Context: an optimization exercise on an open-source flow, tuned for small area. The choices shown serve that exercise and are no tape-out recipe. RTL that was checked went through simulation tests only; none was proved equivalent to the original. Not every run is shown, and edits may drop behaviour that the tests do not exercise. No functional check of the RTL was part of runs 2 to 5 and 10. No activity file was given, so power comes from the tool's default toggle rates.

File: design/flow/design.v
module baudPLL(
		input CLK, RST, SET,
		input [31:0] BAUDRATE,
		output reg BAUD_TICK, BAUD_TICK_X32
	);
	reg [31:0] baudrate_reg, baud_count_reg, oversample32_count_reg;
	always@(posedge CLK or negedge RST) begin
		if (~RST) begin
			baudrate_reg <= 32'b0;
			baud_count_reg <= ~{32'b0};
			oversample32_count_reg <= 32'b0;
			BAUD_TICK <= 1'b0;
			BAUD_TICK_X32 <= 1'b0;
		end else begin
			if (SET) begin
				baudrate_reg <= BAUDRATE;
				baud_count_reg <= 32'b0;
				oversample32_count_reg <= 32'b0;
				BAUD_TICK <= 1'b0;
				BAUD_TICK_X32 <= 1'b0;
			end else begin
				if (baud_count_reg == baudrate_reg - 32'b1) begin
					baud_count_reg <= 32'b0;
					BAUD_TICK <= 1'b1;
				end else begin
					baud_count_reg <= baud_count_reg + 32'd1;
					BAUD_TICK <= 1'b0;
				end
				if (oversample32_count_reg == (baudrate_reg >> 5) - 32'b1) begin
					oversample32_count_reg <= 32'b0;
					BAUD_TICK_X32 <= 1'b1;
				end else begin
					oversample32_count_reg <= oversample32_count_reg + 32'd1;
					BAUD_TICK_X32 <= 1'b0;
				end
			end
		end
	end
endmodule 
module fifo_buffer(
		input CLK, RST, READ_BUFFER, WRITETO_BUFFER, PARITY_IN,
		input  [7:0] DATA_IN,
		output [7:0] DATA_OUT,
		output DIRTYBUFFER, FILLED, PARITY_OUT
	);
	reg [8:0] current_read;
	wire data_avail_to_read;
	reg [8:0] buffer [255:0];
	reg [255:0] buffer_valid;
	reg [7:0] write_head, read_head;
	always@(posedge CLK) begin
		if (WRITETO_BUFFER)
			buffer[write_head] <= {PARITY_IN, DATA_IN};
		if (READ_BUFFER)
			current_read <= buffer[read_head];
	end
	always@(posedge CLK or negedge RST) begin
		if (~RST) begin
			write_head <= 8'b0;
			read_head <= 8'b0;
			buffer_valid <= 256'b0;
		end else begin
			if (WRITETO_BUFFER) begin
				write_head <= write_head + 8'd1;
			end
			if (READ_BUFFER) begin
				read_head <= read_head + 8'd1;
			end
			if (WRITETO_BUFFER & READ_BUFFER) begin
				buffer_valid <= buffer_valid & ~(256'b1 << read_head) | (256'b1 << write_head);     
			end else if (WRITETO_BUFFER) begin
				buffer_valid <= buffer_valid | (256'b1 << write_head);  
			end else if (READ_BUFFER) begin
				buffer_valid <= buffer_valid & ~(256'b1 << read_head);  
			end
		end
	end
	assign DIRTYBUFFER = buffer_valid[read_head];
	assign DATA_OUT = current_read[7:0];
	assign PARITY_OUT = current_read[8];	
	assign FILLED = &{buffer_valid};
endmodule
module tx(
		input CLK, BAUD, RST, DATA_AVAILABLE,
		input [7:0] DATA,
		input  [1:0] MODE,
		output reg TX,BUSY
	);
	localparam [3:0] tx_idle   = 4'd0,
	                 tx_start  = 4'd1,
	                 tx_send   = 4'd2,
	                 tx_parity = 4'd3,
	                 tx_stop   = 4'd4,
	                 tx_sync   = 4'd5;
	reg [3:0] tx_state;
	parameter M8N1 = 00,
	          M8E1 = 01,
			    M8O1 = 11;
	reg [7:0] buffer;
	reg [2:0] count;
	wire parity;
	assign parity = ~(^buffer);
	always@(posedge CLK or negedge RST) begin
		if (~RST) begin
			TX <= 1'b1;
			BUSY <= 1'b0;
			buffer <= 8'b0;
			tx_state <= tx_idle;
			count <= 3'b0;
		end else begin
			case (tx_state)
				tx_idle:
					begin
						TX <= 1'b1;
						if (DATA_AVAILABLE) begin
							tx_state <= tx_sync;
							BUSY <= 1'b1;
						end else begin
							BUSY <= 1'b0;
						end
					end
				tx_sync:
					begin
						TX <= 1'b1;
						buffer <= DATA;
						if (BAUD) tx_state <= tx_start;
					end
				tx_start:
					begin
						TX <= 1'b0;
						if (BAUD) tx_state <= tx_send;
					end
				tx_send:
					begin
						TX <= buffer[count];
						if (count == 3'd7) begin
							if (BAUD) begin
								count <= 3'b0;
								if (MODE == M8N1) 
									tx_state <= tx_stop;
								else
									tx_state <= tx_parity;
							end
						end else begin
							if (BAUD) count <= count + 3'd1;
						end
					end
				tx_parity:
					begin
						if (MODE == M8E1)
							TX <= parity;
						else
							TX <= ~parity;
						if (BAUD) tx_state <= tx_stop;
					end
				tx_stop:
					begin
						TX <= 1'b1;
						if (BAUD) begin
							tx_state <= tx_idle;
							BUSY <= 1'b0;
						end
					end
				default:
					begin
						TX <= 1'b1;
						BUSY <= 1'b0;
						tx_state <= tx_idle;
					end
			endcase
		end
	end
endmodule
module rx(
		input CLK, TICK, RST, RX,
		input [1:0] MODE,
		output reg DATA_DONE,
		output reg [7:0] DATA,
		output reg PARITY
	);
	localparam [2:0] rx_idle   = 3'd0,
	                 rx_data   = 3'd1,
	                 rx_parity = 3'd2,
	                 rx_start  = 3'd3,
	                 rx_stop   = 3'd4;
	parameter M8N1 = 00,
	          M8E1 = 01,
			    M8O1 = 11;
	reg [2:0] rx_state;
	reg [4:0] sample_count;
	reg [2:0] data_buffer_pos;
	always@(posedge CLK or negedge RST) begin
		if (~RST) begin
			rx_state <= rx_idle;
			sample_count <= 5'b0;
			data_buffer_pos <= 3'b0;
			DATA_DONE <= 1'b0;
			DATA <= 8'b0;
			PARITY <= 1'b0;
		end else begin
			DATA_DONE <= 1'b0;
			if (TICK) begin
				sample_count <= sample_count + 5'd1;
				case (rx_state)
					rx_idle:
						begin
							if (~RX) begin
								sample_count <= 5'b0;
								data_buffer_pos <= 3'b0;
								rx_state <= rx_start;
							end
						end
					rx_start:
						begin
							if (sample_count == 5'd16) begin
								if (RX)
									rx_state <= rx_idle;
								else
									rx_state <= rx_data;
							end
						end
					rx_data:
						begin
							if (sample_count == 5'd16) begin
								DATA[data_buffer_pos] <= RX;
								data_buffer_pos <= data_buffer_pos + 3'd1;
								if (data_buffer_pos == 3'd7) begin
									if (MODE == M8N1) begin
										PARITY <= 1'b0;
										rx_state <= rx_stop;
									end else begin
										rx_state <= rx_parity;
									end
								end
							end
						end
					rx_parity:
						begin
							if (sample_count == 5'd16) begin
								PARITY <= RX;
								rx_state <= rx_stop;
							end
						end
					rx_stop:
						begin
							if (sample_count == 5'd16) begin
								DATA_DONE <= 1'b1;
								rx_state <= rx_idle;
							end
						end
					default:
						begin
							rx_state <= rx_idle;
							sample_count <= 5'b0;
							data_buffer_pos <= 3'b0;
						end
				endcase
			end
		end
	end
endmodule
module UARTinterface(
		input CLK, RST, WRITE_TO_TX_BUFFER, READ_BUFFER, SET_BR, SET_MODE,
		input [31:0] DATA_IN__CONFIG,
		output [7:0] DATA_OUT,
		output INTERRUPT, BUSY, PARITY,
		input RX,
		output TX
	);
	wire baudclk, baudclkx32;
	baudPLL pll(
		.CLK(CLK), 
		.RST(RST), 
		.SET(SET_BR),
		.BAUDRATE(DATA_IN__CONFIG),
		.BAUD_TICK(baudclk),
		.BAUD_TICK_X32(baudclkx32)
	); 
	wire read_byte_from_tx_buffer, data_avail_to_read;
	wire [7:0] current_byte;
	fifo_buffer tx_buffer(
		.CLK(CLK), 
		.RST(RST), 
		.READ_BUFFER(read_byte_from_tx_buffer), 
		.WRITETO_BUFFER(WRITE_TO_TX_BUFFER),
		.DATA_IN(DATA_IN__CONFIG[7:0]),
		.DATA_OUT(current_byte),
		.DIRTYBUFFER(data_avail_to_read),
		.FILLED(BUSY),
		.PARITY_IN(1'b0),
		.PARITY_OUT()
	);
	reg [1:0] mode;
	always@(posedge CLK or negedge RST) begin
		if (~RST)
			mode <= 2'b0;
		else
			if (SET_MODE) mode <= DATA_IN__CONFIG[1:0];
	end
	wire tx_busy;
	tx tx(
		.CLK(CLK), 
		.BAUD(baudclk),
		.RST(RST), 
		.DATA_AVAILABLE(data_avail_to_read),
		.DATA(current_byte),
		.MODE(mode),
		.BUSY(tx_busy), 
		.TX(TX)
	);
	assign read_byte_from_tx_buffer = data_avail_to_read & ~tx_busy;
	wire [7:0] out_byte;
	wire write_to_rx_buffer, interrupt, parity;
	rx rx(
		.CLK(CLK), 
		.TICK(baudclkx32),
		.RST(RST), 
		.RX(RX),
		.MODE(mode),
		.DATA_DONE(write_to_rx_buffer),
		.DATA(out_byte),
		.PARITY(parity)
	);
	fifo_buffer rx_buffer(
		.CLK(CLK), 
		.RST(RST), 
		.READ_BUFFER(READ_BUFFER), 
		.WRITETO_BUFFER(write_to_rx_buffer),
		.DATA_IN(out_byte),
		.DATA_OUT(DATA_OUT),
		.DIRTYBUFFER(interrupt),
		.FILLED(),
		.PARITY_IN(parity),
		.PARITY_OUT(PARITY)
	);
	assign INTERRUPT = {7'b0, interrupt};
endmodule 
File: design/flow/run.sh
#!/bin/bash
# synth_recipe.tcl (not shown) runs the flow's synth.tcl, then flattens the netlist and writes it again
# the make line also repeats each setting of config.mk as NAME=value (left out here)
make -C /OpenROAD-flow-scripts/flow DESIGN_CONFIG=/design/flow/config.mk WORK_HOME=/design/flow/orfs CLKGATE_MAP_FILE= SYNTH_SCRIPT=/design/flow/synth_recipe.tcl finish
File: design/flow/config.mk
export PLATFORM = sky130hd
export DESIGN_NAME = UARTinterface
export DESIGN_NICKNAME = UARTinterface
export VERILOG_FILES = /design/flow/design.v
export SDC_FILE = /design/flow/constraint.sdc
export NUM_CORES = 8
export LEC_CHECK = 0
export CAP_MARGIN = 20
export CORE_MARGIN = 2
export CORE_UTILIZATION = 40
export SLEW_MARGIN = 20
File: design/flow/constraint.sdc
create_clock -name core_clock -period 10.0 [get_ports {CLK}]
set_input_delay 2.0000 -clock core_clock [delete_from_list [all_inputs] [get_ports {CLK}]]
set_output_delay 2.0000 -clock core_clock [all_outputs]
set_load 0.01 [all_outputs]
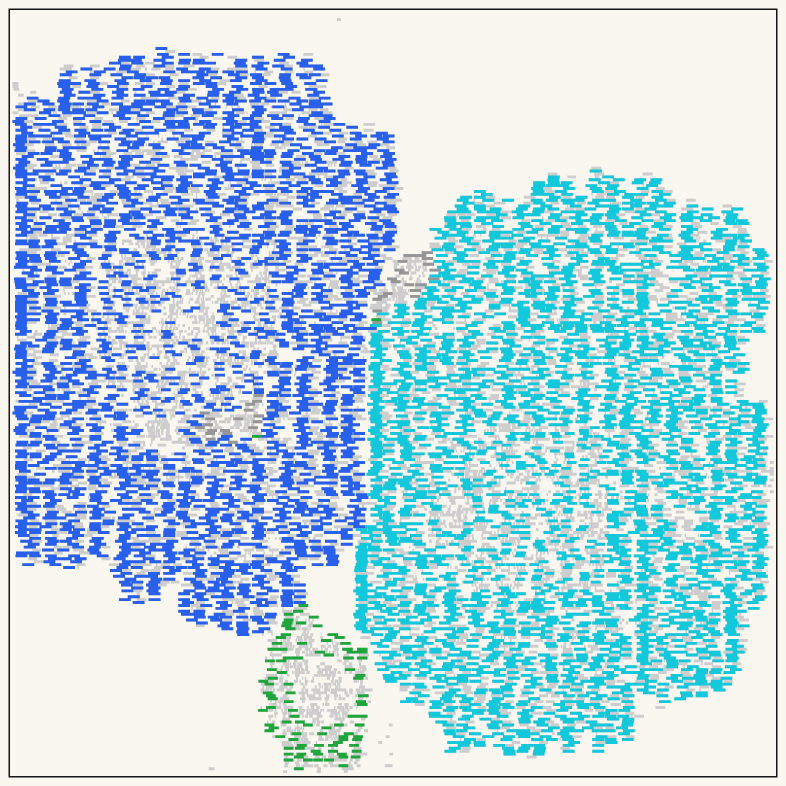
(run_1/blocks.png)
Other sequential cells in the stronger gray, the rest of the logic in the fainter gray.
[blue] tx_buffer | sequential cells: 2328
[green] pll | sequential cells: 98
[cyan] rx_buffer | sequential cells: 2585
not colored: 39
Die ar.: 0.5107 mm^2
Final Util: 45.25%
Final Instance Count excl. Fillers: 17403

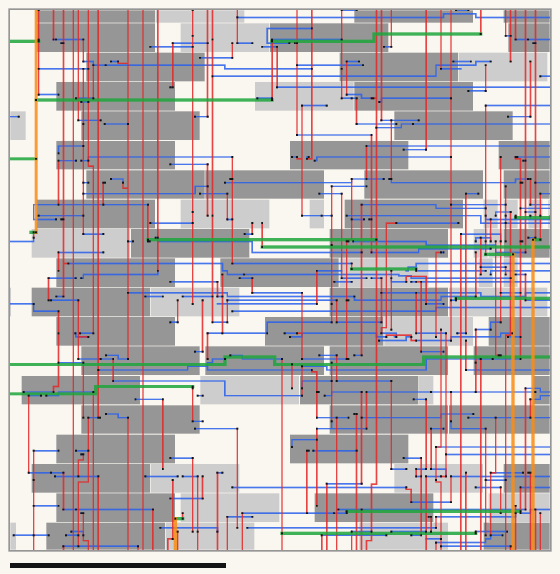
(run_1/closeup.png)
The bar under the picture is 20 um long. Region (332, 332) to (382, 382) um. Cells in gray, sequential cells in the stronger gray; small squares are vias.
[blue] M1
[orange] M4
[green] M3
[red] M2
most frequent: edfxtp_1 (40), mux4_2 (11), nor2_1 (7)
sequential cells in the window: 40
cells with their middle in the window: 65
netlist names of flops here include: rx_buffer.buffer (40)

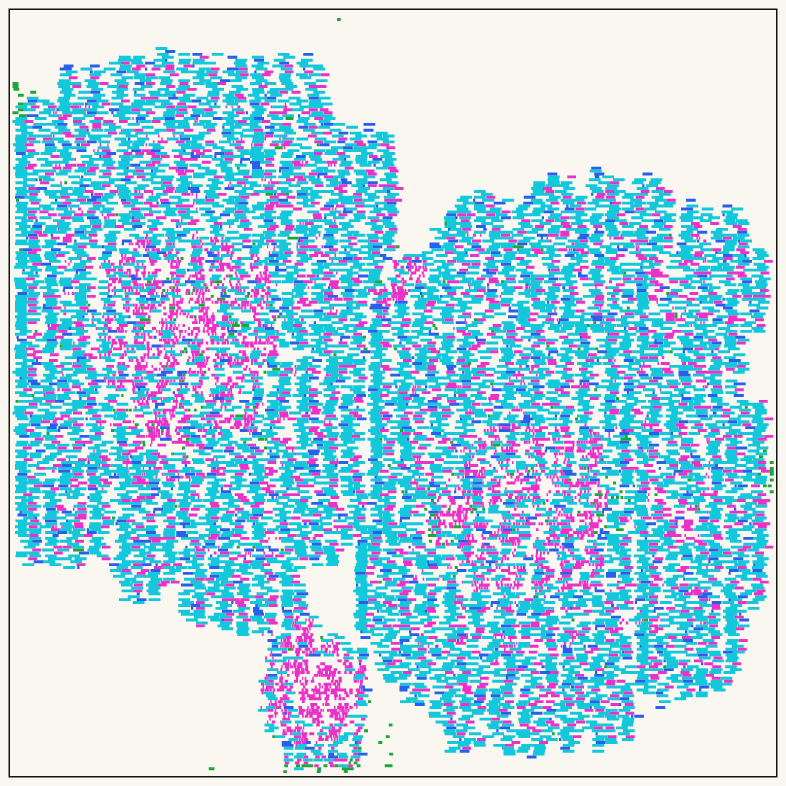
(run_1/class_map.png)
[magenta] remaining logic cells | cells: 4452
[cyan] registers | cells: 5050
[green] remaining buffers and delay cells | cells: 240
[blue] clock drivers and dummy loads | cells: 962
final non-filler cell area: 0.2273 mm^2
sequential share of cell area: 65.26%

==> results.sh, run 1 <==
export IMPL_hpwlAfterDp_um=313500
export IMPL_die_w_um=714.6
export IMPL_dpl_cell_count=16409
export IMPL_synth_compound_area_share_pct=3.118
export IMPL_synth_top_flop_cell="edfxtp_1"
export IMPL_p_comb_w=0.00471
export IMPL_drc=0
export IMPL_fin_tns_setup_ns=0
export IMPL_leakage_nw=74.63
export IMPL_clock_latency_ns=1.07
export IMPL_clock_path_buffers=4
export IMPL_antenna_found_initial=30
export IMPL_start_kind="flip-flop"
export IMPL_dp_slack_ns=3.330
export IMPL_synth_fa_ha_area_share_pct=0.2292
export IMPL_grt_pass1_vias=105535
export IMPL_start_util_pct=40.22
export IMPL_p_per_area_mw_per_mm2=208.6
export IMPL_drt_iter0_drc=12332
export IMPL_reg2regPathDepth=7
export IMPL_avgSynthCellArea_um2=19.90
export IMPL_cts_tree="built"
export IMPL_intPower_w=0.03582
export IMPL_std_cell_rows=260
export IMPL_drv_slew=0
export IMPL_worstPathRequired_ns=8.00
export IMPL_status="no timing/DRC/antenna violations"
export IMPL_setup_ws_ns=2.321
export IMPL_startpoint="rx_buffer.read_head[0]"
export IMPL_crit_path_end="INTERRUPT"
export IMPL_cp_max_fo=95
export IMPL_routedWlPerCell_um=30.36
export IMPL_hold_start="tx_buffer.current_read[4]"
export IMPL_synth_nets=10228
export IMPL_grt_pass1_wl_um=763900
export IMPL_grt_ovfl_total=0
export IMPL_grt_use_met2_pct=33.26
export IMPL_first_pass_iters=6
run 1: how the worst min path moves through the flow:
| stage | to | slack [ns] | cells past startpoint |
|---|---|---|---|
| finish | tx.buffer[4] | 0.48 | 1 |
| global route | tx.buffer[4] | 0.49 | 1 |
| CTS | tx.buffer[4] | 0.48 | 1 |
| detailed placement | tx.buffer[4] | 0.47 | 1 |
| global placement | tx.buffer[4] | 0.47 | 1 |
| floorplan | tx.buffer[0] | 0.46 | 1 |
run 1: cell type report:
cell class                 instances  area, um^2  share of cell area, %
antenna                           18       45.04                0.01982
clock buffer                     700       14360                  6.318
clock inverter                   262        2544                  1.119
inverter                          42       172.7                0.07596
multi-input combinational       4410       51160                  22.51
sequential                      5050      148300                  65.26
tap                             6681        8359                  3.678
timing repair buffer             240        2311                  1.017
run 1: worst max-delay path, cell delays in order, from the launching register on:
cell,delay (ns)
dfrtp_4,1.04
buf_12,0.62
mux4_2,0.60
mux4_2,0.49
mux4_2,0.54
mux4_2,0.60
clkdlybuf4s50_1,0.52
run 1: Yosys cell counts (all sizes together) (37+ instances only):
cell type	count	area share, %
xnor2	96	0.42
nand3	125	0.31
nand4	120	0.37
nand2	211	0.39
xor2	83	0.36
mux4	1564	17
o31ai	44	0.16
nor4	42	0.14
edfxtp	4369	65
ha	37	0.23
clkbuf	432	0.80
mux2	49	0.27
o21ai	1016	2.5
buf	218	0.51
nor2	653	1.2
inv	40	0.074
mux2i	70	0.35
dfrtp	648	8.0
run 1: kinds of logic (layout without fill, tap and decap cells):
group / after synthesis / count (layout)
buf+inv: 692 / 1244
mux: 1683 / 1683
simple gates: 1333 / 1333
flops: 5050 / 5050
xor+xnor: 179 / 179
compound gates: 1178 / 1178
other cells: 0 / 18
fa+ha+maj: 37 / 37
run 1: cells in the final DEF, fill, tap and decap left out, types with 34 or more instances in the layout:
cell type,n
clkinv_2,64
nor4_1,40
clkbuf_16,546
mux4_2,1564
o31ai_1,44
edfxtp_1,4369
nand3_1,100
clkinv_1,103
clkbuf_1,142
mux2i_1,70
inv_1,38
o21ai_0,1016
nand2_1,205
nand4_1,120
xnor2_1,96
bufinv_16,34
mux2_2,49
nor2_1,628
xor2_1,83
nor3_1,34
dfrtp_1,628
buf_4,159
clkdlybuf4s50_1,39
ha_1,37
## Run 2: files that changed since run 1, shown whole
==> design/flow/design.v <==
module baudPLL(
		input CLK, RST, SET,
		input [31:0] BAUDRATE,
		output reg BAUD_TICK, BAUD_TICK_X32
	);
	reg [31:0] baudrate_reg, baud_count_reg, oversample32_count_reg;
	wire [31:0] baud_next = baud_count_reg + 32'd1;
	wire [31:0] over_next = oversample32_count_reg + 32'd1;
	wire baud_hit = (baud_next == baudrate_reg);
	wire over_hit = (over_next == {5'b0, baudrate_reg[31:5]});
	always@(posedge CLK or negedge RST) begin
		if (~RST) begin
			baudrate_reg <= 32'b0;
			baud_count_reg <= ~{32'b0};
			oversample32_count_reg <= 32'b0;
			BAUD_TICK <= 1'b0;
			BAUD_TICK_X32 <= 1'b0;
		end else begin
			if (SET) baudrate_reg <= BAUDRATE;
			baud_count_reg <= (SET | baud_hit) ? 32'b0 : baud_next;
			oversample32_count_reg <= (SET | over_hit) ? 32'b0 : over_next;
			BAUD_TICK <= ~SET & baud_hit;
			BAUD_TICK_X32 <= ~SET & over_hit;
		end
	end
endmodule
module fifo_buffer #(parameter W = 9) (
		input CLK, RST, RD, WR,
		input  [W-1:0] DIN,
		output [W-1:0] RDATA,
		output NOT_EMPTY, FULL
	);
	reg [8:0] wp, rp;
	always@(posedge CLK or negedge RST) begin
		if (~RST) begin
			wp <= 9'd0;
			rp <= 9'd0;
		end else begin
			if (WR) wp <= wp + 9'd1;
			if (RD) rp <= rp + 9'd1;
		end
	end
	wire same = (wp[7:0] == rp[7:0]);
	assign NOT_EMPTY = ~(same & (wp[8] == rp[8]));
	assign FULL = same & (wp[8] != rp[8]);
	wire [W-1:0] term [0:255];
	wire clr_ok = ~FULL | WR;
	genvar i;
	generate
		for (i = 0; i < 256; i = i + 1) begin : word
			wire ws = (wp[7:0] == i);
			wire we = WR & ws;
			wire wc = clr_ok & ws;
			wire rs = (rp[7:0] == i);
			reg [W-1:0] m;
			always@(posedge CLK)
				m <= (m & {W{~wc}}) | (DIN & {W{we}});
			assign term[i] = m & {W{rs}};
		end
	endgenerate
	reg [W-1:0] rd_or;
	integer k;
	always@(*) begin
		rd_or = {W{1'b0}};
		for (k = 0; k < 256; k = k + 1)
			rd_or = rd_or | term[k];
	end
	assign RDATA = rd_or;
endmodule
module tx(
		input CLK, BAUD, RST, POP,
		input [7:0] DATA,
		input [1:0] MODE,
		output reg TX,
		output BUSY
	);
	localparam [2:0] tx_idle   = 3'd0,
	                 tx_start  = 3'd1,
	                 tx_send   = 3'd2,
	                 tx_parity = 3'd3,
	                 tx_stop   = 3'd4,
	                 tx_sync   = 3'd5;
	reg [2:0] tx_state;
	reg [7:0] buffer;
	reg [2:0] count;
	assign BUSY = (tx_state != tx_idle);
	always@(posedge CLK)
		if (POP) buffer <= DATA;
	always@(posedge CLK or negedge RST) begin
		if (~RST) begin
			TX <= 1'b1;
			tx_state <= tx_idle;
			count <= 3'b0;
		end else begin
			case (tx_state)
				tx_idle:
					begin
						TX <= 1'b1;
						if (POP) tx_state <= tx_sync;
					end
				tx_sync:
					begin
						TX <= 1'b1;
						if (BAUD) tx_state <= tx_start;
					end
				tx_start:
					begin
						TX <= 1'b0;
						if (BAUD) tx_state <= tx_send;
					end
				tx_send:
					begin
						TX <= buffer[count];
						if (BAUD) begin
							count <= count + 3'd1;
							if (count == 3'd7)
								tx_state <= (MODE == 2'b00) ? tx_stop : tx_parity;
						end
					end
				tx_parity:
					begin
						TX <= (^buffer) ^ (MODE == 2'b01);
						if (BAUD) tx_state <= tx_stop;
					end
				tx_stop:
					begin
						TX <= 1'b1;
						if (BAUD) tx_state <= tx_idle;
					end
				default:
					begin
						TX <= 1'b1;
						tx_state <= tx_idle;
					end
			endcase
		end
	end
endmodule
module rx(
		input CLK, TICK, RST, RX,
		input [1:0] MODE,
		output reg DATA_DONE,
		output reg [7:0] DATA,
		output reg PARITY
	);
	localparam [2:0] rx_idle   = 3'd0,
	                 rx_data   = 3'd1,
	                 rx_parity = 3'd2,
	                 rx_start  = 3'd3,
	                 rx_stop   = 3'd4;
	reg [2:0] rx_state;
	reg [4:0] sample_count;
	reg [2:0] data_buffer_pos;
	wire mid = (sample_count == 5'd16);
	always@(posedge CLK)
		if (TICK & mid & (rx_state == rx_data))
			DATA <= {RX, DATA[7:1]};
	always@(posedge CLK or negedge RST) begin
		if (~RST) begin
			rx_state <= rx_idle;
			sample_count <= 5'b0;
			data_buffer_pos <= 3'b0;
			DATA_DONE <= 1'b0;
			PARITY <= 1'b0;
		end else begin
			DATA_DONE <= 1'b0;
			if (TICK) begin
				sample_count <= sample_count + 5'd1;
				case (rx_state)
					rx_idle:
						if (~RX) begin
							sample_count <= 5'b0;
							data_buffer_pos <= 3'b0;
							rx_state <= rx_start;
						end
					rx_start:
						if (mid) rx_state <= RX ? rx_idle : rx_data;
					rx_data:
						if (mid) begin
							data_buffer_pos <= data_buffer_pos + 3'd1;
							if (data_buffer_pos == 3'd7) begin
								if (MODE == 2'b00) begin
									PARITY <= 1'b0;
									rx_state <= rx_stop;
								end else
									rx_state <= rx_parity;
							end
						end
					rx_parity:
						if (mid) begin
							PARITY <= RX;
							rx_state <= rx_stop;
						end
					rx_stop:
						if (mid) begin
							DATA_DONE <= 1'b1;
							rx_state <= rx_idle;
						end
					default:
						rx_state <= rx_idle;
				endcase
			end
		end
	end
endmodule
module UARTinterface(
		input CLK, RST, WRITE_TO_TX_BUFFER, READ_BUFFER, SET_BR, SET_MODE,
		input [31:0] DATA_IN__CONFIG,
		output [7:0] DATA_OUT,
		output INTERRUPT, BUSY, PARITY,
		input RX,
		output TX
	);
	wire baudclk, baudclkx32;
	baudPLL pll(
		.CLK(CLK),
		.RST(RST),
		.SET(SET_BR),
		.BAUDRATE(DATA_IN__CONFIG),
		.BAUD_TICK(baudclk),
		.BAUD_TICK_X32(baudclkx32)
	);
	reg [1:0] mode;
	always@(posedge CLK or negedge RST) begin
		if (~RST)
			mode <= 2'b0;
		else if (SET_MODE)
			mode <= DATA_IN__CONFIG[1:0];
	end
	wire tx_avail, tx_busy;
	wire [7:0] tx_byte;
	wire tx_pop = tx_avail & ~tx_busy;
	fifo_buffer #(.W(8)) tx_buffer(
		.CLK(CLK),
		.RST(RST),
		.RD(tx_pop),
		.WR(WRITE_TO_TX_BUFFER),
		.DIN(DATA_IN__CONFIG[7:0]),
		.RDATA(tx_byte),
		.NOT_EMPTY(tx_avail),
		.FULL(BUSY)
	);
	tx tx(
		.CLK(CLK),
		.BAUD(baudclk),
		.RST(RST),
		.POP(tx_pop),
		.DATA(tx_byte),
		.MODE(mode),
		.TX(TX),
		.BUSY(tx_busy)
	);
	wire [7:0] rx_byte;
	wire rx_done, rx_parity;
	wire [8:0] rx_word;
	reg  [8:0] current_read;
	rx rx(
		.CLK(CLK),
		.TICK(baudclkx32),
		.RST(RST),
		.RX(RX),
		.MODE(mode),
		.DATA_DONE(rx_done),
		.DATA(rx_byte),
		.PARITY(rx_parity)
	);
	fifo_buffer #(.W(9)) rx_buffer(
		.CLK(CLK),
		.RST(RST),
		.RD(READ_BUFFER),
		.WR(rx_done),
		.DIN({rx_parity, rx_byte}),
		.RDATA(rx_word),
		.NOT_EMPTY(INTERRUPT),
		.FULL()
	);
	always@(posedge CLK)
		if (READ_BUFFER) current_read <= rx_word;
	assign DATA_OUT = current_read[7:0];
	assign PARITY = current_read[8];
endmodule
==> design/flow/config.mk <==
export PLATFORM = sky130hd
export DESIGN_NAME = UARTinterface
export DESIGN_NICKNAME = UARTinterface
export VERILOG_FILES = /design/flow/design.v
export SDC_FILE = /design/flow/constraint.sdc
export NUM_CORES = 8
export LEC_CHECK = 0
export CAP_MARGIN = 20
export CORE_MARGIN = 2
export CORE_UTILIZATION = 60
export CTS_BUF_LIST = sky130_fd_sc_hd__clkbuf_8
export CTS_CLUSTER_DIAMETER = 60
export CTS_CLUSTER_SIZE = 30
export PLACE_DENSITY = 0.7
export SLEW_MARGIN = 20
==> run 2 against run 1 <==
The flow now stops in global routing (5_1_grt). Area after synthesis shrank 16%. Synthesized cell count grew 55%.
==> results.sh, run 2 <==
export IMPL_post_cts_buffers=0
export IMPL_cts_sinks=4533
export IMPL_std_cell_rows=195
export IMPL_ys_seq_area_share_pct=53.87
export IMPL_io_pins=51
export IMPL_hold_buffers=0
export IMPL_grt_ovfl_total=22616
export IMPL_start_util_pct=60.37
export IMPL_numCtsBuffers=279
export IMPL_avgSynthCellArea_um2=10.80
export IMPL_yosysTopAreaCell="dfxtp_1"
export IMPL_die_h_um=537.0
export IMPL_ys_warn_count=6
export IMPL_synth_nets=15847
export IMPL_stop_stage="global routing (5_1_grt)"
export IMPL_synth_most_common_cell="dfxtp_1"
export IMPL_run_stop_error="[ERROR GRT-0116] Global routing finished with congestion. Check the congestion regions in the DRC Viewer."
export IMPL_synth_cell_type_count=79
export IMPL_place_port_buffers=50
export IMPL_synthesis_area_mm2=0.1704
export IMPL_synth_edff_count=25
export IMPL_synth_common_cells="dfxtp_1 (4352), a22o_1 (2467), o2bb2ai_1 (2048), a22oi_1 (1430), clkbuf_1 (1098)"
export IMPL_htreeDepth=5
export IMPL_clock_path_buffers=4
export IMPL_place_gp_congestion=1.777
export IMPL_placed_cell_area_mm2=0.1772
export IMPL_grt_max_degree=140
export IMPL_synth_top_area_share_pct=51.12
export IMPL_die_w_um=537.0
export IMPL_synthArstFlopShare_pct=3.441
export IMPL_grt_pass1_vias=191202
export IMPL_grt_total_usage_pct=96.24
export IMPL_synthTopCellsByArea="dfxtp_1 (51%), a22o_1 (13%), o2bb2ai_1 (11%)"
export IMPL_dp_slack_ns=4.501
export IMPL_netlist_instances=15784
export IMPL_synth_top_flop_cell="dfxtp_1"
export IMPL_grt_pass1_wl_um=1926000
export IMPL_clockRootBuffer="clkbuf_8"
export IMPL_status="stopped before the end"
export IMPL_synth_seq_cells=4533
export IMPL_post_cts_resized=0
export IMPL_hpwlAfterDp_um=897400
[run 2: cell count changes after synthesis, moves of 1409 or more]
cell       delta
a22o_1     +2460
a22oi_1    +1409
dfxtp_1    +4352
edfxtp_1   -4344
mux4_2     -1562
o2bb2ai_1  +2048
[run 2: through the flow]
stage	util, %	cells
detailed placement	62.78	18981
floorplan	-	15784
global placement	62.64	18956
CTS	65.07	19479
[run 2: cell families after synthesis]
| kind of cell | after synthesis | synth area share, % |
|---|---|---|
| AOI/OAI and AO/OA | 6996 | 34.20 |
| DFF | 4533 | 53.87 |
| and+or+nand+nor | 2704 | 7.519 |
| buffers and inverters | 1312 | 2.994 |
| xor gates and xnor gates | 171 | 0.9368 |
| muxes | 44 | 0.2981 |
| adders and majority gates | 24 | 0.1762 |
[run 2: power by group through the flow]
stage / Combinational (W) / Clock, W / Sequential [W]
after detailed placement: 0.00606 / 0 / 0.0200
after CTS: 0.00607 / 0.0101 / 0.0196
after global placement: 0.00596 / 0 / 0.0200
after floorplan: 0.00274 / 0 / 0.0195
[run 2: worst max path at each step]
stage                                  start  slack, ns                  endpoint
after CTS                    tx_buffer.wp[6]       4.44                      BUSY
after floorplan              rx_buffer.rp[2]       6.35                 INTERRUPT
after global placement    WRITE_TO_TX_BUFFER       4.24  tx_buffer.word[219].m[6]
after detailed placement  WRITE_TO_TX_BUFFER       4.50   tx_buffer.word[44].m[2]
[run 2: metal layers]
layer,track usage (%),overflow
met1,91.48,2076
met2,117.1,14701
met3,81.00,1509
met4,96.03,4143
met5,61.20,187
==> run 2 -> run 3 <==
--- a/design/flow/design.v
+++ b/design/flow/design.v
@@ -67,6 +67,52 @@
 	end
 	assign RDATA = rd_or;
 endmodule
+module rx_fifo #(parameter W = 9) (
+		input CLK, RST, RD, WR,
+		input  [W-1:0] DIN,
+		output [W-1:0] RDATA,
+		output NOT_EMPTY
+	);
+	reg [W-1:0] ring [0:255];
+	reg [W-1:0] pend;
+	reg pending;
+	reg [7:0] wpp, rpp;    
+	reg [8:0] cnt;         
+	wire ins = pending & (&wpp);
+	always@(posedge CLK) begin
+		ring[0] <= ins ? pend : ring[255];
+		if (WR) pend <= DIN;
+	end
+	genvar i;
+	generate
+		for (i = 1; i < 256; i = i + 1) begin : rot
+			always@(posedge CLK) ring[i] <= ring[i-1];
+		end
+	endgenerate
+	always@(posedge CLK or negedge RST) begin
+		if (~RST) begin
+			pending <= 1'b0;
+			wpp <= 8'd0;
+			rpp <= 8'd0;
+			cnt <= 9'd0;
+		end else begin
+			pending <= WR | (pending & ~ins);
+			if (~ins) wpp <= wpp + 8'd1;
+			if (~RD) rpp <= rpp + 8'd1;
+			cnt <= cnt + {8'd0, WR} - {8'd0, RD};
+		end
+	end
+	assign NOT_EMPTY = |cnt;
+	wire bypass = pending & (cnt == 9'd1);
+	reg [W-1:0] rd_or;
+	integer k;
+	always@(*) begin
+		rd_or = bypass ? pend : {W{1'b0}};
+		for (k = 0; k < 256; k = k + 1)
+			rd_or = rd_or | (ring[k] & {W{~bypass & (rpp == k)}});
+	end
+	assign RDATA = rd_or;
+endmodule
 module tx(
 		input CLK, BAUD, RST, POP,
 		input [7:0] DATA,
@@ -264,15 +310,14 @@
 		.DATA(rx_byte),
 		.PARITY(rx_parity)
 	);
-	fifo_buffer #(.W(9)) rx_buffer(
+	rx_fifo #(.W(9)) rx_buffer(
 		.CLK(CLK),
 		.RST(RST),
 		.RD(READ_BUFFER),
 		.WR(rx_done),
 		.DIN({rx_parity, rx_byte}),
 		.RDATA(rx_word),
-		.NOT_EMPTY(INTERRUPT),
-		.FULL()
+		.NOT_EMPTY(INTERRUPT)
 	);
 	always@(posedge CLK)
 		if (READ_BUFFER) current_read <= rx_word;
--- a/design/flow/config.mk
+++ b/design/flow/config.mk
@@ -7,9 +7,8 @@
 export LEC_CHECK = 0
 export CAP_MARGIN = 20
 export CORE_MARGIN = 2
-export CORE_UTILIZATION = 60
+export CORE_UTILIZATION = 40
 export CTS_BUF_LIST = sky130_fd_sc_hd__clkbuf_8
 export CTS_CLUSTER_DIAMETER = 60
 export CTS_CLUSTER_SIZE = 30
-export PLACE_DENSITY = 0.7
 export SLEW_MARGIN = 20
==> run 3 against run 2 <==
The run again fails in global routing (5_1_grt). Area after synthesis down 12%. Synthesized cell count down 18%.
==> results.sh, run 3 <==
export IMPL_status="stopped before the end"
export IMPL_stop_stage="global routing (5_1_grt)"
export IMPL_run_stop_error="[ERROR GRT-0116] Global routing finished with congestion. Check the congestion regions in the DRC Viewer."
export IMPL_synthesis_area_mm2=0.1495
export IMPL_std_cell_rows=224
export IMPL_start_util_pct=40.17
export IMPL_cts_sinks=4550
export IMPL_synth_seq_cells=4550
export IMPL_synthTopCellsByArea="dfxtp_1 (58%), o2bb2ai_1 (12%), a22oi_1 (5.5%)"
export IMPL_numCtsBuffers=368
export IMPL_yosysTopAreaCell="dfxtp_1"
export IMPL_place_port_buffers=50
export IMPL_netlist_instances=13002
export IMPL_dp_slack_ns=4.233
export IMPL_io_pins=51
export IMPL_grt_ovfl_total=353
export IMPL_synth_top_area_share_pct=58.27
export IMPL_avgSynthCellArea_um2=11.50
export IMPL_synth_most_common_cell="dfxtp_1"
export IMPL_hpwlAfterDp_um=937500
export IMPL_post_cts_buffers=0
export IMPL_synth_edff_count=34
export IMPL_synth_nets=13075
export IMPL_grt_total_usage_pct=76.16
export IMPL_die_w_um=615.4
export IMPL_ys_warn_count=7
export IMPL_htreeDepth=5
export IMPL_synth_cell_type_count=98
export IMPL_post_cts_resized=0
export IMPL_die_h_um=615.4
export IMPL_grt_pass1_wl_um=1919000
export IMPL_ys_seq_area_share_pct=61.73
export IMPL_synth_common_cells="dfxtp_1 (4352), o2bb2ai_1 (2052), a22oi_1 (1100), clkbuf_1 (814), nand2_1 (671)"
export IMPL_synthArstFlopShare_pct=3.604
export IMPL_clockRootBuffer="clkbuf_8"
export IMPL_synth_top_flop_cell="dfxtp_1"
export IMPL_clock_path_buffers=4
export IMPL_grt_pass1_vias=157188
[run 3: stage by stage]
step                cell area (um^2)  std cells  util, %
floorplan                     149500      13002        -
global placement              160700      17813    43.18
detailed placement            161100      17831    43.27
CTS                           170300      18517    45.75
[run 3: cells by family after synthesis]
| kind of cell | count (synthesis) | synth area share [%] |
|---|---|---|
| AOI/OAI and AO/OA | 4813 | 26.03 |
| xor gates and xnor gates | 161 | 1.019 |
| adders and majority gates | 34 | 0.2896 |
| buffers and inverters | 1067 | 2.787 |
| DFF | 4550 | 61.73 |
| muxes | 63 | 0.4795 |
| and+or+nand+nor | 2314 | 7.669 |
[run 3: how the worst max path moves through the flow]
stage	startpoint	to	cells past startpoint
CTS	tx_buffer.rp[5]	BUSY	5
floorplan	READ_BUFFER	rx_buffer.cnt[8]	13
detailed placement	WRITE_TO_TX_BUFFER	tx_buffer.word[242].m[3]	6
global placement	WRITE_TO_TX_BUFFER	tx_buffer.word[150].m[0]	8
[run 3: metal layers]
layer,overflow,global-route usage (%)
met2,170,87.95
met5,3,39.79
met3,7,63.71
met4,170,74.35
met1,3,78.04
[run 3: power by group through the flow]
stage | combinational (W) | clock (W) | sequential [W]
floorplan | 0.00333 | 0 | 0.0196
global placement | 0.00908 | 0 | 0.0204
detailed placement | 0.00906 | 0 | 0.0203
CTS | 0.00908 | 0.0126 | 0.0199
==> run 3 -> run 4 <==
--- a/design/flow/config.mk
+++ b/design/flow/config.mk
@@ -8,7 +8,4 @@
 export CAP_MARGIN = 20
 export CORE_MARGIN = 2
 export CORE_UTILIZATION = 40
-export CTS_BUF_LIST = sky130_fd_sc_hd__clkbuf_8
-export CTS_CLUSTER_DIAMETER = 60
-export CTS_CLUSTER_SIZE = 30
 export SLEW_MARGIN = 20
==> run 4 against run 3 <==
The flow again stops in global routing (5_1_grt). Synthesized cell count is the same. Area after synthesis is the same.
==> results.sh, run 4 <==
export IMPL_status="stopped before the end"
export IMPL_stop_stage="global routing (5_1_grt)"
export IMPL_run_stop_error="[ERROR GRT-0116] Global routing finished with congestion. Check the congestion regions in the DRC Viewer."
export IMPL_synth_compound_area_share_pct=26.03
export IMPL_grt_total_usage_pct=76.44
export IMPL_grt_max_degree=117
export IMPL_post_cts_buffers=0
export IMPL_post_cts_resized=0
export IMPL_clock_path_buffers=4
export IMPL_place_gp_congestion=1.324
export IMPL_synth_top_flop_cell="dfxtp_1"
export IMPL_synth_common_cells="dfxtp_1 (4352), o2bb2ai_1 (2052), a22oi_1 (1100), clkbuf_1 (814), nand2_1 (671)"
export IMPL_ys_warn_count=7
export IMPL_ys_seq_area_share_pct=61.73
export IMPL_htreeDepth=5
export IMPL_synth_cell_type_count=98
export IMPL_io_pins=51
export IMPL_synth_top_family_by_area="compound AO/OA/AOI/OAI gates"
export IMPL_std_cell_rows=224
export IMPL_grt_ovfl_total=404
export IMPL_hold_buffers=0
export IMPL_synth_seq_cells=4550
export IMPL_synthSimpleGateAreaFrac_pct=7.669
export IMPL_hpwlAfterDp_um=937500
export IMPL_synth_edff_count=34
export IMPL_place_port_buffers=50
export IMPL_clockRootBuffer="clkbuf_16"
export IMPL_synthTopCellsByArea="dfxtp_1 (58%), o2bb2ai_1 (12%), a22oi_1 (5.5%)"
export IMPL_synth_xor_area_share_pct=1.018
export IMPL_start_util_pct=40.17
export IMPL_die_h_um=615.4
export IMPL_cts_sinks=4550
export IMPL_synth_fa_ha_area_share_pct=0.2896
export IMPL_netlist_instances=13002
export IMPL_avgSynthCellArea_um2=11.50
export IMPL_yosysTopAreaCell="dfxtp_1"
export IMPL_synth_most_common_cell="dfxtp_1"
export IMPL_synthesis_area_mm2=0.1495
export IMPL_grt_pass1_wl_um=1936000
export IMPL_synth_nets=13075
export IMPL_synthArstFlopShare_pct=3.604
export IMPL_numCtsBuffers=467
export IMPL_die_w_um=615.4
export IMPL_grt_pass1_vias=159958
export IMPL_synth_top_area_share_pct=58.27
export IMPL_yosys_mux_area_fraction_pct=0.4795
==> run 4: cell counts after synthesis <==
Identical to the previous run, type by type.
==> run 4: cell families after synthesis <==
group           count (synthesis)
mux                            63
buf+inv                      1067
fa+ha+maj                      34
compound gates               4813
simple gates                 2314
xor+xnor                      161
flops                        4550
==> run 4: how the worst max path moves through the flow <==
stage / startpoint / to / cells past startpoint
3_3_place_gp: WRITE_TO_TX_BUFFER / tx_buffer.word[150].m[0] / 8
2_1_floorplan: READ_BUFFER / rx_buffer.cnt[8] / 13
3_5_place_dp: WRITE_TO_TX_BUFFER / tx_buffer.word[242].m[3] / 6
4_1_cts: tx_buffer.rp[5] / BUSY / 5
==> run 4: through the flow <==
stage / setup WS (ns) / area [um^2] / hold slack, ns / cells
global placement: 3.955 / 160700 / 0.3272 / 17813
floorplan: 6.026 / 149500 / 0.3225 / 13002
CTS: 3.826 / 177800 / 0.2669 / 18704
detailed placement: 4.233 / 161100 / 0.3284 / 17831
==> run 4: power by group through the flow <==
stage	registers, W	logic [W]	clock network [W]
2_1_floorplan	0.0196	0.00333	0
3_3_place_gp	0.0204	0.00908	0
3_5_place_dp	0.0203	0.00906	0
4_1_cts	0.0199	0.00908	0.0189
==> run 4: layer usage <==
metal,GRT usage (%),GRT overflow
met1,78.61,10
met2,88.61,202
met3,63.54,12
met4,74.71,179
met5,35.92,1
==> run 4 -> run 5 <==
--- a/design/flow/design.v
+++ b/design/flow/design.v
@@ -113,6 +113,62 @@
 	end
 	assign RDATA = rd_or;
 endmodule
+module tx_fifo (
+		input CLK, RST, RD, WR,
+		input  [7:0] DIN,
+		output [7:0] RDATA,
+		output NOT_EMPTY, FULL
+	);
+	reg [7:0] ring [0:255];
+	reg [7:0] q [0:7];
+	reg [7:0] head;
+	reg [2:0] qw, qr;
+	reg [3:0] qc;          
+	reg [7:0] wpp, rpp;    
+	reg [8:0] cnt;         
+	wire [7:0] qhead = q[qr];
+	wire xfer = (|qc) & (&wpp[2:0]);
+	wire ring_empty = (cnt == {5'd0, qc});
+	wire deq = xfer | (RD & ring_empty);
+	wire at_ext = ~|rpp[2:0];
+	wire [7:0] ext = ring[{rpp[7:3], 3'b000}];
+	assign RDATA = ring_empty ? qhead : (at_ext ? ext : head);
+	assign NOT_EMPTY = |cnt;
+	assign FULL = cnt[8];
+	always@(posedge CLK) begin
+		ring[0] <= (xfer & (wpp[7:3] == 5'd31)) ? qhead : ring[255];
+		if (WR) q[qw] <= DIN;
+		if (at_ext) head <= ext;
+	end
+	genvar i;
+	generate
+		for (i = 1; i < 256; i = i + 1) begin : rot
+			if (i % 8 == 0) begin : ins
+				always@(posedge CLK)
+					ring[i] <= (xfer & (wpp[7:3] == i / 8 - 1)) ? qhead : ring[i-1];
+			end else begin : sh
+				always@(posedge CLK) ring[i] <= ring[i-1];
+			end
+		end
+	endgenerate
+	always@(posedge CLK or negedge RST) begin
+		if (~RST) begin
+			qw <= 3'd0;
+			qr <= 3'd0;
+			qc <= 4'd0;
+			wpp <= 8'd0;
+			rpp <= 8'd0;
+			cnt <= 9'd0;
+		end else begin
+			if (WR) qw <= qw + 3'd1;
+			if (deq) qr <= qr + 3'd1;
+			qc <= qc + {3'd0, WR} - {3'd0, deq};
+			if (~deq) wpp <= wpp + 8'd1;
+			if (~RD) rpp <= rpp + 8'd1;
+			cnt <= cnt + {8'd0, WR} - {8'd0, RD};
+		end
+	end
+endmodule
 module tx(
 		input CLK, BAUD, RST, POP,
 		input [7:0] DATA,
@@ -276,7 +332,7 @@
 	wire tx_avail, tx_busy;
 	wire [7:0] tx_byte;
 	wire tx_pop = tx_avail & ~tx_busy;
-	fifo_buffer #(.W(8)) tx_buffer(
+	tx_fifo tx_buffer(
 		.CLK(CLK),
 		.RST(RST),
 		.RD(tx_pop),
--- a/design/flow/config.mk
+++ b/design/flow/config.mk
@@ -8,4 +8,5 @@
 export CAP_MARGIN = 20
 export CORE_MARGIN = 2
 export CORE_UTILIZATION = 40
+export PLACE_DENSITY = 0.5
 export SLEW_MARGIN = 20
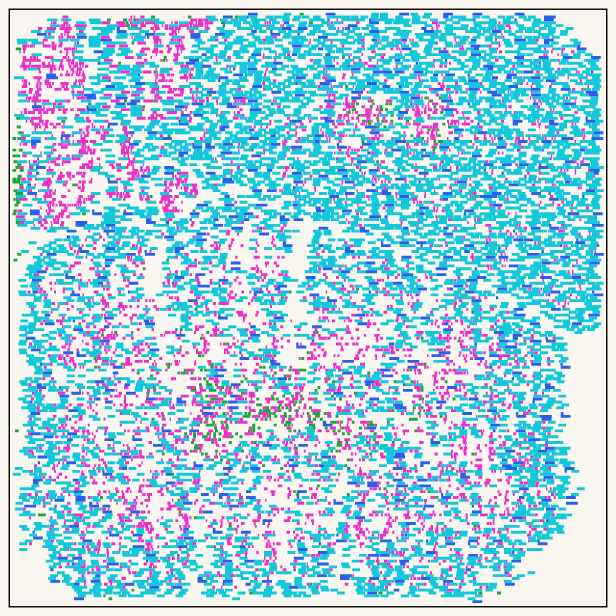
(run_5/class_map.png)
[blue] clock drivers and dummy loads | cells: 819
[green] remaining buffers and delay cells | cells: 358
[cyan] registers | cells: 4639
[magenta] remaining logic cells | cells: 4197
sequential share of cell area: 64.73%
Final Util: 47.50%

==> run 5 against run 4 <==
Now clean on timing, DRC and antenna. Area after synthesis down 17%. Synthesized cell count down 28%.
==> results.sh, run 5 <==
export IMPL_synth_xor_area_share_pct=1.286
export IMPL_place_gp_congestion=1.044
export IMPL_start_kind="flip-flop"
export IMPL_leakage_nw=54.69
export IMPL_die_w_um=560.1
export IMPL_synth_common_cells="dfxtp_1 (4360), a22oi_1 (653), nor2_1 (497), nand3_1 (383), nand2_1 (376)"
export IMPL_fin_tns_setup_ns=0
export IMPL_avgSynthCellArea_um2=13.26
export IMPL_status="no timing/DRC/antenna violations"
export IMPL_drc=0
export IMPL_grt_total_usage_pct=36.12
export IMPL_first_pass_iters=10
export IMPL_synthArstFlopShare_pct=3.902
export IMPL_netlist_instances=9325
export IMPL_std_cell_rows=204
export IMPL_start_util_pct=40.12
export IMPL_cts_sinks=4639
export IMPL_synth_top_area_share_pct=70.56
export IMPL_post_cts_buffers=0
export IMPL_post_cts_resized=0
export IMPL_yosys_mux_area_fraction_pct=1.218
export IMPL_io_pins=51
export IMPL_yosysTopAreaCell="dfxtp_1"
export IMPL_synthTopCellsByArea="dfxtp_1 (71%), a22oi_1 (4.0%), dfrtp_1 (3.0%)"
export IMPL_antenna_found_initial=121
export IMPL_clock_path_buffers=4
export IMPL_hpwlAfterDp_um=406200
export IMPL_place_port_buffers=50
export IMPL_synth_edff_count=98
export IMPL_worstPathRequired_ns=8.00
export IMPL_final_cell_mix="dfxtp_1 (4360), a22oi_1 (653), clkbuf_16 (456)"
export IMPL_ys_seq_area_share_pct=76.64
export IMPL_htreeDepth=5
export IMPL_synth_cell_type_count=93
export IMPL_crit_path_end="INTERRUPT"
export IMPL_synth_seq_cells=4639
export IMPL_final_common_cell="dfxtp_1"
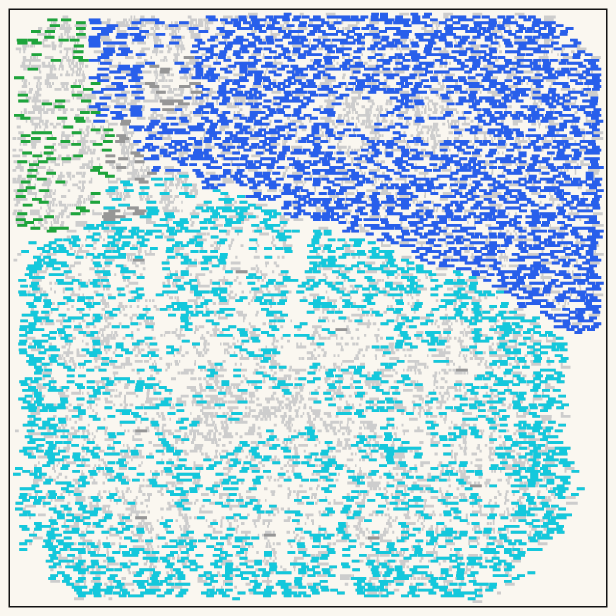
(run_5/blocks.png)
Other sequential cells in the stronger gray, the rest of the logic in the fainter gray.
[green] pll | sequential cells: 98 | where: top left
[cyan] rx_buffer | sequential cells: 2339
[blue] tx_buffer | sequential cells: 2155
not colored: 47
Die ar.: 0.3137 mm^2
Final Instance Count excl. Fillers: 14208

## run 5: cell families after synthesis
group | Yosys count
flops | 4639
compound gates | 1957
simple gates | 1825
buf+inv | 561
xor+xnor | 172
mux | 119
fa+ha+maj | 52
## run 5: power breakdown
part,switching (W),total [W],internal (W)
registers,0.000612,0.0200,0.0194
logic,0.00510,0.00614,0.00104
clock network,0.00746,0.0175,0.0101
## run 5: per-layer routing
layer	global-route usage [%]	part of all wire, %	vias to the layer above
met4	21.65	6.9	82
met5	0.4726	0.12	-
met1	48.12	41	43368
met3	15.68	13	2003
li1	-	-	34148
met2	47.75	39	7022
## run 5: per-stage QoR
stage | setup WS [ns] | total power (W) | instance area [um^2] | utilization [%]
after floorplan | 6.027 | 0.02218 | 123700 | -
after CTS | 3.944 | 0.04341 | 146200 | 47.42
after global routing | 3.944 | 0.04443 | 146300 | 47.44
after detailed placement | 4.842 | 0.02611 | 130700 | 42.39
final | 4.029 | 0.04373 | 146500 | 47.50
after global placement | 4.825 | 0.02607 | 130600 | 42.37
## run 5: how the worst min path moves through the flow
stage / startpoint / cells after the start / endpoint
2_1_floorplan: tx_buffer.ring[99][0] / 0 / tx_buffer.ring[100][0]
3_3_place_gp: tx_buffer.ring[246][0] / 0 / tx_buffer.ring[247][0]
5_1_grt: rx_buffer.ring[33][4] / 0 / rx_buffer.ring[34][4]
3_5_place_dp: tx_buffer.ring[65][4] / 0 / tx_buffer.ring[66][4]
4_1_cts: tx_buffer.ring[70][6] / 0 / tx_buffer.ring[71][6]
6_report: tx_buffer.ring[70][6] / 0 / tx_buffer.ring[71][6]
## run 5: worst max-delay path, cell delays in order (launching register included)
cell and delay (ns):
dfrtp_1 0.39, inv_1 0.09, ha_1 0.22, and3b_2 0.22, buf_4 0.74, nand4_1 0.67
clkdlybuf4s50_1 0.69
## run 5: area by class of cell
cell class | count | area, um^2 | area share (%)
Inverter | 72 | 270.3 | 0.1845
Tap cell | 4120 | 5155 | 3.520
Sequential cell | 4639 | 94810 | 64.73
Clock inverter | 188 | 2452 | 1.674
Timing Repair Buffer | 358 | 2910 | 1.987
Multi-Input combinational cell | 4125 | 27620 | 18.86
Antenna cell | 75 | 187.7 | 0.1281
Clock buffer | 631 | 13050 | 8.912
==> run_5/closeup.png <==
The bar under the picture is 20 um long. Region (255, 255) to (305, 305) um. Cells in gray, sequential cells in the stronger gray; small squares are vias.
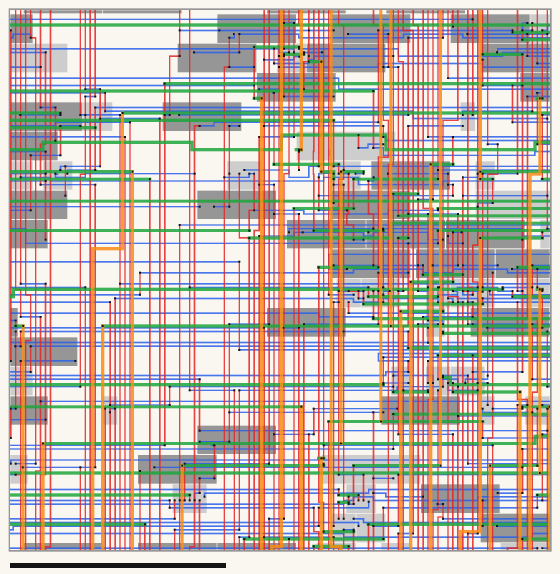

==> run 5 -> run 6 <==
--- a/design/flow/design.v
+++ b/design/flow/design.v
@@ -74,14 +74,27 @@
 		output NOT_EMPTY
 	);
 	reg [W-1:0] ring [0:255];
+	reg [W-1:0] ob [0:7];
 	reg [W-1:0] pend;
 	reg pending;
-	reg [7:0] wpp, rpp;    
-	reg [8:0] cnt;         
-	wire ins = pending & (&wpp);
+	reg [7:0] wpp, xpp;    
+	reg [2:0] obw, obr;
+	reg [3:0] obc;         
+	wire ring_empty = (wpp == xpp);
+	wire room = ~obc[3] | RD;
+	wire ext_do = ~ring_empty & ~|xpp[2:0] & room;
+	wire pend_ob = pending & ring_empty & room;
+	wire direct = WR & ring_empty & ~pending & room;
+	wire ob_we = ext_do | pend_ob | direct;
+	wire ins = pending & ~pend_ob & (&wpp);
+	wire [W-1:0] ext = ring[{xpp[7:3], 3'b000}];
+	wire [W-1:0] ob_din = ~ring_empty ? ext : (pending ? pend : DIN);
+	assign RDATA = ob[obr];
+	assign NOT_EMPTY = |obc;
 	always@(posedge CLK) begin
 		ring[0] <= ins ? pend : ring[255];
 		if (WR) pend <= DIN;
+		if (ob_we) ob[obw] <= ob_din;
 	end
 	genvar i;
 	generate
@@ -93,25 +106,19 @@
 		if (~RST) begin
 			pending <= 1'b0;
 			wpp <= 8'd0;
-			rpp <= 8'd0;
-			cnt <= 9'd0;
+			xpp <= 8'd0;
+			obw <= 3'd0;
+			obr <= 3'd0;
+			obc <= 4'd0;
 		end else begin
-			pending <= WR | (pending & ~ins);
+			pending <= (WR & ~direct) | (pending & ~ins & ~pend_ob);
 			if (~ins) wpp <= wpp + 8'd1;
-			if (~RD) rpp <= rpp + 8'd1;
-			cnt <= cnt + {8'd0, WR} - {8'd0, RD};
+			if (~ext_do) xpp <= xpp + 8'd1;
+			if (ob_we) obw <= obw + 3'd1;
+			if (RD) obr <= obr + 3'd1;
+			obc <= obc + {3'd0, ob_we} - {3'd0, RD};
 		end
 	end
-	assign NOT_EMPTY = |cnt;
-	wire bypass = pending & (cnt == 9'd1);
-	reg [W-1:0] rd_or;
-	integer k;
-	always@(*) begin
-		rd_or = bypass ? pend : {W{1'b0}};
-		for (k = 0; k < 256; k = k + 1)
-			rd_or = rd_or | (ring[k] & {W{~bypass & (rpp == k)}});
-	end
-	assign RDATA = rd_or;
 endmodule
 module tx_fifo (
 		input CLK, RST, RD, WR,
@@ -135,8 +142,9 @@
 	assign RDATA = ring_empty ? qhead : (at_ext ? ext : head);
 	assign NOT_EMPTY = |cnt;
 	assign FULL = cnt[8];
+	wire aligned = &wpp[2:0] & ((|qc) | ~cnt[8]);
 	always@(posedge CLK) begin
-		ring[0] <= (xfer & (wpp[7:3] == 5'd31)) ? qhead : ring[255];
+		ring[0] <= (ring[255] & {8{~(aligned & (wpp[7:3] == 5'd31))}}) | (qhead & {8{xfer & (wpp[7:3] == 5'd31)}});
 		if (WR) q[qw] <= DIN;
 		if (at_ext) head <= ext;
 	end
@@ -145,7 +153,7 @@
 		for (i = 1; i < 256; i = i + 1) begin : rot
 			if (i % 8 == 0) begin : ins
 				always@(posedge CLK)
-					ring[i] <= (xfer & (wpp[7:3] == i / 8 - 1)) ? qhead : ring[i-1];
+					ring[i] <= (ring[i-1] & {8{~(aligned & (wpp[7:3] == i / 8 - 1))}}) | (qhead & {8{xfer & (wpp[7:3] == i / 8 - 1)}});
 			end else begin : sh
 				always@(posedge CLK) ring[i] <= ring[i-1];
 			end
--- a/design/flow/config.mk
+++ b/design/flow/config.mk
@@ -8,5 +8,8 @@
 export CAP_MARGIN = 20
 export CORE_MARGIN = 2
 export CORE_UTILIZATION = 40
+export CTS_BUF_LIST = sky130_fd_sc_hd__clkbuf_16
+export CTS_CLUSTER_DIAMETER = 40
+export CTS_CLUSTER_SIZE = 30
 export PLACE_DENSITY = 0.5
 export SLEW_MARGIN = 20
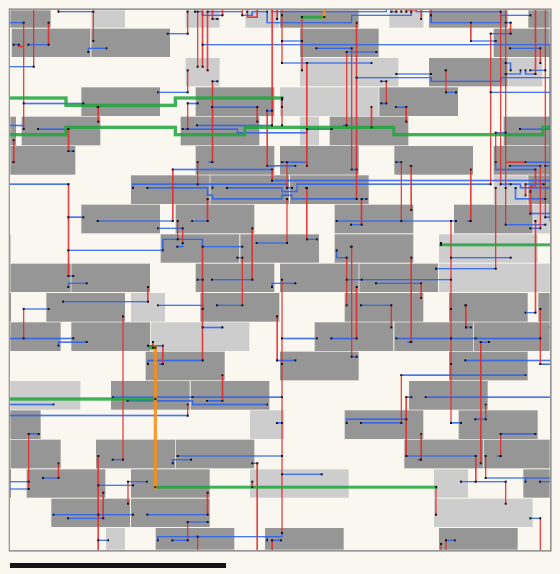
(run_6/closeup.png)
The bar under the picture is 20 um long. Region (240, 240) to (290, 290) um. Cells in gray, sequential cells in the stronger gray; small squares are vias.
[green] M3
[red] M2
[orange] M4
[blue] M1
cells with their middle in the window: 84
sequential cells in the window: 64
netlist names of flops here include: tx_buffer.ring (46), rx_buffer.ring (18)
most frequent: dfxtp_1 (64), clkbuf_16 (7), a22o_1 (6)

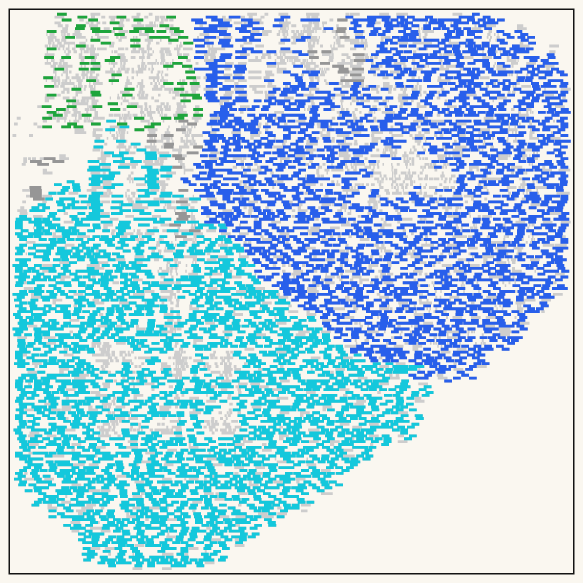
(run_6/blocks.png)
Other sequential cells in the stronger gray, the rest of the logic in the fainter gray.
[cyan] rx_buffer | sequential cells: 2412
[green] pll | sequential cells: 98 | where: top left
[blue] tx_buffer | sequential cells: 2155
not colored: 47
Final Instance Count excl. Fillers: 11345
Final Util: 47.74%
Die ar.: 0.2812 mm^2

==> run 6 against run 5 <==
Sequential cell count up 73. Sequential power up 2%. Final cell count down 20%. Clock power about the same. Non-clock buffer count down 227. Routed wire length down 61%.
==> results.sh, run 6 <==
export IMPL_ys_seq_area_share_pct=87.53
export IMPL_cp_top_family="buffers and inverters"
export IMPL_final_cell_mix="dfxtp_1 (4360), clkbuf_16 (443), nand2_1 (338)"
export IMPL_p_clk_w=0.0172
export IMPL_synth_fa_ha_area_share_pct=0.5172
export IMPL_synth_most_common_cell="dfxtp_1"
export IMPL_seq_cell_power_w=0.0204
export IMPL_grt_pass1_vias=49567
export IMPL_ys_warn_count=8
export IMPL_synth_nets=6874
export IMPL_cp_max_fo=3
export IMPL_p_clk_share_pct=42.9
export IMPL_p_per_area_mw_per_mm2=304.0
export IMPL_startpoint="rx_buffer.obc[3]"
export IMPL_clock_latency_ns=0.96
export IMPL_antenna_found_initial=29
export IMPL_cts_tree="built"
export IMPL_place_port_buffers=50
export IMPL_synth_common_cells="dfxtp_1 (4360), nand2_1 (338), nor2_1 (206), a22o_1 (175), edfxtp_1 (170)"
export IMPL_hpwlAfterDp_um=152600
export IMPL_std_cell_rows=193
export IMPL_start_util_pct=40.14
export IMPL_worst_path_buf_inv=2
export IMPL_p_comb_share_pct=6.3
export IMPL_leakage_nw=51.56
export IMPL_grt_max_degree=69
export IMPL_ff_latch_area_mm2=0.09699
export IMPL_drv_slew=0
export IMPL_power_switching_w=0.009898
export IMPL_grt_ovfl_total=0
export IMPL_synthSimpleGateAreaFrac_pct=3.739
export IMPL_clock_path_buffers=4
export IMPL_post_cts_resized=0
export IMPL_p_comb_w=0.00251
export IMPL_clockRootBuffer="clkbuf_16"
export IMPL_grt_total_usage_pct=16.10
export IMPL_synth_top_family_by_area="compound AO/OA/AOI/OAI gates"
export IMPL_synth_seq_cells=4712
export IMPL_power_frac_seq_pct=50.9
export IMPL_crit_path_max_incr_delay_ns=0.62
export IMPL_yosys_mux_area_fraction_pct=1.653
export IMPL_status="no timing/DRC/antenna violations"
export IMPL_hold_start="tx_buffer.ring[53][7]"
export IMPL_place_gp_congestion=0.8936
export IMPL_die_w_um=530.3
export IMPL_netSwitchingFraction_pct=24.71
export IMPL_synthesis_area_mm2=0.1108
export IMPL_path_cells="inv_1 > ha_1 > nand3_1 > clkdlybuf4s50_1"
export IMPL_final_common_cell="dfxtp_1"
export IMPL_synth_edff_count=170
export IMPL_die_h_um=530.3
export IMPL_avgSynthCellArea_um2=16.32
export IMPL_drc=0
export IMPL_synth_top_flop_cell="dfxtp_1"
export IMPL_netlist_instances=6791
export IMPL_cts_sinks=4712
run 6: cell count changes after synthesis, moves of 62 or more:
cell	previous run	this run
nor4_1	88	25
nor2_1	497	206
a31oi_1	70	5
edfxtp_1	98	170
nand3_1	383	60
nand4_1	131	69
a21oi_1	282	43
buf_1	85	18
a22oi_1	653	166
clkbuf_1	314	76
a32oi_1	144	1
a22o_1	73	175
o22ai_1	173	5
run 6: metal layers:
metal | GRT usage [%] | up-vias | part of all wire, %
met5 | 0 | - | 0
met4 | 5.586 | 0 | 3.2
met3 | 3.154 | 496 | 5.9
met2 | 24.18 | 1412 | 43
met1 | 23.14 | 24943 | 48
li1 | - | 23833 | -
run 6: cell families (layout without fill, tap and decap cells):
logic type | Yosys count | in the layout
xor gates and xnor gates | 183 | 183
and+or+nand+nor | 878 | 878
DFF | 4712 | 4712
buffers and inverters | 172 | 1010
AOI/OAI and AO/OA | 674 | 674
muxes | 128 | 128
adders and majority gates | 44 | 44
other | 0 | 11
run 6: path summary, 6_finish.rpt:
| path | endpoint | slack, ns | cells after the start |
|---|---|---|---|
| setup reg to reg | rx_buffer.ob[7][3] | 6.05 | 8 |
| hold reg to reg | tx_buffer.ring[54][7] | 0.27 | 0 |
| min in group asynchronous | tx_buffer.rpp[0] | 1.10 | 1 |
| hold / removal | tx_buffer.ring[54][7] | 0.27 | 0 |
| max in group asynchronous | pll.oversample32_count_reg[0] | 7.50 | 2 |
| setup / recovery | INTERRUPT | 5.67 | 4 |
run 6: final cells by class:
cell class	instances	area share, %
well taps	3705	3.518
flip-flops and latches	4712	73.60
clock buffers	443	8.412
inverters	55	0.1567
repair buffers	131	0.8384
clock inverters	381	3.391
multi-input cells	1907	10.07
diodes	11	0.02089
run 6: metrics by stage:
| stage | cell area [um^2] | hold WS [ns] | cells | setup WS, ns |
|---|---|---|---|---|
| 2_1_floorplan | 110800 | 0.3096 | 6791 | 6.384 |
| 5_1_grt | 131800 | 0.2666 | 11335 | 5.571 |
| 6_report | 131800 | 0.2661 | 11345 | 5.672 |
| 3_5_place_dp | 116200 | 0.3121 | 10509 | 5.163 |
| 3_3_place_gp | 116200 | 0.3096 | 10509 | 5.231 |
| 4_1_cts | 131700 | 0.2666 | 11333 | 5.515 |
==> run_6/top_view.png <==
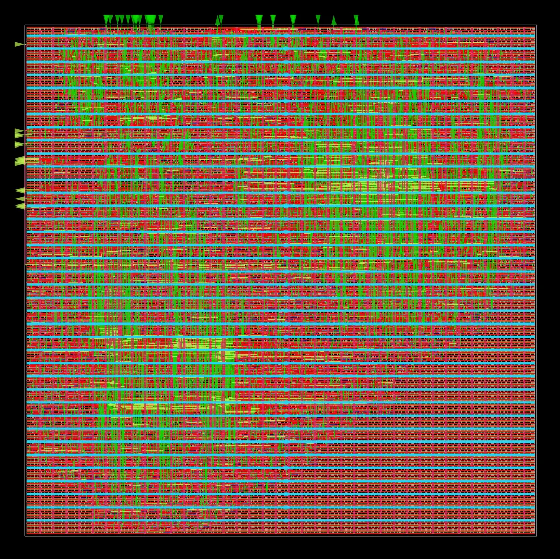

==> run 6 -> run 7 <==
--- a/design/flow/config.mk
+++ b/design/flow/config.mk
@@ -9,7 +9,7 @@
 export CORE_MARGIN = 2
 export CORE_UTILIZATION = 40
 export CTS_BUF_LIST = sky130_fd_sc_hd__clkbuf_16
-export CTS_CLUSTER_DIAMETER = 40
-export CTS_CLUSTER_SIZE = 30
+export CTS_CLUSTER_DIAMETER = 50
+export CTS_CLUSTER_SIZE = 25
 export PLACE_DENSITY = 0.5
 export SLEW_MARGIN = 20
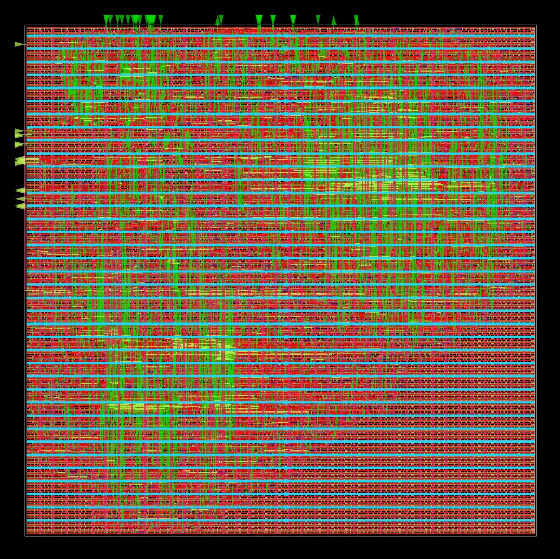
(run_7/top_view.png)
final wirelength: 227700 um
Die Ht: 530.3 um

==> run 7 against run 6 <==
Cell area fell by 1.7%. Register-to-register slack about the same. Largest cell class unchanged. Via count fell by 0.87%. Count of clock-buffer cells in the layout fell by 77. Critical path depth unchanged. Sequential power about the same. Maximum frequency is essentially flat.
==> results.sh, run 7 <==
export IMPL_status="no timing/DRC/antenna violations"
export IMPL_hold_start="tx_buffer.ring[212][7]"
export IMPL_synthSimpleGateAreaFrac_pct=3.739
export IMPL_numCtsBuffers=360
export IMPL_start_util_pct=40.14
export IMPL_leakage_nw=50.39
export IMPL_clockRootBuffer="clkbuf_16"
export IMPL_start_kind="flip-flop"
export IMPL_synth_cell_type_count=79
export IMPL_holdWs_ns=0.2755
export IMPL_synth_nets=6874
export IMPL_post_cts_resized=0
export IMPL_synth_edff_count=170
export IMPL_synthesis_area_mm2=0.1108
export IMPL_synth_top_flop_cell="dfxtp_1"
export IMPL_yosys_mux_area_fraction_pct=1.653
export IMPL_antenna_found_initial=30
export IMPL_grt_ovfl_total=0
export IMPL_drc=0
export IMPL_startpoint="rx_buffer.obc[3]"
export IMPL_place_port_buffers=50
export IMPL_synthArstFlopShare_pct=3.862
export IMPL_synth_most_common_cell="dfxtp_1"
export IMPL_synth_top_family_by_area="compound AO/OA/AOI/OAI gates"
export IMPL_netlist_instances=6791
export IMPL_ys_warn_count=8
export IMPL_synth_xor_area_share_pct=1.512
export IMPL_multiInputGateArea_mm2=0.01327
export IMPL_final_cell_mix="dfxtp_1 (4360), clkbuf_16 (366), nand2_1 (338)"
export IMPL_clock_path_buffers=4
export IMPL_yosysTopAreaCell="dfxtp_1"
export IMPL_cp_max_fo=3
export IMPL_drt_iter0_drc=4124
export IMPL_hold_buffers=0
export IMPL_grt_pass1_wl_um=330500
export IMPL_synthTopCellsByArea="dfxtp_1 (79%), edfxtp_1 (4.6%), dfrtp_1 (3.4%)"
export IMPL_synth_seq_cells=4712
export IMPL_grt_total_usage_pct=16.05
export IMPL_place_gp_congestion=0.8936
export IMPL_ys_seq_area_share_pct=87.53
export IMPL_synth_fa_ha_area_share_pct=0.5172
export IMPL_cts_tree="built"
export IMPL_p_per_area_mw_per_mm2=295.6
export IMPL_first_pass_iters=6
export IMPL_hpwlAfterDp_um=152600
export IMPL_cts_sinks=4712
export IMPL_avgSynthCellArea_um2=16.32
export IMPL_routedWlPerCell_um=20.35
export IMPL_placed_cell_area_mm2=0.1162
export IMPL_synth_compound_area_share_pct=4.410
export IMPL_post_cts_buffers=0
export IMPL_ff_latch_area_mm2=0.09699
export IMPL_grt_pass1_vias=48879
export IMPL_io_pins=51
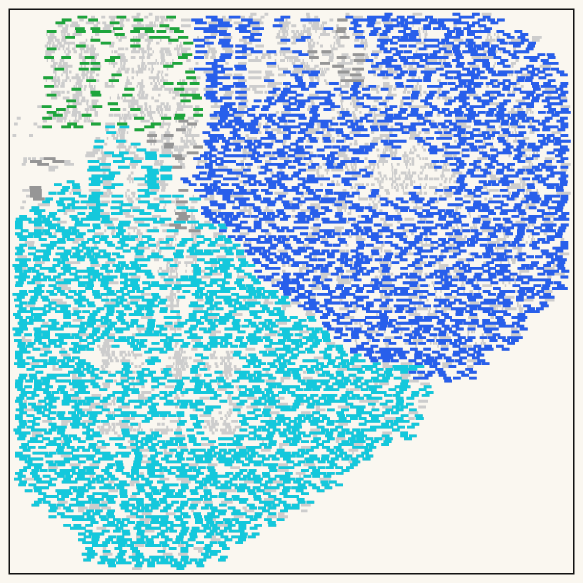
(run_7/blocks.png)
Other sequential cells in the stronger gray, the rest of the logic in the fainter gray.
[blue] tx_buffer | sequential cells: 2155
[cyan] rx_buffer | sequential cells: 2412
[green] pll | sequential cells: 98 | where: top left
Final Instance Count excl. Fillers: 11193
Final Util: 46.93%

run 7: cell types whose count changed in the layout (fill, tap and decap cells not counted), moves of 3 or more:
cell / delta
clkbuf_16: -77
clkinv_4: -26
inv_1: -6
bufinv_16: -20
clkinv_16: +3
clkinvlp_4: -10
inv_16: +9
clkinv_2: -38
inv_6: -19
clkinv_8: +17
inv_12: +25
clkinv_1: -15
run 7: routing by layer:
layer  vias to the layer above  share of wire [%]  global-route usage (%)
met5                         -                  0                       0
met4                         0                3.5                   5.831
met3                       468                5.9                   3.049
met2                      1418                 43                   24.05
met1                     24744                 48                   23.08
li1                      23612                  -                       -
run 7: stage by stage:
step | power (W) | util, % | cells
finish | 0.03828 | 46.93 | 11193
global route | 0.03968 | 46.92 | 11185
CTS | 0.03872 | 46.91 | 11183
detailed placement | 0.02333 | 42.09 | 10509
global placement | 0.02328 | 42.08 | 10509
floorplan | 0.02178 | - | 6791
run 7: kinds of logic (layout without fill, tap and decap cells):
logic type / count (synthesis) / after routing
flops: 4712 / 4712
simple gates: 878 / 878
compound gates: 674 / 674
other cells: 0 / 9
mux: 128 / 128
buf+inv: 172 / 860
fa+ha+maj: 44 / 44
xor+xnor: 183 / 183
run 7: critical path, cell delays in order (launching register included):
cell and delay, ns:
dfrtp_1 0.36, inv_1 0.12, ha_1 0.16, nand3_1 0.17
clkdlybuf4s50_1 0.62
run 7: cell type report:
cell class	instances	area share, %
well taps	3705	3.579
flip-flops and latches	4712	74.88
diodes	9	0.01739
clock inverters	308	3.200
repair buffers	131	0.8530
clock buffers	366	7.071
inverters	55	0.1594
multi-input cells	1907	10.24
run 7: path summary, 6_finish.rpt:
kind                                                  endpoint  slack (ns)  cells after the start
min in group asynchronous                     tx_buffer.wpp[0]        1.11                      1
worst min register to register          tx_buffer.ring[213][7]        0.28                      0
worst max-delay path                                 INTERRUPT        5.68                      4
worst min-delay path                    tx_buffer.ring[213][7]        0.28                      0
max in group asynchronous       pll.oversample32_count_reg[24]        7.48                      2
worst max register to register              rx_buffer.ob[3][3]        6.04                      8
run 7: where the power goes:
group	switching [W]	leakage [nW]	internal (W)
combinational	0.00169	5.12	0.000819
clock	0.00757	6.42	0.00784
sequential	0.000565	38.9	0.0198
==> run_7/class_map.png <==
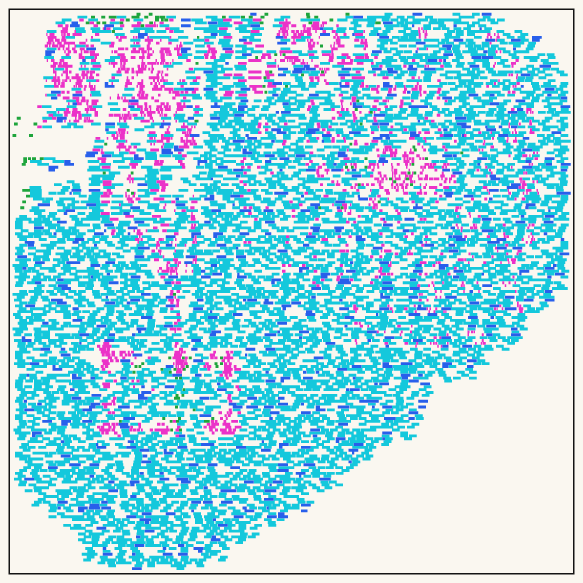

==> run 7 -> run 8 <==
--- a/design/flow/config.mk
+++ b/design/flow/config.mk
@@ -9,7 +9,7 @@
 export CORE_MARGIN = 2
 export CORE_UTILIZATION = 40
 export CTS_BUF_LIST = sky130_fd_sc_hd__clkbuf_16
-export CTS_CLUSTER_DIAMETER = 50
-export CTS_CLUSTER_SIZE = 25
+export CTS_CLUSTER_DIAMETER = 100
+export CTS_CLUSTER_SIZE = 27
 export PLACE_DENSITY = 0.5
 export SLEW_MARGIN = 20
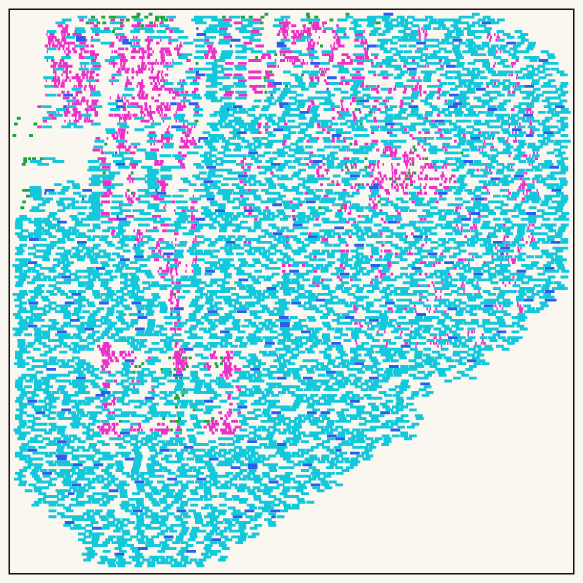
(run_8/class_map.png)
[cyan] registers | cells: 4712
[magenta] remaining logic cells | cells: 1962
[blue] clock drivers and dummy loads | cells: 243
[green] remaining buffers and delay cells | cells: 130
sequential share of cell area: 79.66%
row cnt: 193
Final Util: 44.11%

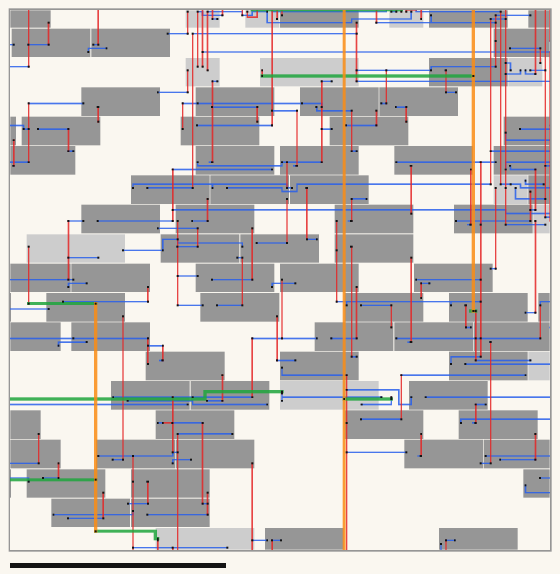
(run_8/closeup.png)
The bar under the picture is 20 um long. Region (240, 240) to (290, 290) um. Cells in gray, sequential cells in the stronger gray; small squares are vias.
[red] M2
[blue] M1
[green] M3
[orange] M4
netlist names of flops here include: tx_buffer.ring (46), rx_buffer.ring (18)
sequential cells in the window: 64
most frequent: dfxtp_1 (64), a22o_1 (6), clkbuf_16 (4)
cells with their middle in the window: 74

==> run 8 against run 7 <==
Setup slack got worse by 0.043 ns. First-iteration DRC count grew 0.68%. Core utilization decreased by 2.8 points. Sequential power about the same. Maximum frequency is 0.98% lower. Synthesized cell count stayed put. Count of clock-buffer cells in the layout fell by 160. Routed wire length decreased by 1.8%. Final cell count decreased by 3.8%. Sequential share of layout area grew 4.8 points. Cell area down 6.0%. Clock power is about 40% lower. Largest cell class unchanged. Highest routed layer is now met5.
==> results.sh, run 8 <==
export IMPL_cts_tree="built"
export IMPL_io_pins=51
export IMPL_die_h_um=530.3
export IMPL_grt_pass1_vias=46968
export IMPL_first_pass_iters=6
export IMPL_cp_max_fo=3
export IMPL_grt_ovfl_total=0
export IMPL_start_util_pct=40.14
export IMPL_hpwlAfterDp_um=152600
export IMPL_grt_total_usage_pct=15.70
export IMPL_synth_nets=6874
export IMPL_synthTopCellsByArea="dfxtp_1 (79%), edfxtp_1 (4.6%), dfrtp_1 (3.4%)"
export IMPL_synth_cell_type_count=79
export IMPL_ys_seq_area_share_pct=87.53
export IMPL_numCtsBuffers=201
export IMPL_status="no timing/DRC/antenna violations"
export IMPL_cts_sinks=4712
export IMPL_drv_slew=0
export IMPL_grt_max_degree=69
export IMPL_ff2ff_setup_slack_ns=6.06
export IMPL_fin_tns_setup_ns=0
export IMPL_drc=0
export IMPL_ys_warn_count=8
export IMPL_drt_wl_total_um=223700
export IMPL_hold_buffers=0
export IMPL_synth_top_area_share_pct=78.78
export IMPL_synth_seq_cells=4712
export IMPL_synth_edff_count=170
export IMPL_final_cell_mix="dfxtp_1 (4360), nand2_1 (338), clkbuf_16 (206)"
export IMPL_clockRootBuffer="clkbuf_16"
run 8: cell counts after synthesis:
No cell type changed its count.
run 8: area by class of cell:
| class | instances | area, um^2 |
|---|---|---|
| fillers | 24297 | 154300 |
| flip-flops and latches | 4712 | 96990 |
| clock buffers | 206 | 5155 |
| repair buffers | 130 | 1100 |
| multi-input cells | 1907 | 13270 |
| clock inverters | 37 | 361.6 |
| diodes | 11 | 27.53 |
| well taps | 3705 | 4636 |
| inverters | 55 | 206.4 |
run 8: power by group:
part | internal [W] | switching (W) | total (W)
registers | 0.0198 | 0.000564 | 0.0204
logic | 0.000819 | 0.00169 | 0.00251
clock network | 0.00377 | 0.00544 | 0.00920
run 8: cell families (layout without fill, tap and decap cells):
kind of cell	Yosys count	after routing	synth area share, %
multiplexers	128	128	1.653
AND/OR/NAND/NOR	878	878	3.739
XOR/XNOR	183	183	1.512
other	0	11	0
adder cells (fa/ha/maj)	44	44	0.5172
buffers and inverters	172	428	0.6369
flip-flops	4712	4712	87.53
AO/OA/AOI/OAI	674	674	4.410
run 8: worst max-delay path: cells and delay by family, from the launching register on:
| kind | cells | cell delay (ns) |
|---|---|---|
| flip-flops | 1 | 0.38 |
| buffers and inverters | 2 | 0.75 |
| AND/OR/NAND/NOR | 1 | 0.17 |
| adder cells (fa/ha/maj) | 1 | 0.16 |
run 8: worst paths after layout:
check,cells past startpoint,startpoint,endpoint
min reg2reg,0,rx_buffer.ring[81][5],rx_buffer.ring[82][5]
min,0,rx_buffer.ring[81][5],rx_buffer.ring[82][5]
max reg2reg,8,rx_buffer.xpp[3],rx_buffer.ob[2][3]
max in group asynchronous,2,RST,pll.oversample32_count_reg[10]
min in group asynchronous,1,RST,tx_buffer.rpp[3]
max,4,rx_buffer.obc[3],INTERRUPT
run 8: per-layer routing:
| metal | share of wire [%] | GRT usage, % |
|---|---|---|
| met5 | 0.0058 | 0 |
| met4 | 2.9 | 4.479 |
| met3 | 5.5 | 2.630 |
| met2 | 43 | 23.90 |
| met1 | 48 | 22.96 |
run 8: stage by stage:
step           utilization (%)  instance area (um^2)  cells
3_3_place_gp             42.08                116200  10509
4_1_cts                  44.09                121700  10752
5_1_grt                  44.10                121700  10753
6_report                 44.11                121700  10763
2_1_floorplan                -                110800   6791
3_5_place_dp             42.09                116200  10509
==> run_8/blocks.png <==
Other sequential cells in the stronger gray, the rest of the logic in the fainter gray.
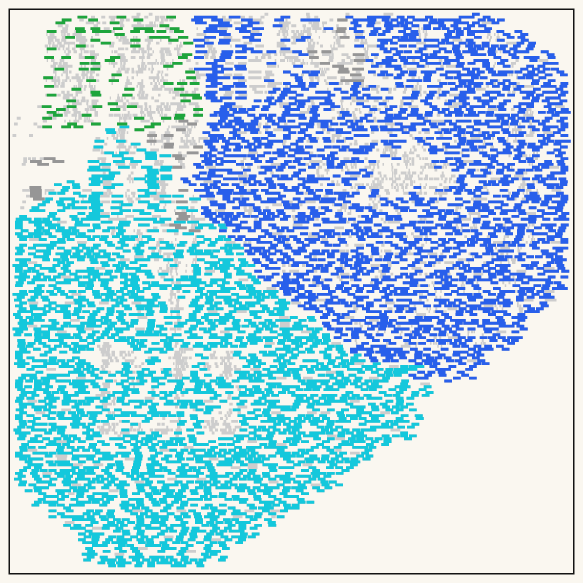

==> run 8 -> run 9 <==
--- a/design/flow/config.mk
+++ b/design/flow/config.mk
@@ -10,6 +10,6 @@
 export CORE_UTILIZATION = 40
 export CTS_BUF_LIST = sky130_fd_sc_hd__clkbuf_16
 export CTS_CLUSTER_DIAMETER = 100
-export CTS_CLUSTER_SIZE = 27
+export CTS_CLUSTER_SIZE = 30
 export PLACE_DENSITY = 0.5
 export SLEW_MARGIN = 20
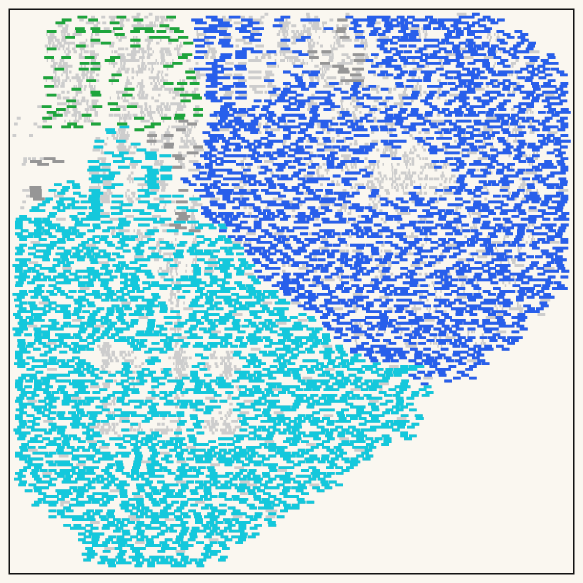
(run_9/blocks.png)
Other sequential cells in the stronger gray, the rest of the logic in the fainter gray.
[green] pll | sequential cells: 98 | where: top left
[cyan] rx_buffer | sequential cells: 2412
[blue] tx_buffer | sequential cells: 2155
not colored: 47
Final Instance Count excl. Fillers: 10745
Final Util: 43.98%

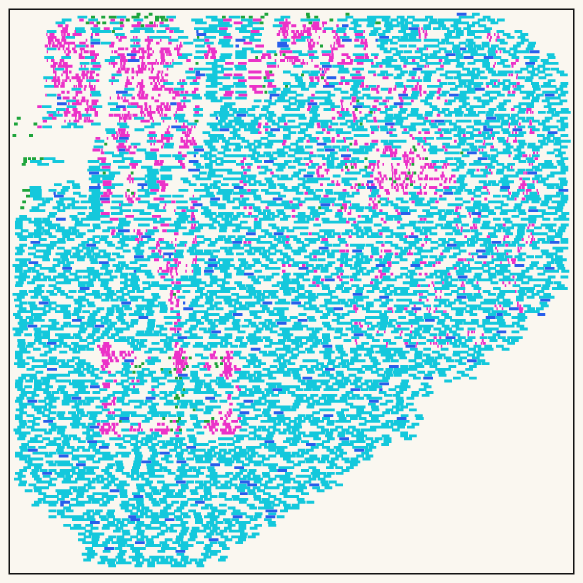
(run_9/class_map.png)
sequential share of cell area: 79.90%
Core ar.: 0.2760 mm^2
final non-filler cell area: 0.1214 mm^2

==> run 9 against run 8 <==
Sequential cell count unchanged. Die area is the same. Final cell count fell by 0.17%. Synthesized cell count unchanged. Area after synthesis unchanged. Via count fell by 0.31%. Core utilization is 0.13 points lower. Power down 0.88%. Clock skew is 0.0063 ns higher. Critical endpoint unchanged. Largest cell class unchanged.
==> results.sh, run 9 <==
export IMPL_status="no timing/DRC/antenna violations"
export IMPL_dpl_cell_count=10509
export IMPL_avgSynthCellArea_um2=16.32
export IMPL_synth_seq_cells=4712
export IMPL_antenna_found_initial=30
export IMPL_post_cts_resized=0
export IMPL_grt_ovfl_total=0
export IMPL_htreeDepth=4
export IMPL_drv_slew=0
export IMPL_grt_use_met2_pct=23.82
export IMPL_netSwitchingFraction_pct=24.18
export IMPL_final_cell_mix="dfxtp_1 (4360), nand2_1 (338), nor2_1 (204)"
export IMPL_clockRootBuffer="clkbuf_16"
export IMPL_synth_common_cells="dfxtp_1 (4360), nand2_1 (338), nor2_1 (206), a22o_1 (175), edfxtp_1 (170)"
export IMPL_worstPathRequired_ns=8.00
export IMPL_final_common_cell="dfxtp_1"
export IMPL_leakage_nw=46.55
export IMPL_drt_wl_total_um=223500
export IMPL_grt_use_met3_pct=2.605
export IMPL_synth_edff_count=170
export IMPL_synth_top_flop_cell="dfxtp_1"
export IMPL_synthesis_area_mm2=0.1108
export IMPL_drt_iter0_drc=3957
export IMPL_p_per_area_mw_per_mm2=261.9
export IMPL_synthArstFlopShare_pct=3.862
export IMPL_grt_total_usage_pct=15.69
export IMPL_place_gp_congestion=0.8936
export IMPL_power_frac_seq_pct=64.0
export IMPL_netlist_instances=6791
export IMPL_grt_busiest_layer="met2"
export IMPL_cp_max_fo=3
export IMPL_synthTopCellsByArea="dfxtp_1 (79%), edfxtp_1 (4.6%), dfrtp_1 (3.4%)"
export IMPL_grt_max_degree=69
export IMPL_synth_cell_type_count=79
export IMPL_post_cts_buffers=0
export IMPL_numCtsBuffers=184
export IMPL_hpwlAfterDp_um=152600
export IMPL_clock_path_buffers=4
export IMPL_fill_cells=24357
export IMPL_cpMaxStageDelayCell="clkdlybuf4s50_1"
export IMPL_synth_nets=6874
export IMPL_io_pins=51
export IMPL_drc=0
export IMPL_ys_seq_area_share_pct=87.53
export IMPL_first_pass_iters=6
export IMPL_power_total_w=0.03180
export IMPL_place_port_buffers=50
export IMPL_p_comb_share_pct=7.9
export IMPL_start_util_pct=40.14
export IMPL_placed_cell_area_mm2=0.1162
export IMPL_grt_pass1_vias=46924
export IMPL_clock_latency_ns=0.91
export IMPL_power_switching_w=0.007690
export IMPL_std_cell_rows=193
export IMPL_gr_usage_met1_pct=22.91
export IMPL_start_kind="flip-flop"
export IMPL_p_clk_share_pct=28.1
export IMPL_cts_tree="built"
export IMPL_hold_buffers=0
run 9: cell count changes in the layout (fill, tap and decap cells not counted), sizes merged:
cell	previous run	this run
buf	81	82
bufinv	0	1
clkbuf	207	187
clkinv	5	11
diode	11	9
inv	87	83
run 9: kinds of logic (layout without fill, tap and decap cells):
family | after synthesis | in the layout | share of synthesized area, %
fa+ha+maj | 44 | 44 | 0.5172
buf+inv | 172 | 412 | 0.6369
xor+xnor | 183 | 183 | 1.512
compound gates | 674 | 674 | 4.410
other cells | 0 | 9 | 0
simple gates | 878 | 878 | 3.739
flops | 4712 | 4712 | 87.53
mux | 128 | 128 | 1.653
run 9: cell type report:
class                           count  area, um^2  area share [%]
Sequential cell                  4712       96990           79.90
Multi-Input combinational cell   1907       13270           10.93
Clock buffer                      186        4654           3.834
Tap cell                         3705        4636           3.819
Timing Repair Buffer              131        1105          0.9102
Clock inverter                     40       510.5          0.4206
Inverter                           55       206.4          0.1701
Antenna cell                        9       22.52         0.01855
run 9: final timing paths:
check | start | slack, ns | to | cells past startpoint
min | rx_buffer.ring[61][6] | 0.28 | rx_buffer.ring[62][6] | 0
min in group asynchronous | RST | 1.12 | tx_buffer.rpp[3] | 1
max | rx_buffer.obc[3] | 5.63 | INTERRUPT | 4
min reg2reg | rx_buffer.ring[61][6] | 0.28 | rx_buffer.ring[62][6] | 0
max in group asynchronous | RST | 7.51 | pll.oversample32_count_reg[0] | 2
max reg2reg | rx_buffer.xpp[4] | 6.05 | rx_buffer.ob[4][0] | 8
run 9: power by group through the flow:
stage / logic, W / registers [W] / clock network, W
4_1_cts: 0.00254 / 0.0204 / 0.00926
3_5_place_dp: 0.00253 / 0.0208 / 0
3_3_place_gp: 0.00251 / 0.0208 / 0
6_report: 0.00251 / 0.0204 / 0.00892
5_1_grt: 0.00266 / 0.0205 / 0.00990
2_1_floorplan: 0.00135 / 0.0204 / 0
run 9: metal layers:
layer | share of wire, % | wire (um)
met5 | 0 | 0
met4 | 3.1 | 6961
met3 | 5.4 | 12110
met2 | 43 | 95920
met1 | 49 | 108500
==> run_9/top_view.png <==
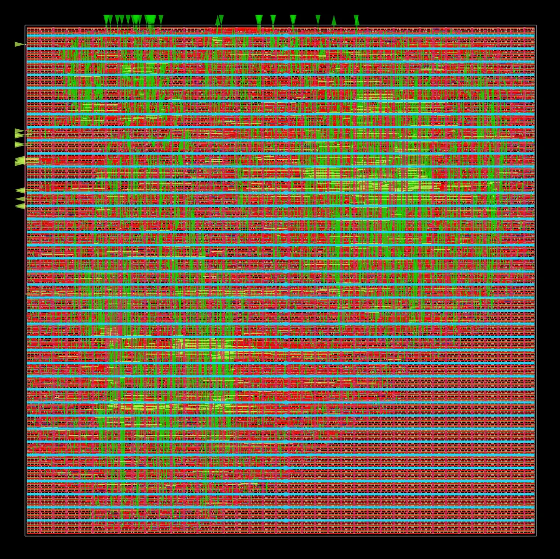

==> run 9 -> run 10 <==
--- a/design/flow/design.v
+++ b/design/flow/design.v
@@ -73,38 +73,40 @@
 		output [W-1:0] RDATA,
 		output NOT_EMPTY
 	);
-	reg [W-1:0] ring [0:255];
+	reg [W-1:0] ring [0:247];
 	reg [W-1:0] ob [0:7];
 	reg [W-1:0] pend;
 	reg pending;
+	reg full;              
 	reg [7:0] wpp, xpp;    
 	reg [2:0] obw, obr;
 	reg [3:0] obc;         
-	wire ring_empty = (wpp == xpp);
+	wire ring_empty = (wpp == xpp) & ~full;
 	wire room = ~obc[3] | RD;
 	wire ext_do = ~ring_empty & ~|xpp[2:0] & room;
 	wire pend_ob = pending & ring_empty & room;
 	wire direct = WR & ring_empty & ~pending & room;
 	wire ob_we = ext_do | pend_ob | direct;
-	wire ins = pending & ~pend_ob & (&wpp);
+	wire ins = pending & ~pend_ob & ~full & (wpp == 8'd247);
 	wire [W-1:0] ext = ring[{xpp[7:3], 3'b000}];
 	wire [W-1:0] ob_din = ~ring_empty ? ext : (pending ? pend : DIN);
 	assign RDATA = ob[obr];
 	assign NOT_EMPTY = |obc;
 	always@(posedge CLK) begin
-		ring[0] <= ins ? pend : ring[255];
+		ring[0] <= ins ? pend : ring[247];
 		if (WR) pend <= DIN;
 		if (ob_we) ob[obw] <= ob_din;
 	end
 	genvar i;
 	generate
-		for (i = 1; i < 256; i = i + 1) begin : rot
+		for (i = 1; i < 248; i = i + 1) begin : rot
 			always@(posedge CLK) ring[i] <= ring[i-1];
 		end
 	endgenerate
 	always@(posedge CLK or negedge RST) begin
 		if (~RST) begin
 			pending <= 1'b0;
+			full <= 1'b0;
 			wpp <= 8'd0;
 			xpp <= 8'd0;
 			obw <= 3'd0;
@@ -112,8 +114,9 @@
 			obc <= 4'd0;
 		end else begin
 			pending <= (WR & ~direct) | (pending & ~ins & ~pend_ob);
-			if (~ins) wpp <= wpp + 8'd1;
-			if (~ext_do) xpp <= xpp + 8'd1;
+			full <= (full & ~ext_do) | (ins & ~ext_do & (xpp == 8'd246));
+			if (~ins) wpp <= (wpp == 8'd247) ? 8'd0 : wpp + 8'd1;
+			if (~ext_do) xpp <= (xpp == 8'd247) ? 8'd0 : xpp + 8'd1;
 			if (ob_we) obw <= obw + 3'd1;
 			if (RD) obr <= obr + 3'd1;
 			obc <= obc + {3'd0, ob_we} - {3'd0, RD};
--- a/design/flow/config.mk
+++ b/design/flow/config.mk
@@ -7,9 +7,9 @@
 export LEC_CHECK = 0
 export CAP_MARGIN = 20
 export CORE_MARGIN = 2
-export CORE_UTILIZATION = 40
+export CORE_UTILIZATION = 50
 export CTS_BUF_LIST = sky130_fd_sc_hd__clkbuf_16
 export CTS_CLUSTER_DIAMETER = 100
 export CTS_CLUSTER_SIZE = 30
-export PLACE_DENSITY = 0.5
+export PLACE_DENSITY = 0.65
 export SLEW_MARGIN = 20
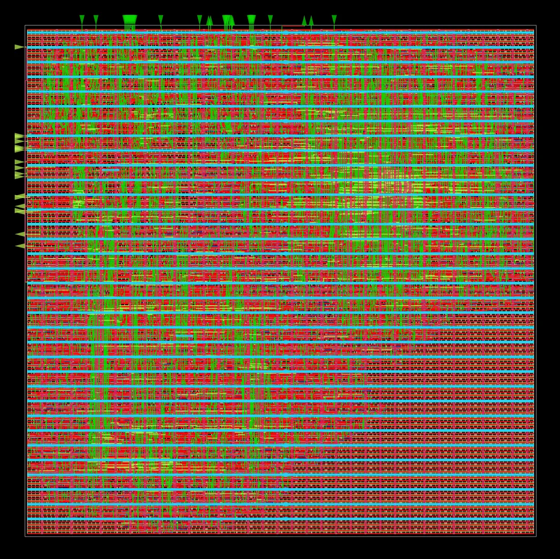
(run_10/top_view.png)
top-level I/O count: 51
final wirelength: 207100 um

==> run 10 against run 9 <==
Core utilization is 11 points higher. Clock power is 3.7% lower. Die area is 21% lower. Sequential cell count is 71 lower. Power is 3.0% lower. Synthesized cell count is 1.1% lower. Routed wire length is 7.4% lower. Largest cell class unchanged.
==> results.sh, run 10 <==
export IMPL_clock_latency_ns=0.88
export IMPL_ys_warn_count=8
export IMPL_routedWlPerCell_um=21.17
export IMPL_fill_cells=17232
export IMPL_yosysTopAreaCell="dfxtp_1"
export IMPL_post_cts_resized=0
export IMPL_drt_iter0_drc=4156
export IMPL_status="no timing/DRC/antenna violations"
export IMPL_setup_ws_ns=5.312
export IMPL_grt_pass1_vias=46299
export IMPL_dp_slack_ns=4.174
export IMPL_htreeDepth=4
export IMPL_power_total_w=0.03085
export IMPL_std_cell_rows=171
export IMPL_synth_nets=6800
export IMPL_worst_path_buf_inv=1
export IMPL_synthTopCellsByArea="dfxtp_1 (78%), edfxtp_1 (4.7%), dfrtp_1 (3.4%)"
export IMPL_worstPathRequired_ns=10.48
export IMPL_fin_tns_setup_ns=0
export IMPL_start_kind="input port"
export IMPL_leakage_nw=45.83
export IMPL_cts_sinks=4641
export IMPL_grt_pass1_wl_um=300700
export IMPL_synth_edff_count=170
export IMPL_cts_tree="built"
export IMPL_multiInputGateArea_mm2=0.01334
export IMPL_synth_cell_type_count=84
export IMPL_ys_seq_area_share_pct=87.31
export IMPL_drv_slew=0
export IMPL_ff_latch_area_mm2=0.09557
export IMPL_clockRootBuffer="clkbuf_16"
export IMPL_grt_total_usage_pct=18.31
export IMPL_path_cells="clkdlybuf4s50_1 > nor2_1 > nor4b_1 > o21bai_1 > nand2b_1 > nor2_1"
export IMPL_min_period_over_period_pct=46.88
export IMPL_core_area_mm2=0.2174
export IMPL_drc=0
export IMPL_cp_common_cell="nor2_1"
export IMPL_netlist_instances=6716
export IMPL_synth_top_flop_cell="dfxtp_1"
export IMPL_synth_top_area_share_pct=78.42
export IMPL_final_area_mm2=0.1186
export IMPL_cp_max_fo=15
export IMPL_grt_max_degree=111
export IMPL_synthArstFlopShare_pct=3.943
export IMPL_synthesis_area_mm2=0.1095
export IMPL_clock_path_buffers=3
export IMPL_start_util_pct=50.36
export IMPL_die_area_mm2=0.2227
export IMPL_place_gp_congestion=0.9470
export IMPL_grt_ovfl_total=0
export IMPL_place_port_buffers=50
export IMPL_post_cts_buffers=0
export IMPL_crit_path_max_incr_delay_ns=0.99
export IMPL_final_cell_mix="dfxtp_1 (4288), nand2_1 (310), nor2_1 (196)"
export IMPL_cpMaxStageDelayCell="clkdlybuf4s50_1"
export IMPL_hpwlAfterDp_um=138400
export IMPL_antenna_found_initial=19
export IMPL_avgSynthCellArea_um2=16.30
export IMPL_die_h_um=471.9
export IMPL_cp_top_family="simple AND/OR/NAND/NOR gates"
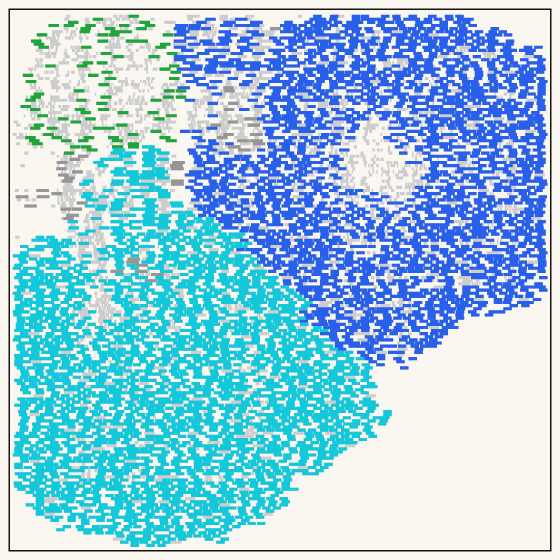
(run_10/blocks.png)
Other sequential cells in the stronger gray, the rest of the logic in the fainter gray.
[blue] tx_buffer | sequential cells: 2155
[green] pll | sequential cells: 98 | where: top left
[cyan] rx_buffer | sequential cells: 2341
Final Instance Count excl. Fillers: 9782
Final Util: 54.58%

[run 10: where the power goes]
group          total (W)  internal [W]  switching [W]
registers         0.0200        0.0195       0.000555
logic            0.00224      0.000729        0.00151
clock network    0.00859       0.00332        0.00527
[run 10: stage by stage]
| step | instances | hold WS [ns] |
|---|---|---|
| 4_1_cts | 9774 | 0.2929 |
| 3_3_place_gp | 9550 | 0.3096 |
| 2_1_floorplan | 6716 | 0.3096 |
| 5_1_grt | 9777 | 0.3059 |
| 6_report | 9782 | 0.2831 |
| 3_5_place_dp | 9554 | 0.3121 |
[run 10: worst reg2reg max path: cells and delay by family, from the launching register on]
family | cells | cell delay (ns)
simple gates | 5 | 1.63
compound gates | 2 | 1.15
flops | 1 | 0.62
mux | 1 | 0.40
buf+inv | 1 | 0.36
[run 10: area by class of cell]
type	instances	share of cell area [%]
multi-input cells	1896	11.24
diodes	7	0.01476
clock inverters	43	0.4745
flip-flops and latches	4641	80.55
repair buffers	104	0.7877
clock buffers	177	3.733
well taps	2854	3.010
inverters	60	0.1898
[run 10: cells by family (layout without fill, tap and decap cells)]
kind of cell	count (synthesis)	in the layout	share of synthesized area (%)
flip-flops	4641	4641	87.31
AND/OR/NAND/NOR	848	848	3.705
multiplexers	134	134	1.723
buffers and inverters	179	384	0.6595
AO/OA/AOI/OAI	705	705	4.695
adder cells (fa/ha/maj)	45	45	0.5349
XOR/XNOR	164	164	1.376
other	0	7	0
[run 10: final timing paths]
check	slack, ns	from	cells after the start	end
worst max register to register	5.77	pll.baud_count_reg[11]	9	pll.baud_count_reg[17]
min in group asynchronous	1.07	RST	1	tx_buffer.qw[1]
worst min register to register	0.28	tx_buffer.ring[101][5]	0	tx_buffer.ring[102][5]
worst min-delay path	0.28	tx_buffer.ring[101][5]	0	tx_buffer.ring[102][5]
worst max-delay path	5.31	READ_BUFFER	6	rx_buffer.ob[1][0]
max in group asynchronous	7.55	RST	2	rx_buffer.obr[0]
[run 10: per-layer routing]
layer / wire, um / track usage, % / vias to the layer above
met4: 7277 / 6.228 / 4
met2: 89360 / 27.62 / 1110
met1: 99800 / 26.88 / 23688
met5: 27 / 0 / -
li1: - / - / 22633
met3: 10630 / 3.037 / 383
==> run_10/closeup.png <==
The bar under the picture is 20 um long. Region (211, 211) to (261, 261) um. Cells in gray, sequential cells in the stronger gray; small squares are vias.
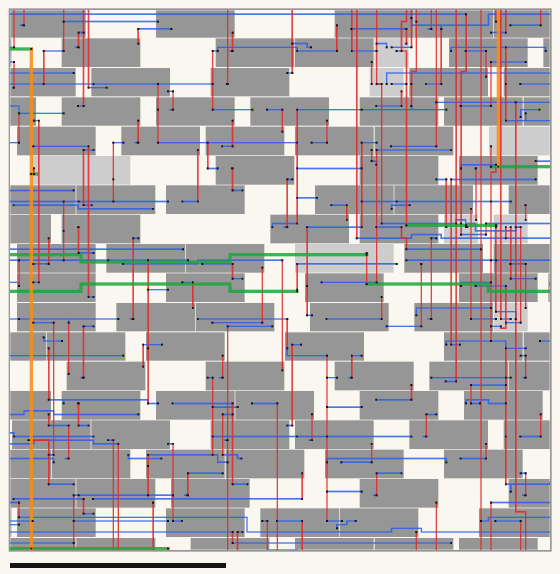

==> run 10 -> run 11 <==
--- a/design/flow/design.v
+++ b/design/flow/design.v
@@ -3,22 +3,21 @@
 		input [31:0] BAUDRATE,
 		output reg BAUD_TICK, BAUD_TICK_X32
 	);
-	reg [31:0] baudrate_reg, baud_count_reg, oversample32_count_reg;
-	wire [31:0] baud_next = baud_count_reg + 32'd1;
-	wire [31:0] over_next = oversample32_count_reg + 32'd1;
-	wire baud_hit = (baud_next == baudrate_reg);
-	wire over_hit = (over_next == {5'b0, baudrate_reg[31:5]});
+	reg [31:0] baudrate_reg, baud_left, oversample_left;
+	wire [31:0] baudrate_next = SET ? BAUDRATE : baudrate_reg;
+	wire baud_hit = (baud_left == 32'd1);
+	wire over_hit = (oversample_left == 32'd1);
 	always@(posedge CLK or negedge RST) begin
 		if (~RST) begin
-			baudrate_reg <= 32'b0;
-			baud_count_reg <= ~{32'b0};
-			oversample32_count_reg <= 32'b0;
+			baudrate_reg <= 32'd0;
+			baud_left <= 32'd1;
+			oversample_left <= 32'd0;
 			BAUD_TICK <= 1'b0;
 			BAUD_TICK_X32 <= 1'b0;
 		end else begin
-			if (SET) baudrate_reg <= BAUDRATE;
-			baud_count_reg <= (SET | baud_hit) ? 32'b0 : baud_next;
-			oversample32_count_reg <= (SET | over_hit) ? 32'b0 : over_next;
+			baudrate_reg <= baudrate_next;
+			baud_left <= (SET | baud_hit) ? baudrate_next : baud_left - 32'd1;
+			oversample_left <= (SET | over_hit) ? {5'd0, baudrate_next[31:5]} : oversample_left - 32'd1;
 			BAUD_TICK <= ~SET & baud_hit;
 			BAUD_TICK_X32 <= ~SET & over_hit;
 		end
--- a/design/flow/config.mk
+++ b/design/flow/config.mk
@@ -7,9 +7,9 @@
 export LEC_CHECK = 0
 export CAP_MARGIN = 20
 export CORE_MARGIN = 2
-export CORE_UTILIZATION = 50
+export CORE_UTILIZATION = 40
 export CTS_BUF_LIST = sky130_fd_sc_hd__clkbuf_16
 export CTS_CLUSTER_DIAMETER = 100
 export CTS_CLUSTER_SIZE = 30
-export PLACE_DENSITY = 0.65
+export PLACE_DENSITY = 0.5
 export SLEW_MARGIN = 20
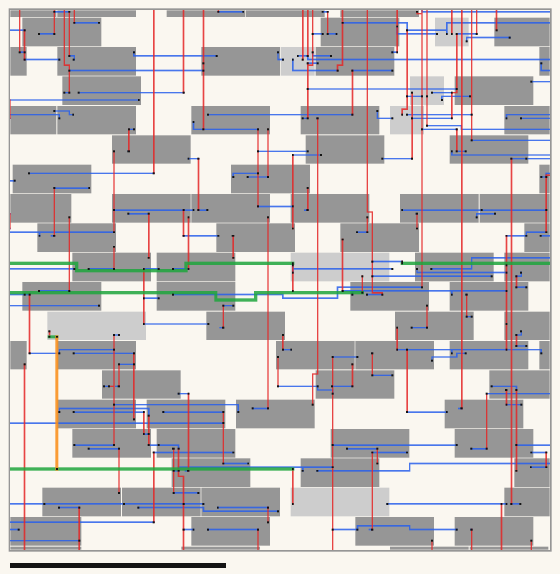
(run_11/closeup.png)
The bar under the picture is 20 um long. Region (239, 239) to (289, 289) um. Cells in gray, sequential cells in the stronger gray; small squares are vias.

==> run 11 against run 10 <==
Clock power rose by 3.3%. Via count rose by 2.0%. Synthesized cell count rose by 1.4%. Critical path depth did not move. Setup slack improved by 0.081 ns. Combinational power rose by 25%. Critical path type unchanged.
==> results.sh, run 11 <==
export IMPL_synth_top_area_share_pct=78.22
export IMPL_grt_pass1_wl_um=328900
export IMPL_synth_common_cells="dfxtp_1 (4288), nand2_1 (301), dfrtp_1 (181), o21ai_0 (173), edfxtp_1 (170)"
export IMPL_core_area_mm2=0.2734
export IMPL_dpl_cell_count=10363
export IMPL_clock_latency_ns=0.92
export IMPL_netlist_instances=6810
export IMPL_cts_tree="built"
export IMPL_synth_xor_area_share_pct=0.9383
export IMPL_worstPathRequired_ns=10.52
export IMPL_multiInputGateArea_mm2=0.01351
export IMPL_power_total_w=0.03187
export IMPL_drt_wl_total_um=229800
export IMPL_place_port_buffers=50
export IMPL_synth_cell_type_count=82
export IMPL_synthTopCellsByArea="dfxtp_1 (78%), edfxtp_1 (4.7%), dfrtp_1 (4.1%)"
export IMPL_post_cts_buffers=0
export IMPL_final_common_cell="dfxtp_1"
export IMPL_ys_warn_count=8
export IMPL_synth_edff_count=170
export IMPL_timing_rr_start="rx_buffer.xpp[5]"
export IMPL_ys_seq_area_share_pct=87.04
export IMPL_grt_total_usage_pct=16.22
export IMPL_synth_nets=6896
export IMPL_grt_ovfl_total=0
export IMPL_ff2ff_setup_slack_ns=5.49
export IMPL_reg2reg_to="rx_buffer.ob[5][5]"
export IMPL_min_period_over_period_pct=46.07
export IMPL_htreeDepth=4
export IMPL_die_h_um=527.8
export IMPL_drc=0
export IMPL_avgSynthCellArea_um2=16.12
export IMPL_status="no timing/DRC/antenna violations"
export IMPL_fin_util_pct=43.93
export IMPL_drv_slew=0
export IMPL_die_w_um=527.8
export IMPL_cp_max_fo=14
export IMPL_synthSimpleGateAreaFrac_pct=4.402
export IMPL_numCtsBuffers=184
export IMPL_routedWlPerCell_um=21.65
export IMPL_clockRootBuffer="clkbuf_16"
export IMPL_synth_top_flop_cell="dfxtp_1"
export IMPL_fill_cells=24220
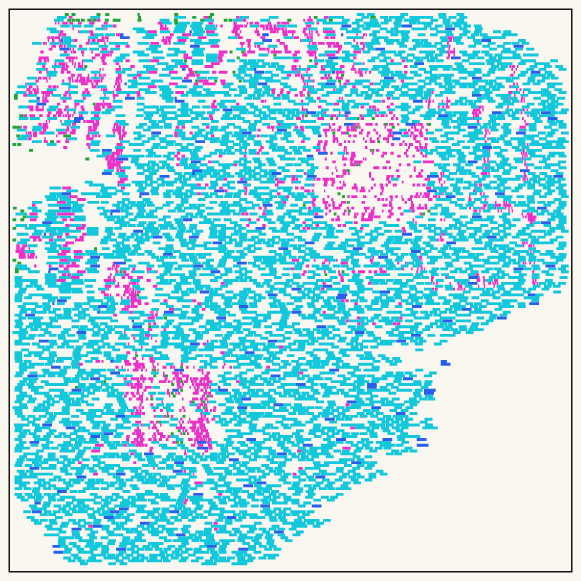
(run_11/class_map.png)
[magenta] remaining logic cells | cells: 2011
[blue] clock drivers and dummy loads | cells: 228
[green] remaining buffers and delay cells | cells: 123
[cyan] registers | cells: 4641
row cnt: 192
sequential share of cell area: 79.55%

run 11: critical path, stage by stage:
cell	delay, ns
clkdlybuf4s50_1	0.87
nand2b_1	0.38
o21ai_0	0.15
mux2i_1	0.69
nand2_1	0.31
nor3b_2	0.71
run 11: where the power goes:
group          switching [W]  internal [W]
logic                0.00192      0.000882
registers           0.000664        0.0195
clock network        0.00535       0.00353
run 11: cell type report:
cell class | instances | share of cell area, %
diodes | 22 | 0.04584
multi-input cells | 1935 | 11.25
inverters | 76 | 0.2375
clock inverters | 40 | 0.3792
flip-flops and latches | 4641 | 79.55
clock buffers | 188 | 3.917
repair buffers | 123 | 0.8824
well taps | 3589 | 3.739
run 11: worst min-delay path by stage:
stage,from,to,slack (ns),cells after the start
final,rx_buffer.ring[190][3],rx_buffer.ring[191][3],0.25,0
after global routing,rx_buffer.ring[81][3],rx_buffer.ring[82][3],0.27,0
after CTS,rx_buffer.ring[190][3],rx_buffer.ring[191][3],0.26,0
after detailed placement,rx_buffer.ring[143][3],rx_buffer.ring[144][3],0.31,0
after global placement,rx_buffer.ring[105][8],rx_buffer.ring[106][8],0.31,0
after floorplan,rx_buffer.ring[99][0],rx_buffer.ring[100][0],0.31,0
run 11: routing by layer:
layer  part of all wire (%)  wire, um  track usage, %
met2                     42     95630           23.73
met4                    2.7      6304           4.553
met1                     50    114700           24.50
met5                 0.0061        14               0
met3                    5.7     13170           2.832
run 11: cells by family after synthesis:
kind of cell,Yosys count
mux,189
simple gates,957
xor+xnor,116
fa+ha+maj,47
flops,4641
buf+inv,234
compound gates,626
run 11: metrics by stage:
step / area, um^2 / hold WS (ns)
6_report: 120100 / 0.2479
3_3_place_gp: 114800 / 0.3096
2_1_floorplan: 109700 / 0.3096
4_1_cts: 120000 / 0.2626
5_1_grt: 120000 / 0.2685
3_5_place_dp: 114800 / 0.3121
==> run_11/top_view.png <==
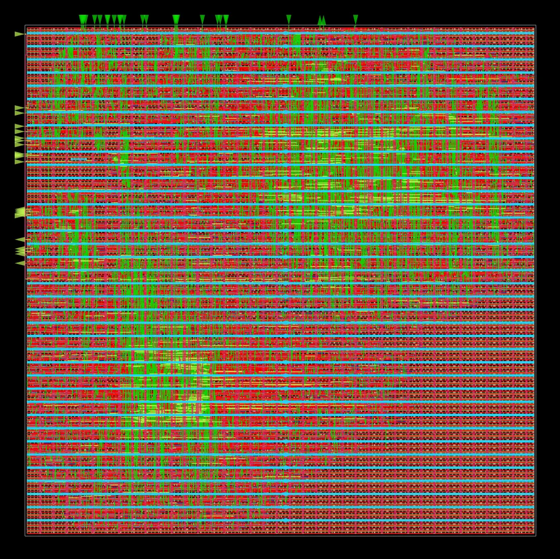

==> run 11 -> run 12 <==
--- a/design/flow/config.mk
+++ b/design/flow/config.mk
@@ -5,11 +5,11 @@
 export SDC_FILE = /design/flow/constraint.sdc
 export NUM_CORES = 8
 export LEC_CHECK = 0
-export CAP_MARGIN = 20
+export CAP_MARGIN = 0
 export CORE_MARGIN = 2
 export CORE_UTILIZATION = 40
 export CTS_BUF_LIST = sky130_fd_sc_hd__clkbuf_16
 export CTS_CLUSTER_DIAMETER = 100
 export CTS_CLUSTER_SIZE = 30
 export PLACE_DENSITY = 0.5
-export SLEW_MARGIN = 20
+export SLEW_MARGIN = 0
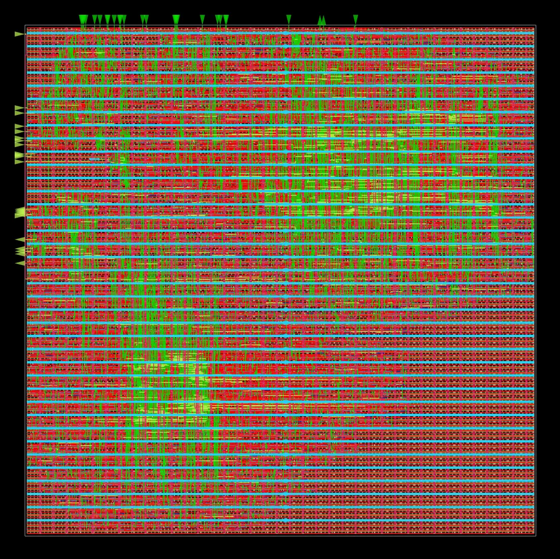
(run_12/top_view.png)
Die Ht: 527.8 um
Die Width: 527.8 um
final wirelength: 230000 um
final non-filler cell area: 0.1199 mm^2
Die ar.: 0.2786 mm^2

==> run 12 against run 11 <==
Synthesized cell count unchanged. Sequential share of layout area increased by 0.11 points. Maximum frequency decreased by 6.9%. Clock power decreased by 0.9%. Sequential cell count unchanged. Area after synthesis unchanged. Critical path depth unchanged. Die area unchanged. Core utilization decreased by 0.063 points. Sequential power about the same. Clock skew increased by 0.012 ns.
==> results.sh, run 12 <==
export IMPL_synth_edff_count=170
export IMPL_synth_top_flop_cell="dfxtp_1"
export IMPL_p_per_area_mw_per_mm2=265.0
export IMPL_clockRootBuffer="clkbuf_16"
export IMPL_path_cells="clkdlybuf4s50_1 > nand2b_1 > o21ai_0 > mux2i_1 > nand2b_1 > nor3b_1"
export IMPL_hold_buffers=0
export IMPL_post_cts_resized=0
export IMPL_power_total_w=0.03178
export IMPL_cts_sinks=4641
export IMPL_synth_most_common_cell="dfxtp_1"
export IMPL_first_pass_iters=6
export IMPL_cp_max_fo=14
export IMPL_start_kind="input port"
export IMPL_placed_cell_area_mm2=0.1148
export IMPL_drc=0
export IMPL_antenna_found_initial=35
export IMPL_synth_seq_cells=4641
export IMPL_numCtsBuffers=183
export IMPL_min_period_over_period_pct=49.47
export IMPL_synth_cell_type_count=82
export IMPL_crit_path_max_incr_delay_ns=1.07
export IMPL_netlist_instances=6810
export IMPL_ys_warn_count=8
export IMPL_worstPathRequired_ns=10.49
export IMPL_status="no timing/DRC/antenna violations"
export IMPL_grt_pass1_wl_um=329600
export IMPL_grt_pass1_vias=46848
export IMPL_startpoint="READ_BUFFER"
export IMPL_drt_iter0_drc=4097
export IMPL_timing_rr_start="rx_buffer.xpp[5]"
export IMPL_grt_ovfl_total=0
export IMPL_post_cts_buffers=0
export IMPL_synth_nets=6896
export IMPL_synth_common_cells="dfxtp_1 (4288), nand2_1 (301), dfrtp_1 (181), o21ai_0 (173), edfxtp_1 (170)"
export IMPL_grt_total_usage_pct=16.24
export IMPL_io_pins=51
export IMPL_synthArstFlopShare_pct=3.943
export IMPL_synth_top_area_share_pct=78.22
export IMPL_drv_slew=0
export IMPL_routedWlPerCell_um=21.69
export IMPL_synthesis_area_mm2=0.1097
export IMPL_place_port_buffers=50
export IMPL_final_cell_mix="dfxtp_1 (4288), nand2_1 (301), clkbuf_16 (188)"
export IMPL_yosysTopAreaCell="dfxtp_1"
export IMPL_std_cell_rows=192
export IMPL_clock_path_buffers=4
export IMPL_place_gp_congestion=0.9055
export IMPL_hold_start="rx_buffer.ring[190][3]"
export IMPL_cp_common_cell="nand2b_1"
export IMPL_fin_tns_setup_ns=0
export IMPL_cts_tree="built"
export IMPL_final_common_cell="dfxtp_1"
export IMPL_start_util_pct=40.14
export IMPL_leakage_nw=46.18
export IMPL_hpwlAfterDp_um=158100
export IMPL_clock_latency_ns=0.91
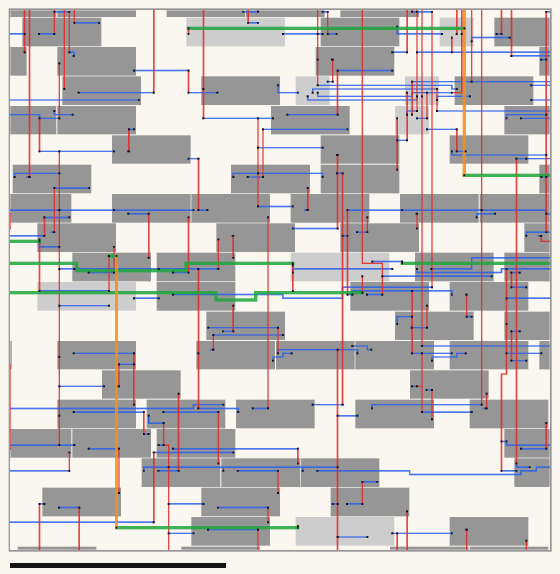
(run_12/closeup.png)
The bar under the picture is 20 um long. Region (239, 239) to (289, 289) um. Cells in gray, sequential cells in the stronger gray; small squares are vias.
[green] M3
[blue] M1
[orange] M4
[red] M2
netlist names of flops here include: tx_buffer.ring (48), rx_buffer.ring (13)
cells with their middle in the window: 69
most frequent: dfxtp_1 (61), a22o_1 (4), clkbuf_16 (4)
sequential cells in the window: 61

==> run 12: cell counts after synthesis <==
No cell type changed its count.
==> run 12: final timing paths <==
check / endpoint / slack [ns] / depth (start not counted)
setup / recovery: rx_buffer.ob[2][0] / 5.05 / 6
max in group asynchronous: rx_buffer.xpp[3] / 6.65 / 3
hold / removal: rx_buffer.ring[191][3] / 0.25 / 0
setup reg to reg: rx_buffer.ob[2][0] / 5.50 / 6
hold reg to reg: rx_buffer.ring[191][3] / 0.25 / 0
min in group asynchronous: tx.count[1] / 1.11 / 1
==> run 12: cell type report <==
class,count,area (um^2)
inverters,76,285.3
clock inverters,38,366.6
clock buffers,188,4705
fillers,24161,153500
multi-input cells,1935,13470
flip-flops and latches,4641,95540
well taps,3589,4491
diodes,16,40.04
repair buffers,122,1040
==> run 12: metal layers <==
metal	vias up	routed length (um)	global-route usage (%)
li1	22901	-	-
met4	2	6629	4.730
met5	-	8	0
met1	24229	113900	24.54
met2	1254	95620	23.71
met3	352	13860	2.816
==> run 12: logic make-up after synthesis <==
| family | count (synthesis) | share of synthesized area [%] |
|---|---|---|
| AOI/OAI and AO/OA | 626 | 4.036 |
| muxes | 189 | 2.208 |
| xor gates and xnor gates | 116 | 0.9383 |
| and+or+nand+nor | 957 | 4.402 |
| DFF | 4641 | 87.04 |
| buffers and inverters | 234 | 0.8163 |
| adders and majority gates | 47 | 0.5564 |
==> run 12: worst max-delay path: cells and delay by family <==
kind                   cells  cell delay, ns
AOI/OAI and AO/OA          1            0.16
buffers and inverters      1            0.87
muxes                      1            0.68
and+or+nand+nor            3            1.72
==> run 12: power breakdown <==
group	switching, W	internal [W]
Combinational	0.00192	0.000881
Sequential	0.000661	0.0195
Clock	0.00532	0.00347
==> run 12: stage by stage <==
step / worst slack [ns] / util, % / cells / hold WS (ns)
6_report: 5.053 / 43.87 / 10605 / 0.2463
5_1_grt: 4.753 / 43.86 / 10591 / 0.2558
4_1_cts: 5.067 / 43.85 / 10589 / 0.2469
3_5_place_dp: 4.070 / 42.00 / 10363 / 0.3121
3_3_place_gp: 4.309 / 42.00 / 10363 / 0.3096
2_1_floorplan: 6.022 / - / 6810 / 0.3096
==> run_12/class_map.png <==
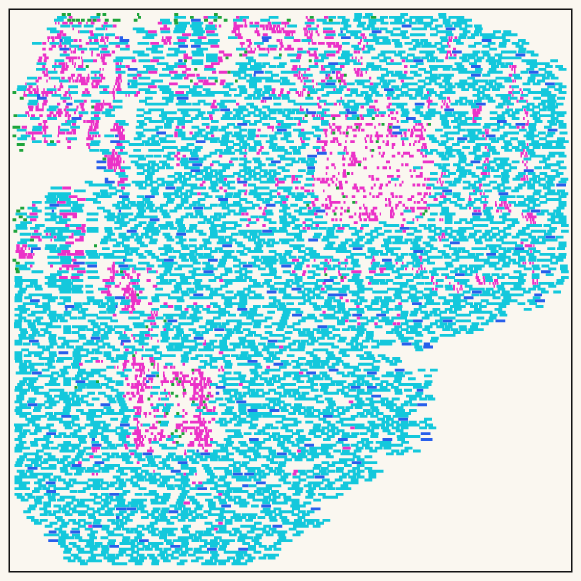

==> run 12 -> run 13 <==
--- a/design/flow/config.mk
+++ b/design/flow/config.mk
@@ -7,9 +7,9 @@
 export LEC_CHECK = 0
 export CAP_MARGIN = 0
 export CORE_MARGIN = 2
-export CORE_UTILIZATION = 40
+export CORE_UTILIZATION = 50
 export CTS_BUF_LIST = sky130_fd_sc_hd__clkbuf_16
 export CTS_CLUSTER_DIAMETER = 100
 export CTS_CLUSTER_SIZE = 30
-export PLACE_DENSITY = 0.5
+export PLACE_DENSITY = 0.65
 export SLEW_MARGIN = 0
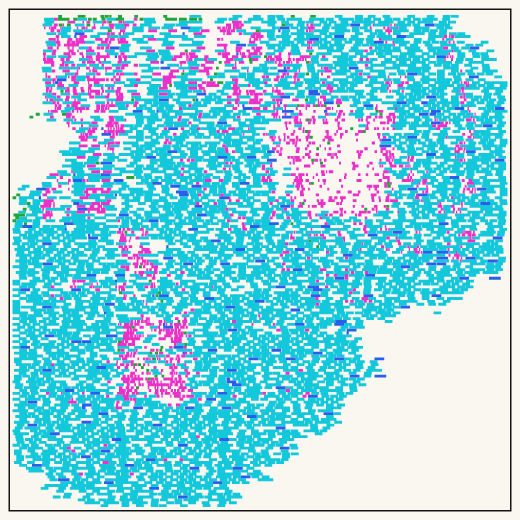
(run_13/class_map.png)
[green] remaining buffers and delay cells | cells: 121
[magenta] remaining logic cells | cells: 2011
[blue] clock drivers and dummy loads | cells: 224
[cyan] registers | cells: 4641
final non-filler cell area: 0.1190 mm^2
Core ar.: 0.2176 mm^2
sequential share of cell area: 80.31%
row cnt: 171

==> run 13 against run 12 <==
Still clean. Register-to-register slack worse by 0.11 ns. Non-clock buffer count down 1. Combinational power about the same. Setup slack better by 0.30 ns. Synthesized cell count stayed put. Area after synthesis did not move. Critical path type unchanged. Largest power group unchanged. Highest routed layer unchanged.
==> results.sh, run 13 <==
export IMPL_die_h_um=472.5
export IMPL_status="no timing/DRC/antenna violations"
export IMPL_cp_max_fo=14
export IMPL_grt_pass1_vias=46594
export IMPL_grt_pass1_wl_um=314100
export IMPL_clock_path_buffers=3
export IMPL_synth_nets=6896
export IMPL_drt_iter0_drc=4163
export IMPL_place_gp_congestion=0.9835
export IMPL_die_w_um=472.5
export IMPL_intPower_w=0.02371
export IMPL_cts_sinks=4641
export IMPL_hpwlAfterDp_um=150500
export IMPL_hold_buffers=0
export IMPL_cpMaxStageDelayCell="nor3b_1"
export IMPL_ys_warn_count=8
export IMPL_synth_cell_type_count=82
export IMPL_drt_wl_total_um=219100
export IMPL_p_comb_share_pct=8.9
export IMPL_synthesis_area_mm2=0.1097
export IMPL_numCtsBuffers=176
export IMPL_place_port_buffers=50
export IMPL_routedWlPerCell_um=22.20
export IMPL_power_switching_w=0.007768
export IMPL_power_total_w=0.03148
export IMPL_netSwitchingFraction_pct=24.68
export IMPL_yosysTopAreaCell="dfxtp_1"
export IMPL_avgSynthCellArea_um2=16.12
export IMPL_grt_ovfl_total=0
export IMPL_clock_latency_ns=0.86
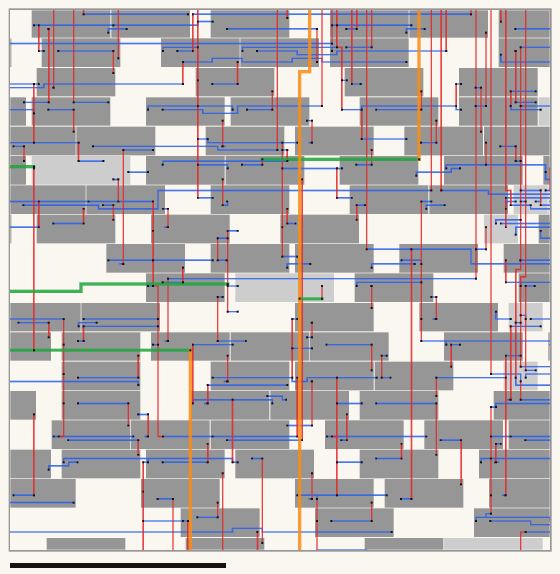
(run_13/closeup.png)
The bar under the picture is 20 um long. Region (211, 211) to (261, 261) um. Cells in gray, sequential cells in the stronger gray; small squares are vias.

-- run 13: cell count changes in the layout (fill, tap and decap cells not counted), moves of 2 or more --
cell,previous run,this run
mux2i_2,3,0
clkinv_1,1,3
clkinv_16,1,11
clkinv_2,0,2
inv_8,2,0
mux2i_4,5,8
inv_12,2,0
inv_16,4,2
inv_6,8,4
clkbuf_16,188,177
inv_1,90,97
clkinv_4,3,1
-- run 13: cell type report --
cell class,instances,area (um^2)
flip-flops and latches,4641,95540
multi-input cells,1935,13500
inverters,76,285.3
well taps,2854,3571
diodes,17,42.54
clock buffers,177,4429
repair buffers,121,1032
fillers,17017,98640
clock inverters,47,563.0
-- run 13: cell families after synthesis --
family	after synthesis	share of synthesized area, %
flip-flops	4641	87.04
AO/OA/AOI/OAI	626	4.036
buffers and inverters	234	0.8163
XOR/XNOR	116	0.9383
adder cells (fa/ha/maj)	47	0.5564
AND/OR/NAND/NOR	957	4.402
multiplexers	189	2.208
-- run 13: layer usage --
layer  track usage (%)  routed length, um  part of all wire [%]  vias to the layer above
met5                 0                 13                0.0059                        -
met4             6.377               7583                   3.5                        2
met3             3.428              13660                   6.2                      428
met2             28.41              92410                    42                     1551
met1             28.91             105400                    48                    24048
li1                  -                  -                     -                    22862
-- run 13: worst paths after layout --
check	start	to	slack, ns	depth (start not counted)
worst max-delay path	READ_BUFFER	rx_buffer.ob[6][5]	5.35	7
worst max register to register	rx_buffer.xpp[7]	rx_buffer.ob[6][5]	5.39	7
worst min-delay path	tx_buffer.ring[158][5]	tx_buffer.ring[159][5]	0.29	0
worst min register to register	tx_buffer.ring[158][5]	tx_buffer.ring[159][5]	0.29	0
max in group asynchronous	RST	pll.baudrate_reg[20]	6.75	3
min in group asynchronous	RST	tx_buffer.rpp[1]	1.07	1
-- run 13: power groups by stage --
stage	registers [W]	logic, W	clock network [W]
after floorplan	0.0202	0.00155	0
after global placement	0.0205	0.00273	0
after detailed placement	0.0206	0.00277	0
after CTS	0.0201	0.00278	0.00873
after global routing	0.0202	0.00292	0.00935
final	0.0201	0.00280	0.00852
-- run 13: metrics by stage --
stage / util, % / std cells
floorplan: - / 6810
global placement: 52.36 / 9627
detailed placement: 52.36 / 9627
CTS: 54.65 / 9851
global route: 54.65 / 9855
finish: 54.67 / 9868

==> notes/layouts.md <==
Pictures saved along the way, in no particular order.

The whole layout, all layers.
picture 1
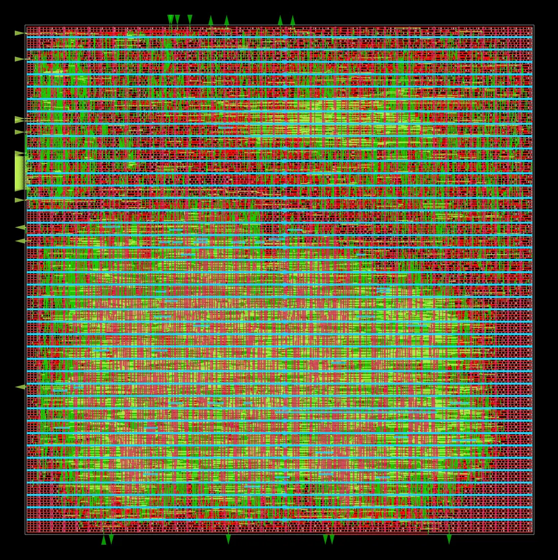
picture 2
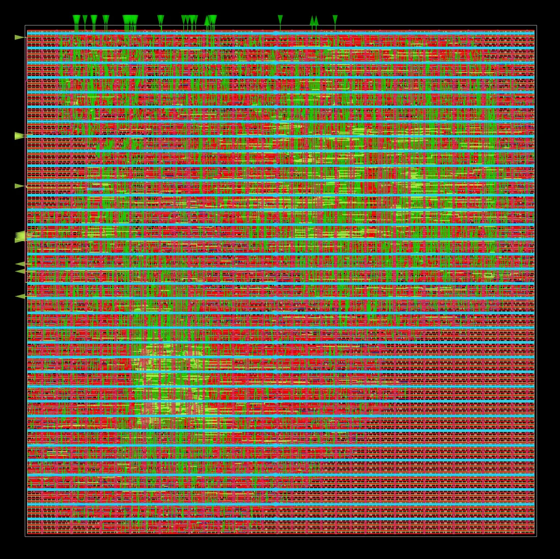
picture 3
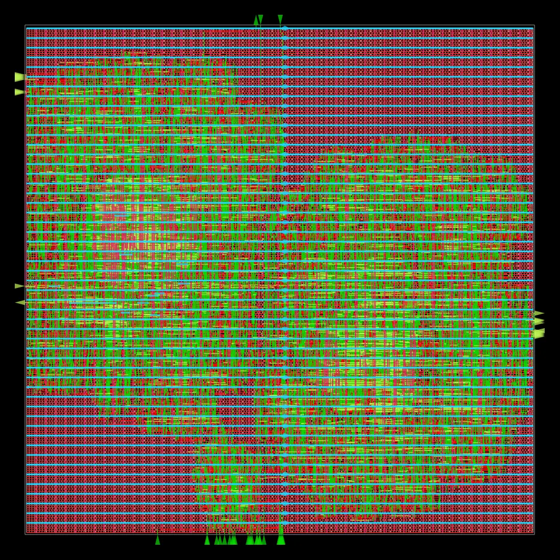
- run 13 = picture 2
- run 5 = picture 1
- run 1 = picture 3

-- what the ideal ports hide --
The results above use ideal ports. As a check the final layouts listed here were re-extracted and re-timed, cells and wires unchanged.
Step 1 (the two cells are an assumption about what drives the block):
set clk [get_ports {CLK}]
set_driving_cell -lib_cell sky130_fd_sc_hd__clkbuf_16 $clk
set_driving_cell -lib_cell sky130_fd_sc_hd__buf_2 [delete_from_list [all_inputs] $clk]
Step 2 adds t to the input delays and takes it off the output delays; t is the mean of the earliest and latest rising clock arrival at the registers after step 1. Input paths then give back, and output paths get back, about the clock's delay inside the block.
Slacks: ideal / step 1 / step 2; pairs: ideal / step 1.
| run | shift t [ns] | setup slack, ns | worst slew at a driven data input, ns | cell pins on the clock port's net |
|---|---|---|---|---|
| run 1 | 1.155 | 2.321 / 2.207 / 3.362 | 0.20 | 1 |
| run 5 | 1.079 | 4.029 / 3.927 / 4.399 | 0.10 | 1 |
| run 6 | 0.994 | 5.672 / 5.587 / 5.167 | 0.11 | 1 |
| run 7 | 0.995 | 5.676 / 5.587 / 5.208 | 0.11 | 1 |
| run 8 | 0.952 | 5.634 / 5.544 / 5.200 | 0.10 | 1 |
| run 9 | 0.959 | 5.633 / 5.543 / 5.241 | 0.10 | 1 |
| run 10 | 0.925 | 5.312 / 5.376 / 4.451 | 0.08 | 1 |
| run 11 | 0.945 | 5.393 / 5.462 / 4.517 | 0.06 | 1 |
| run 12 | 0.943 | 5.053 / 5.122 / 4.179 | 0.07 | 1 |
| run 13 | 0.912 | 5.350 / 5.388 / 4.502 | 0.07 | 1 |
After both steps every run listed still meets setup and hold. The setup slack of run 11, which loses most, moves by +0.069 ns with the drivers and by -0.876 ns with both steps.
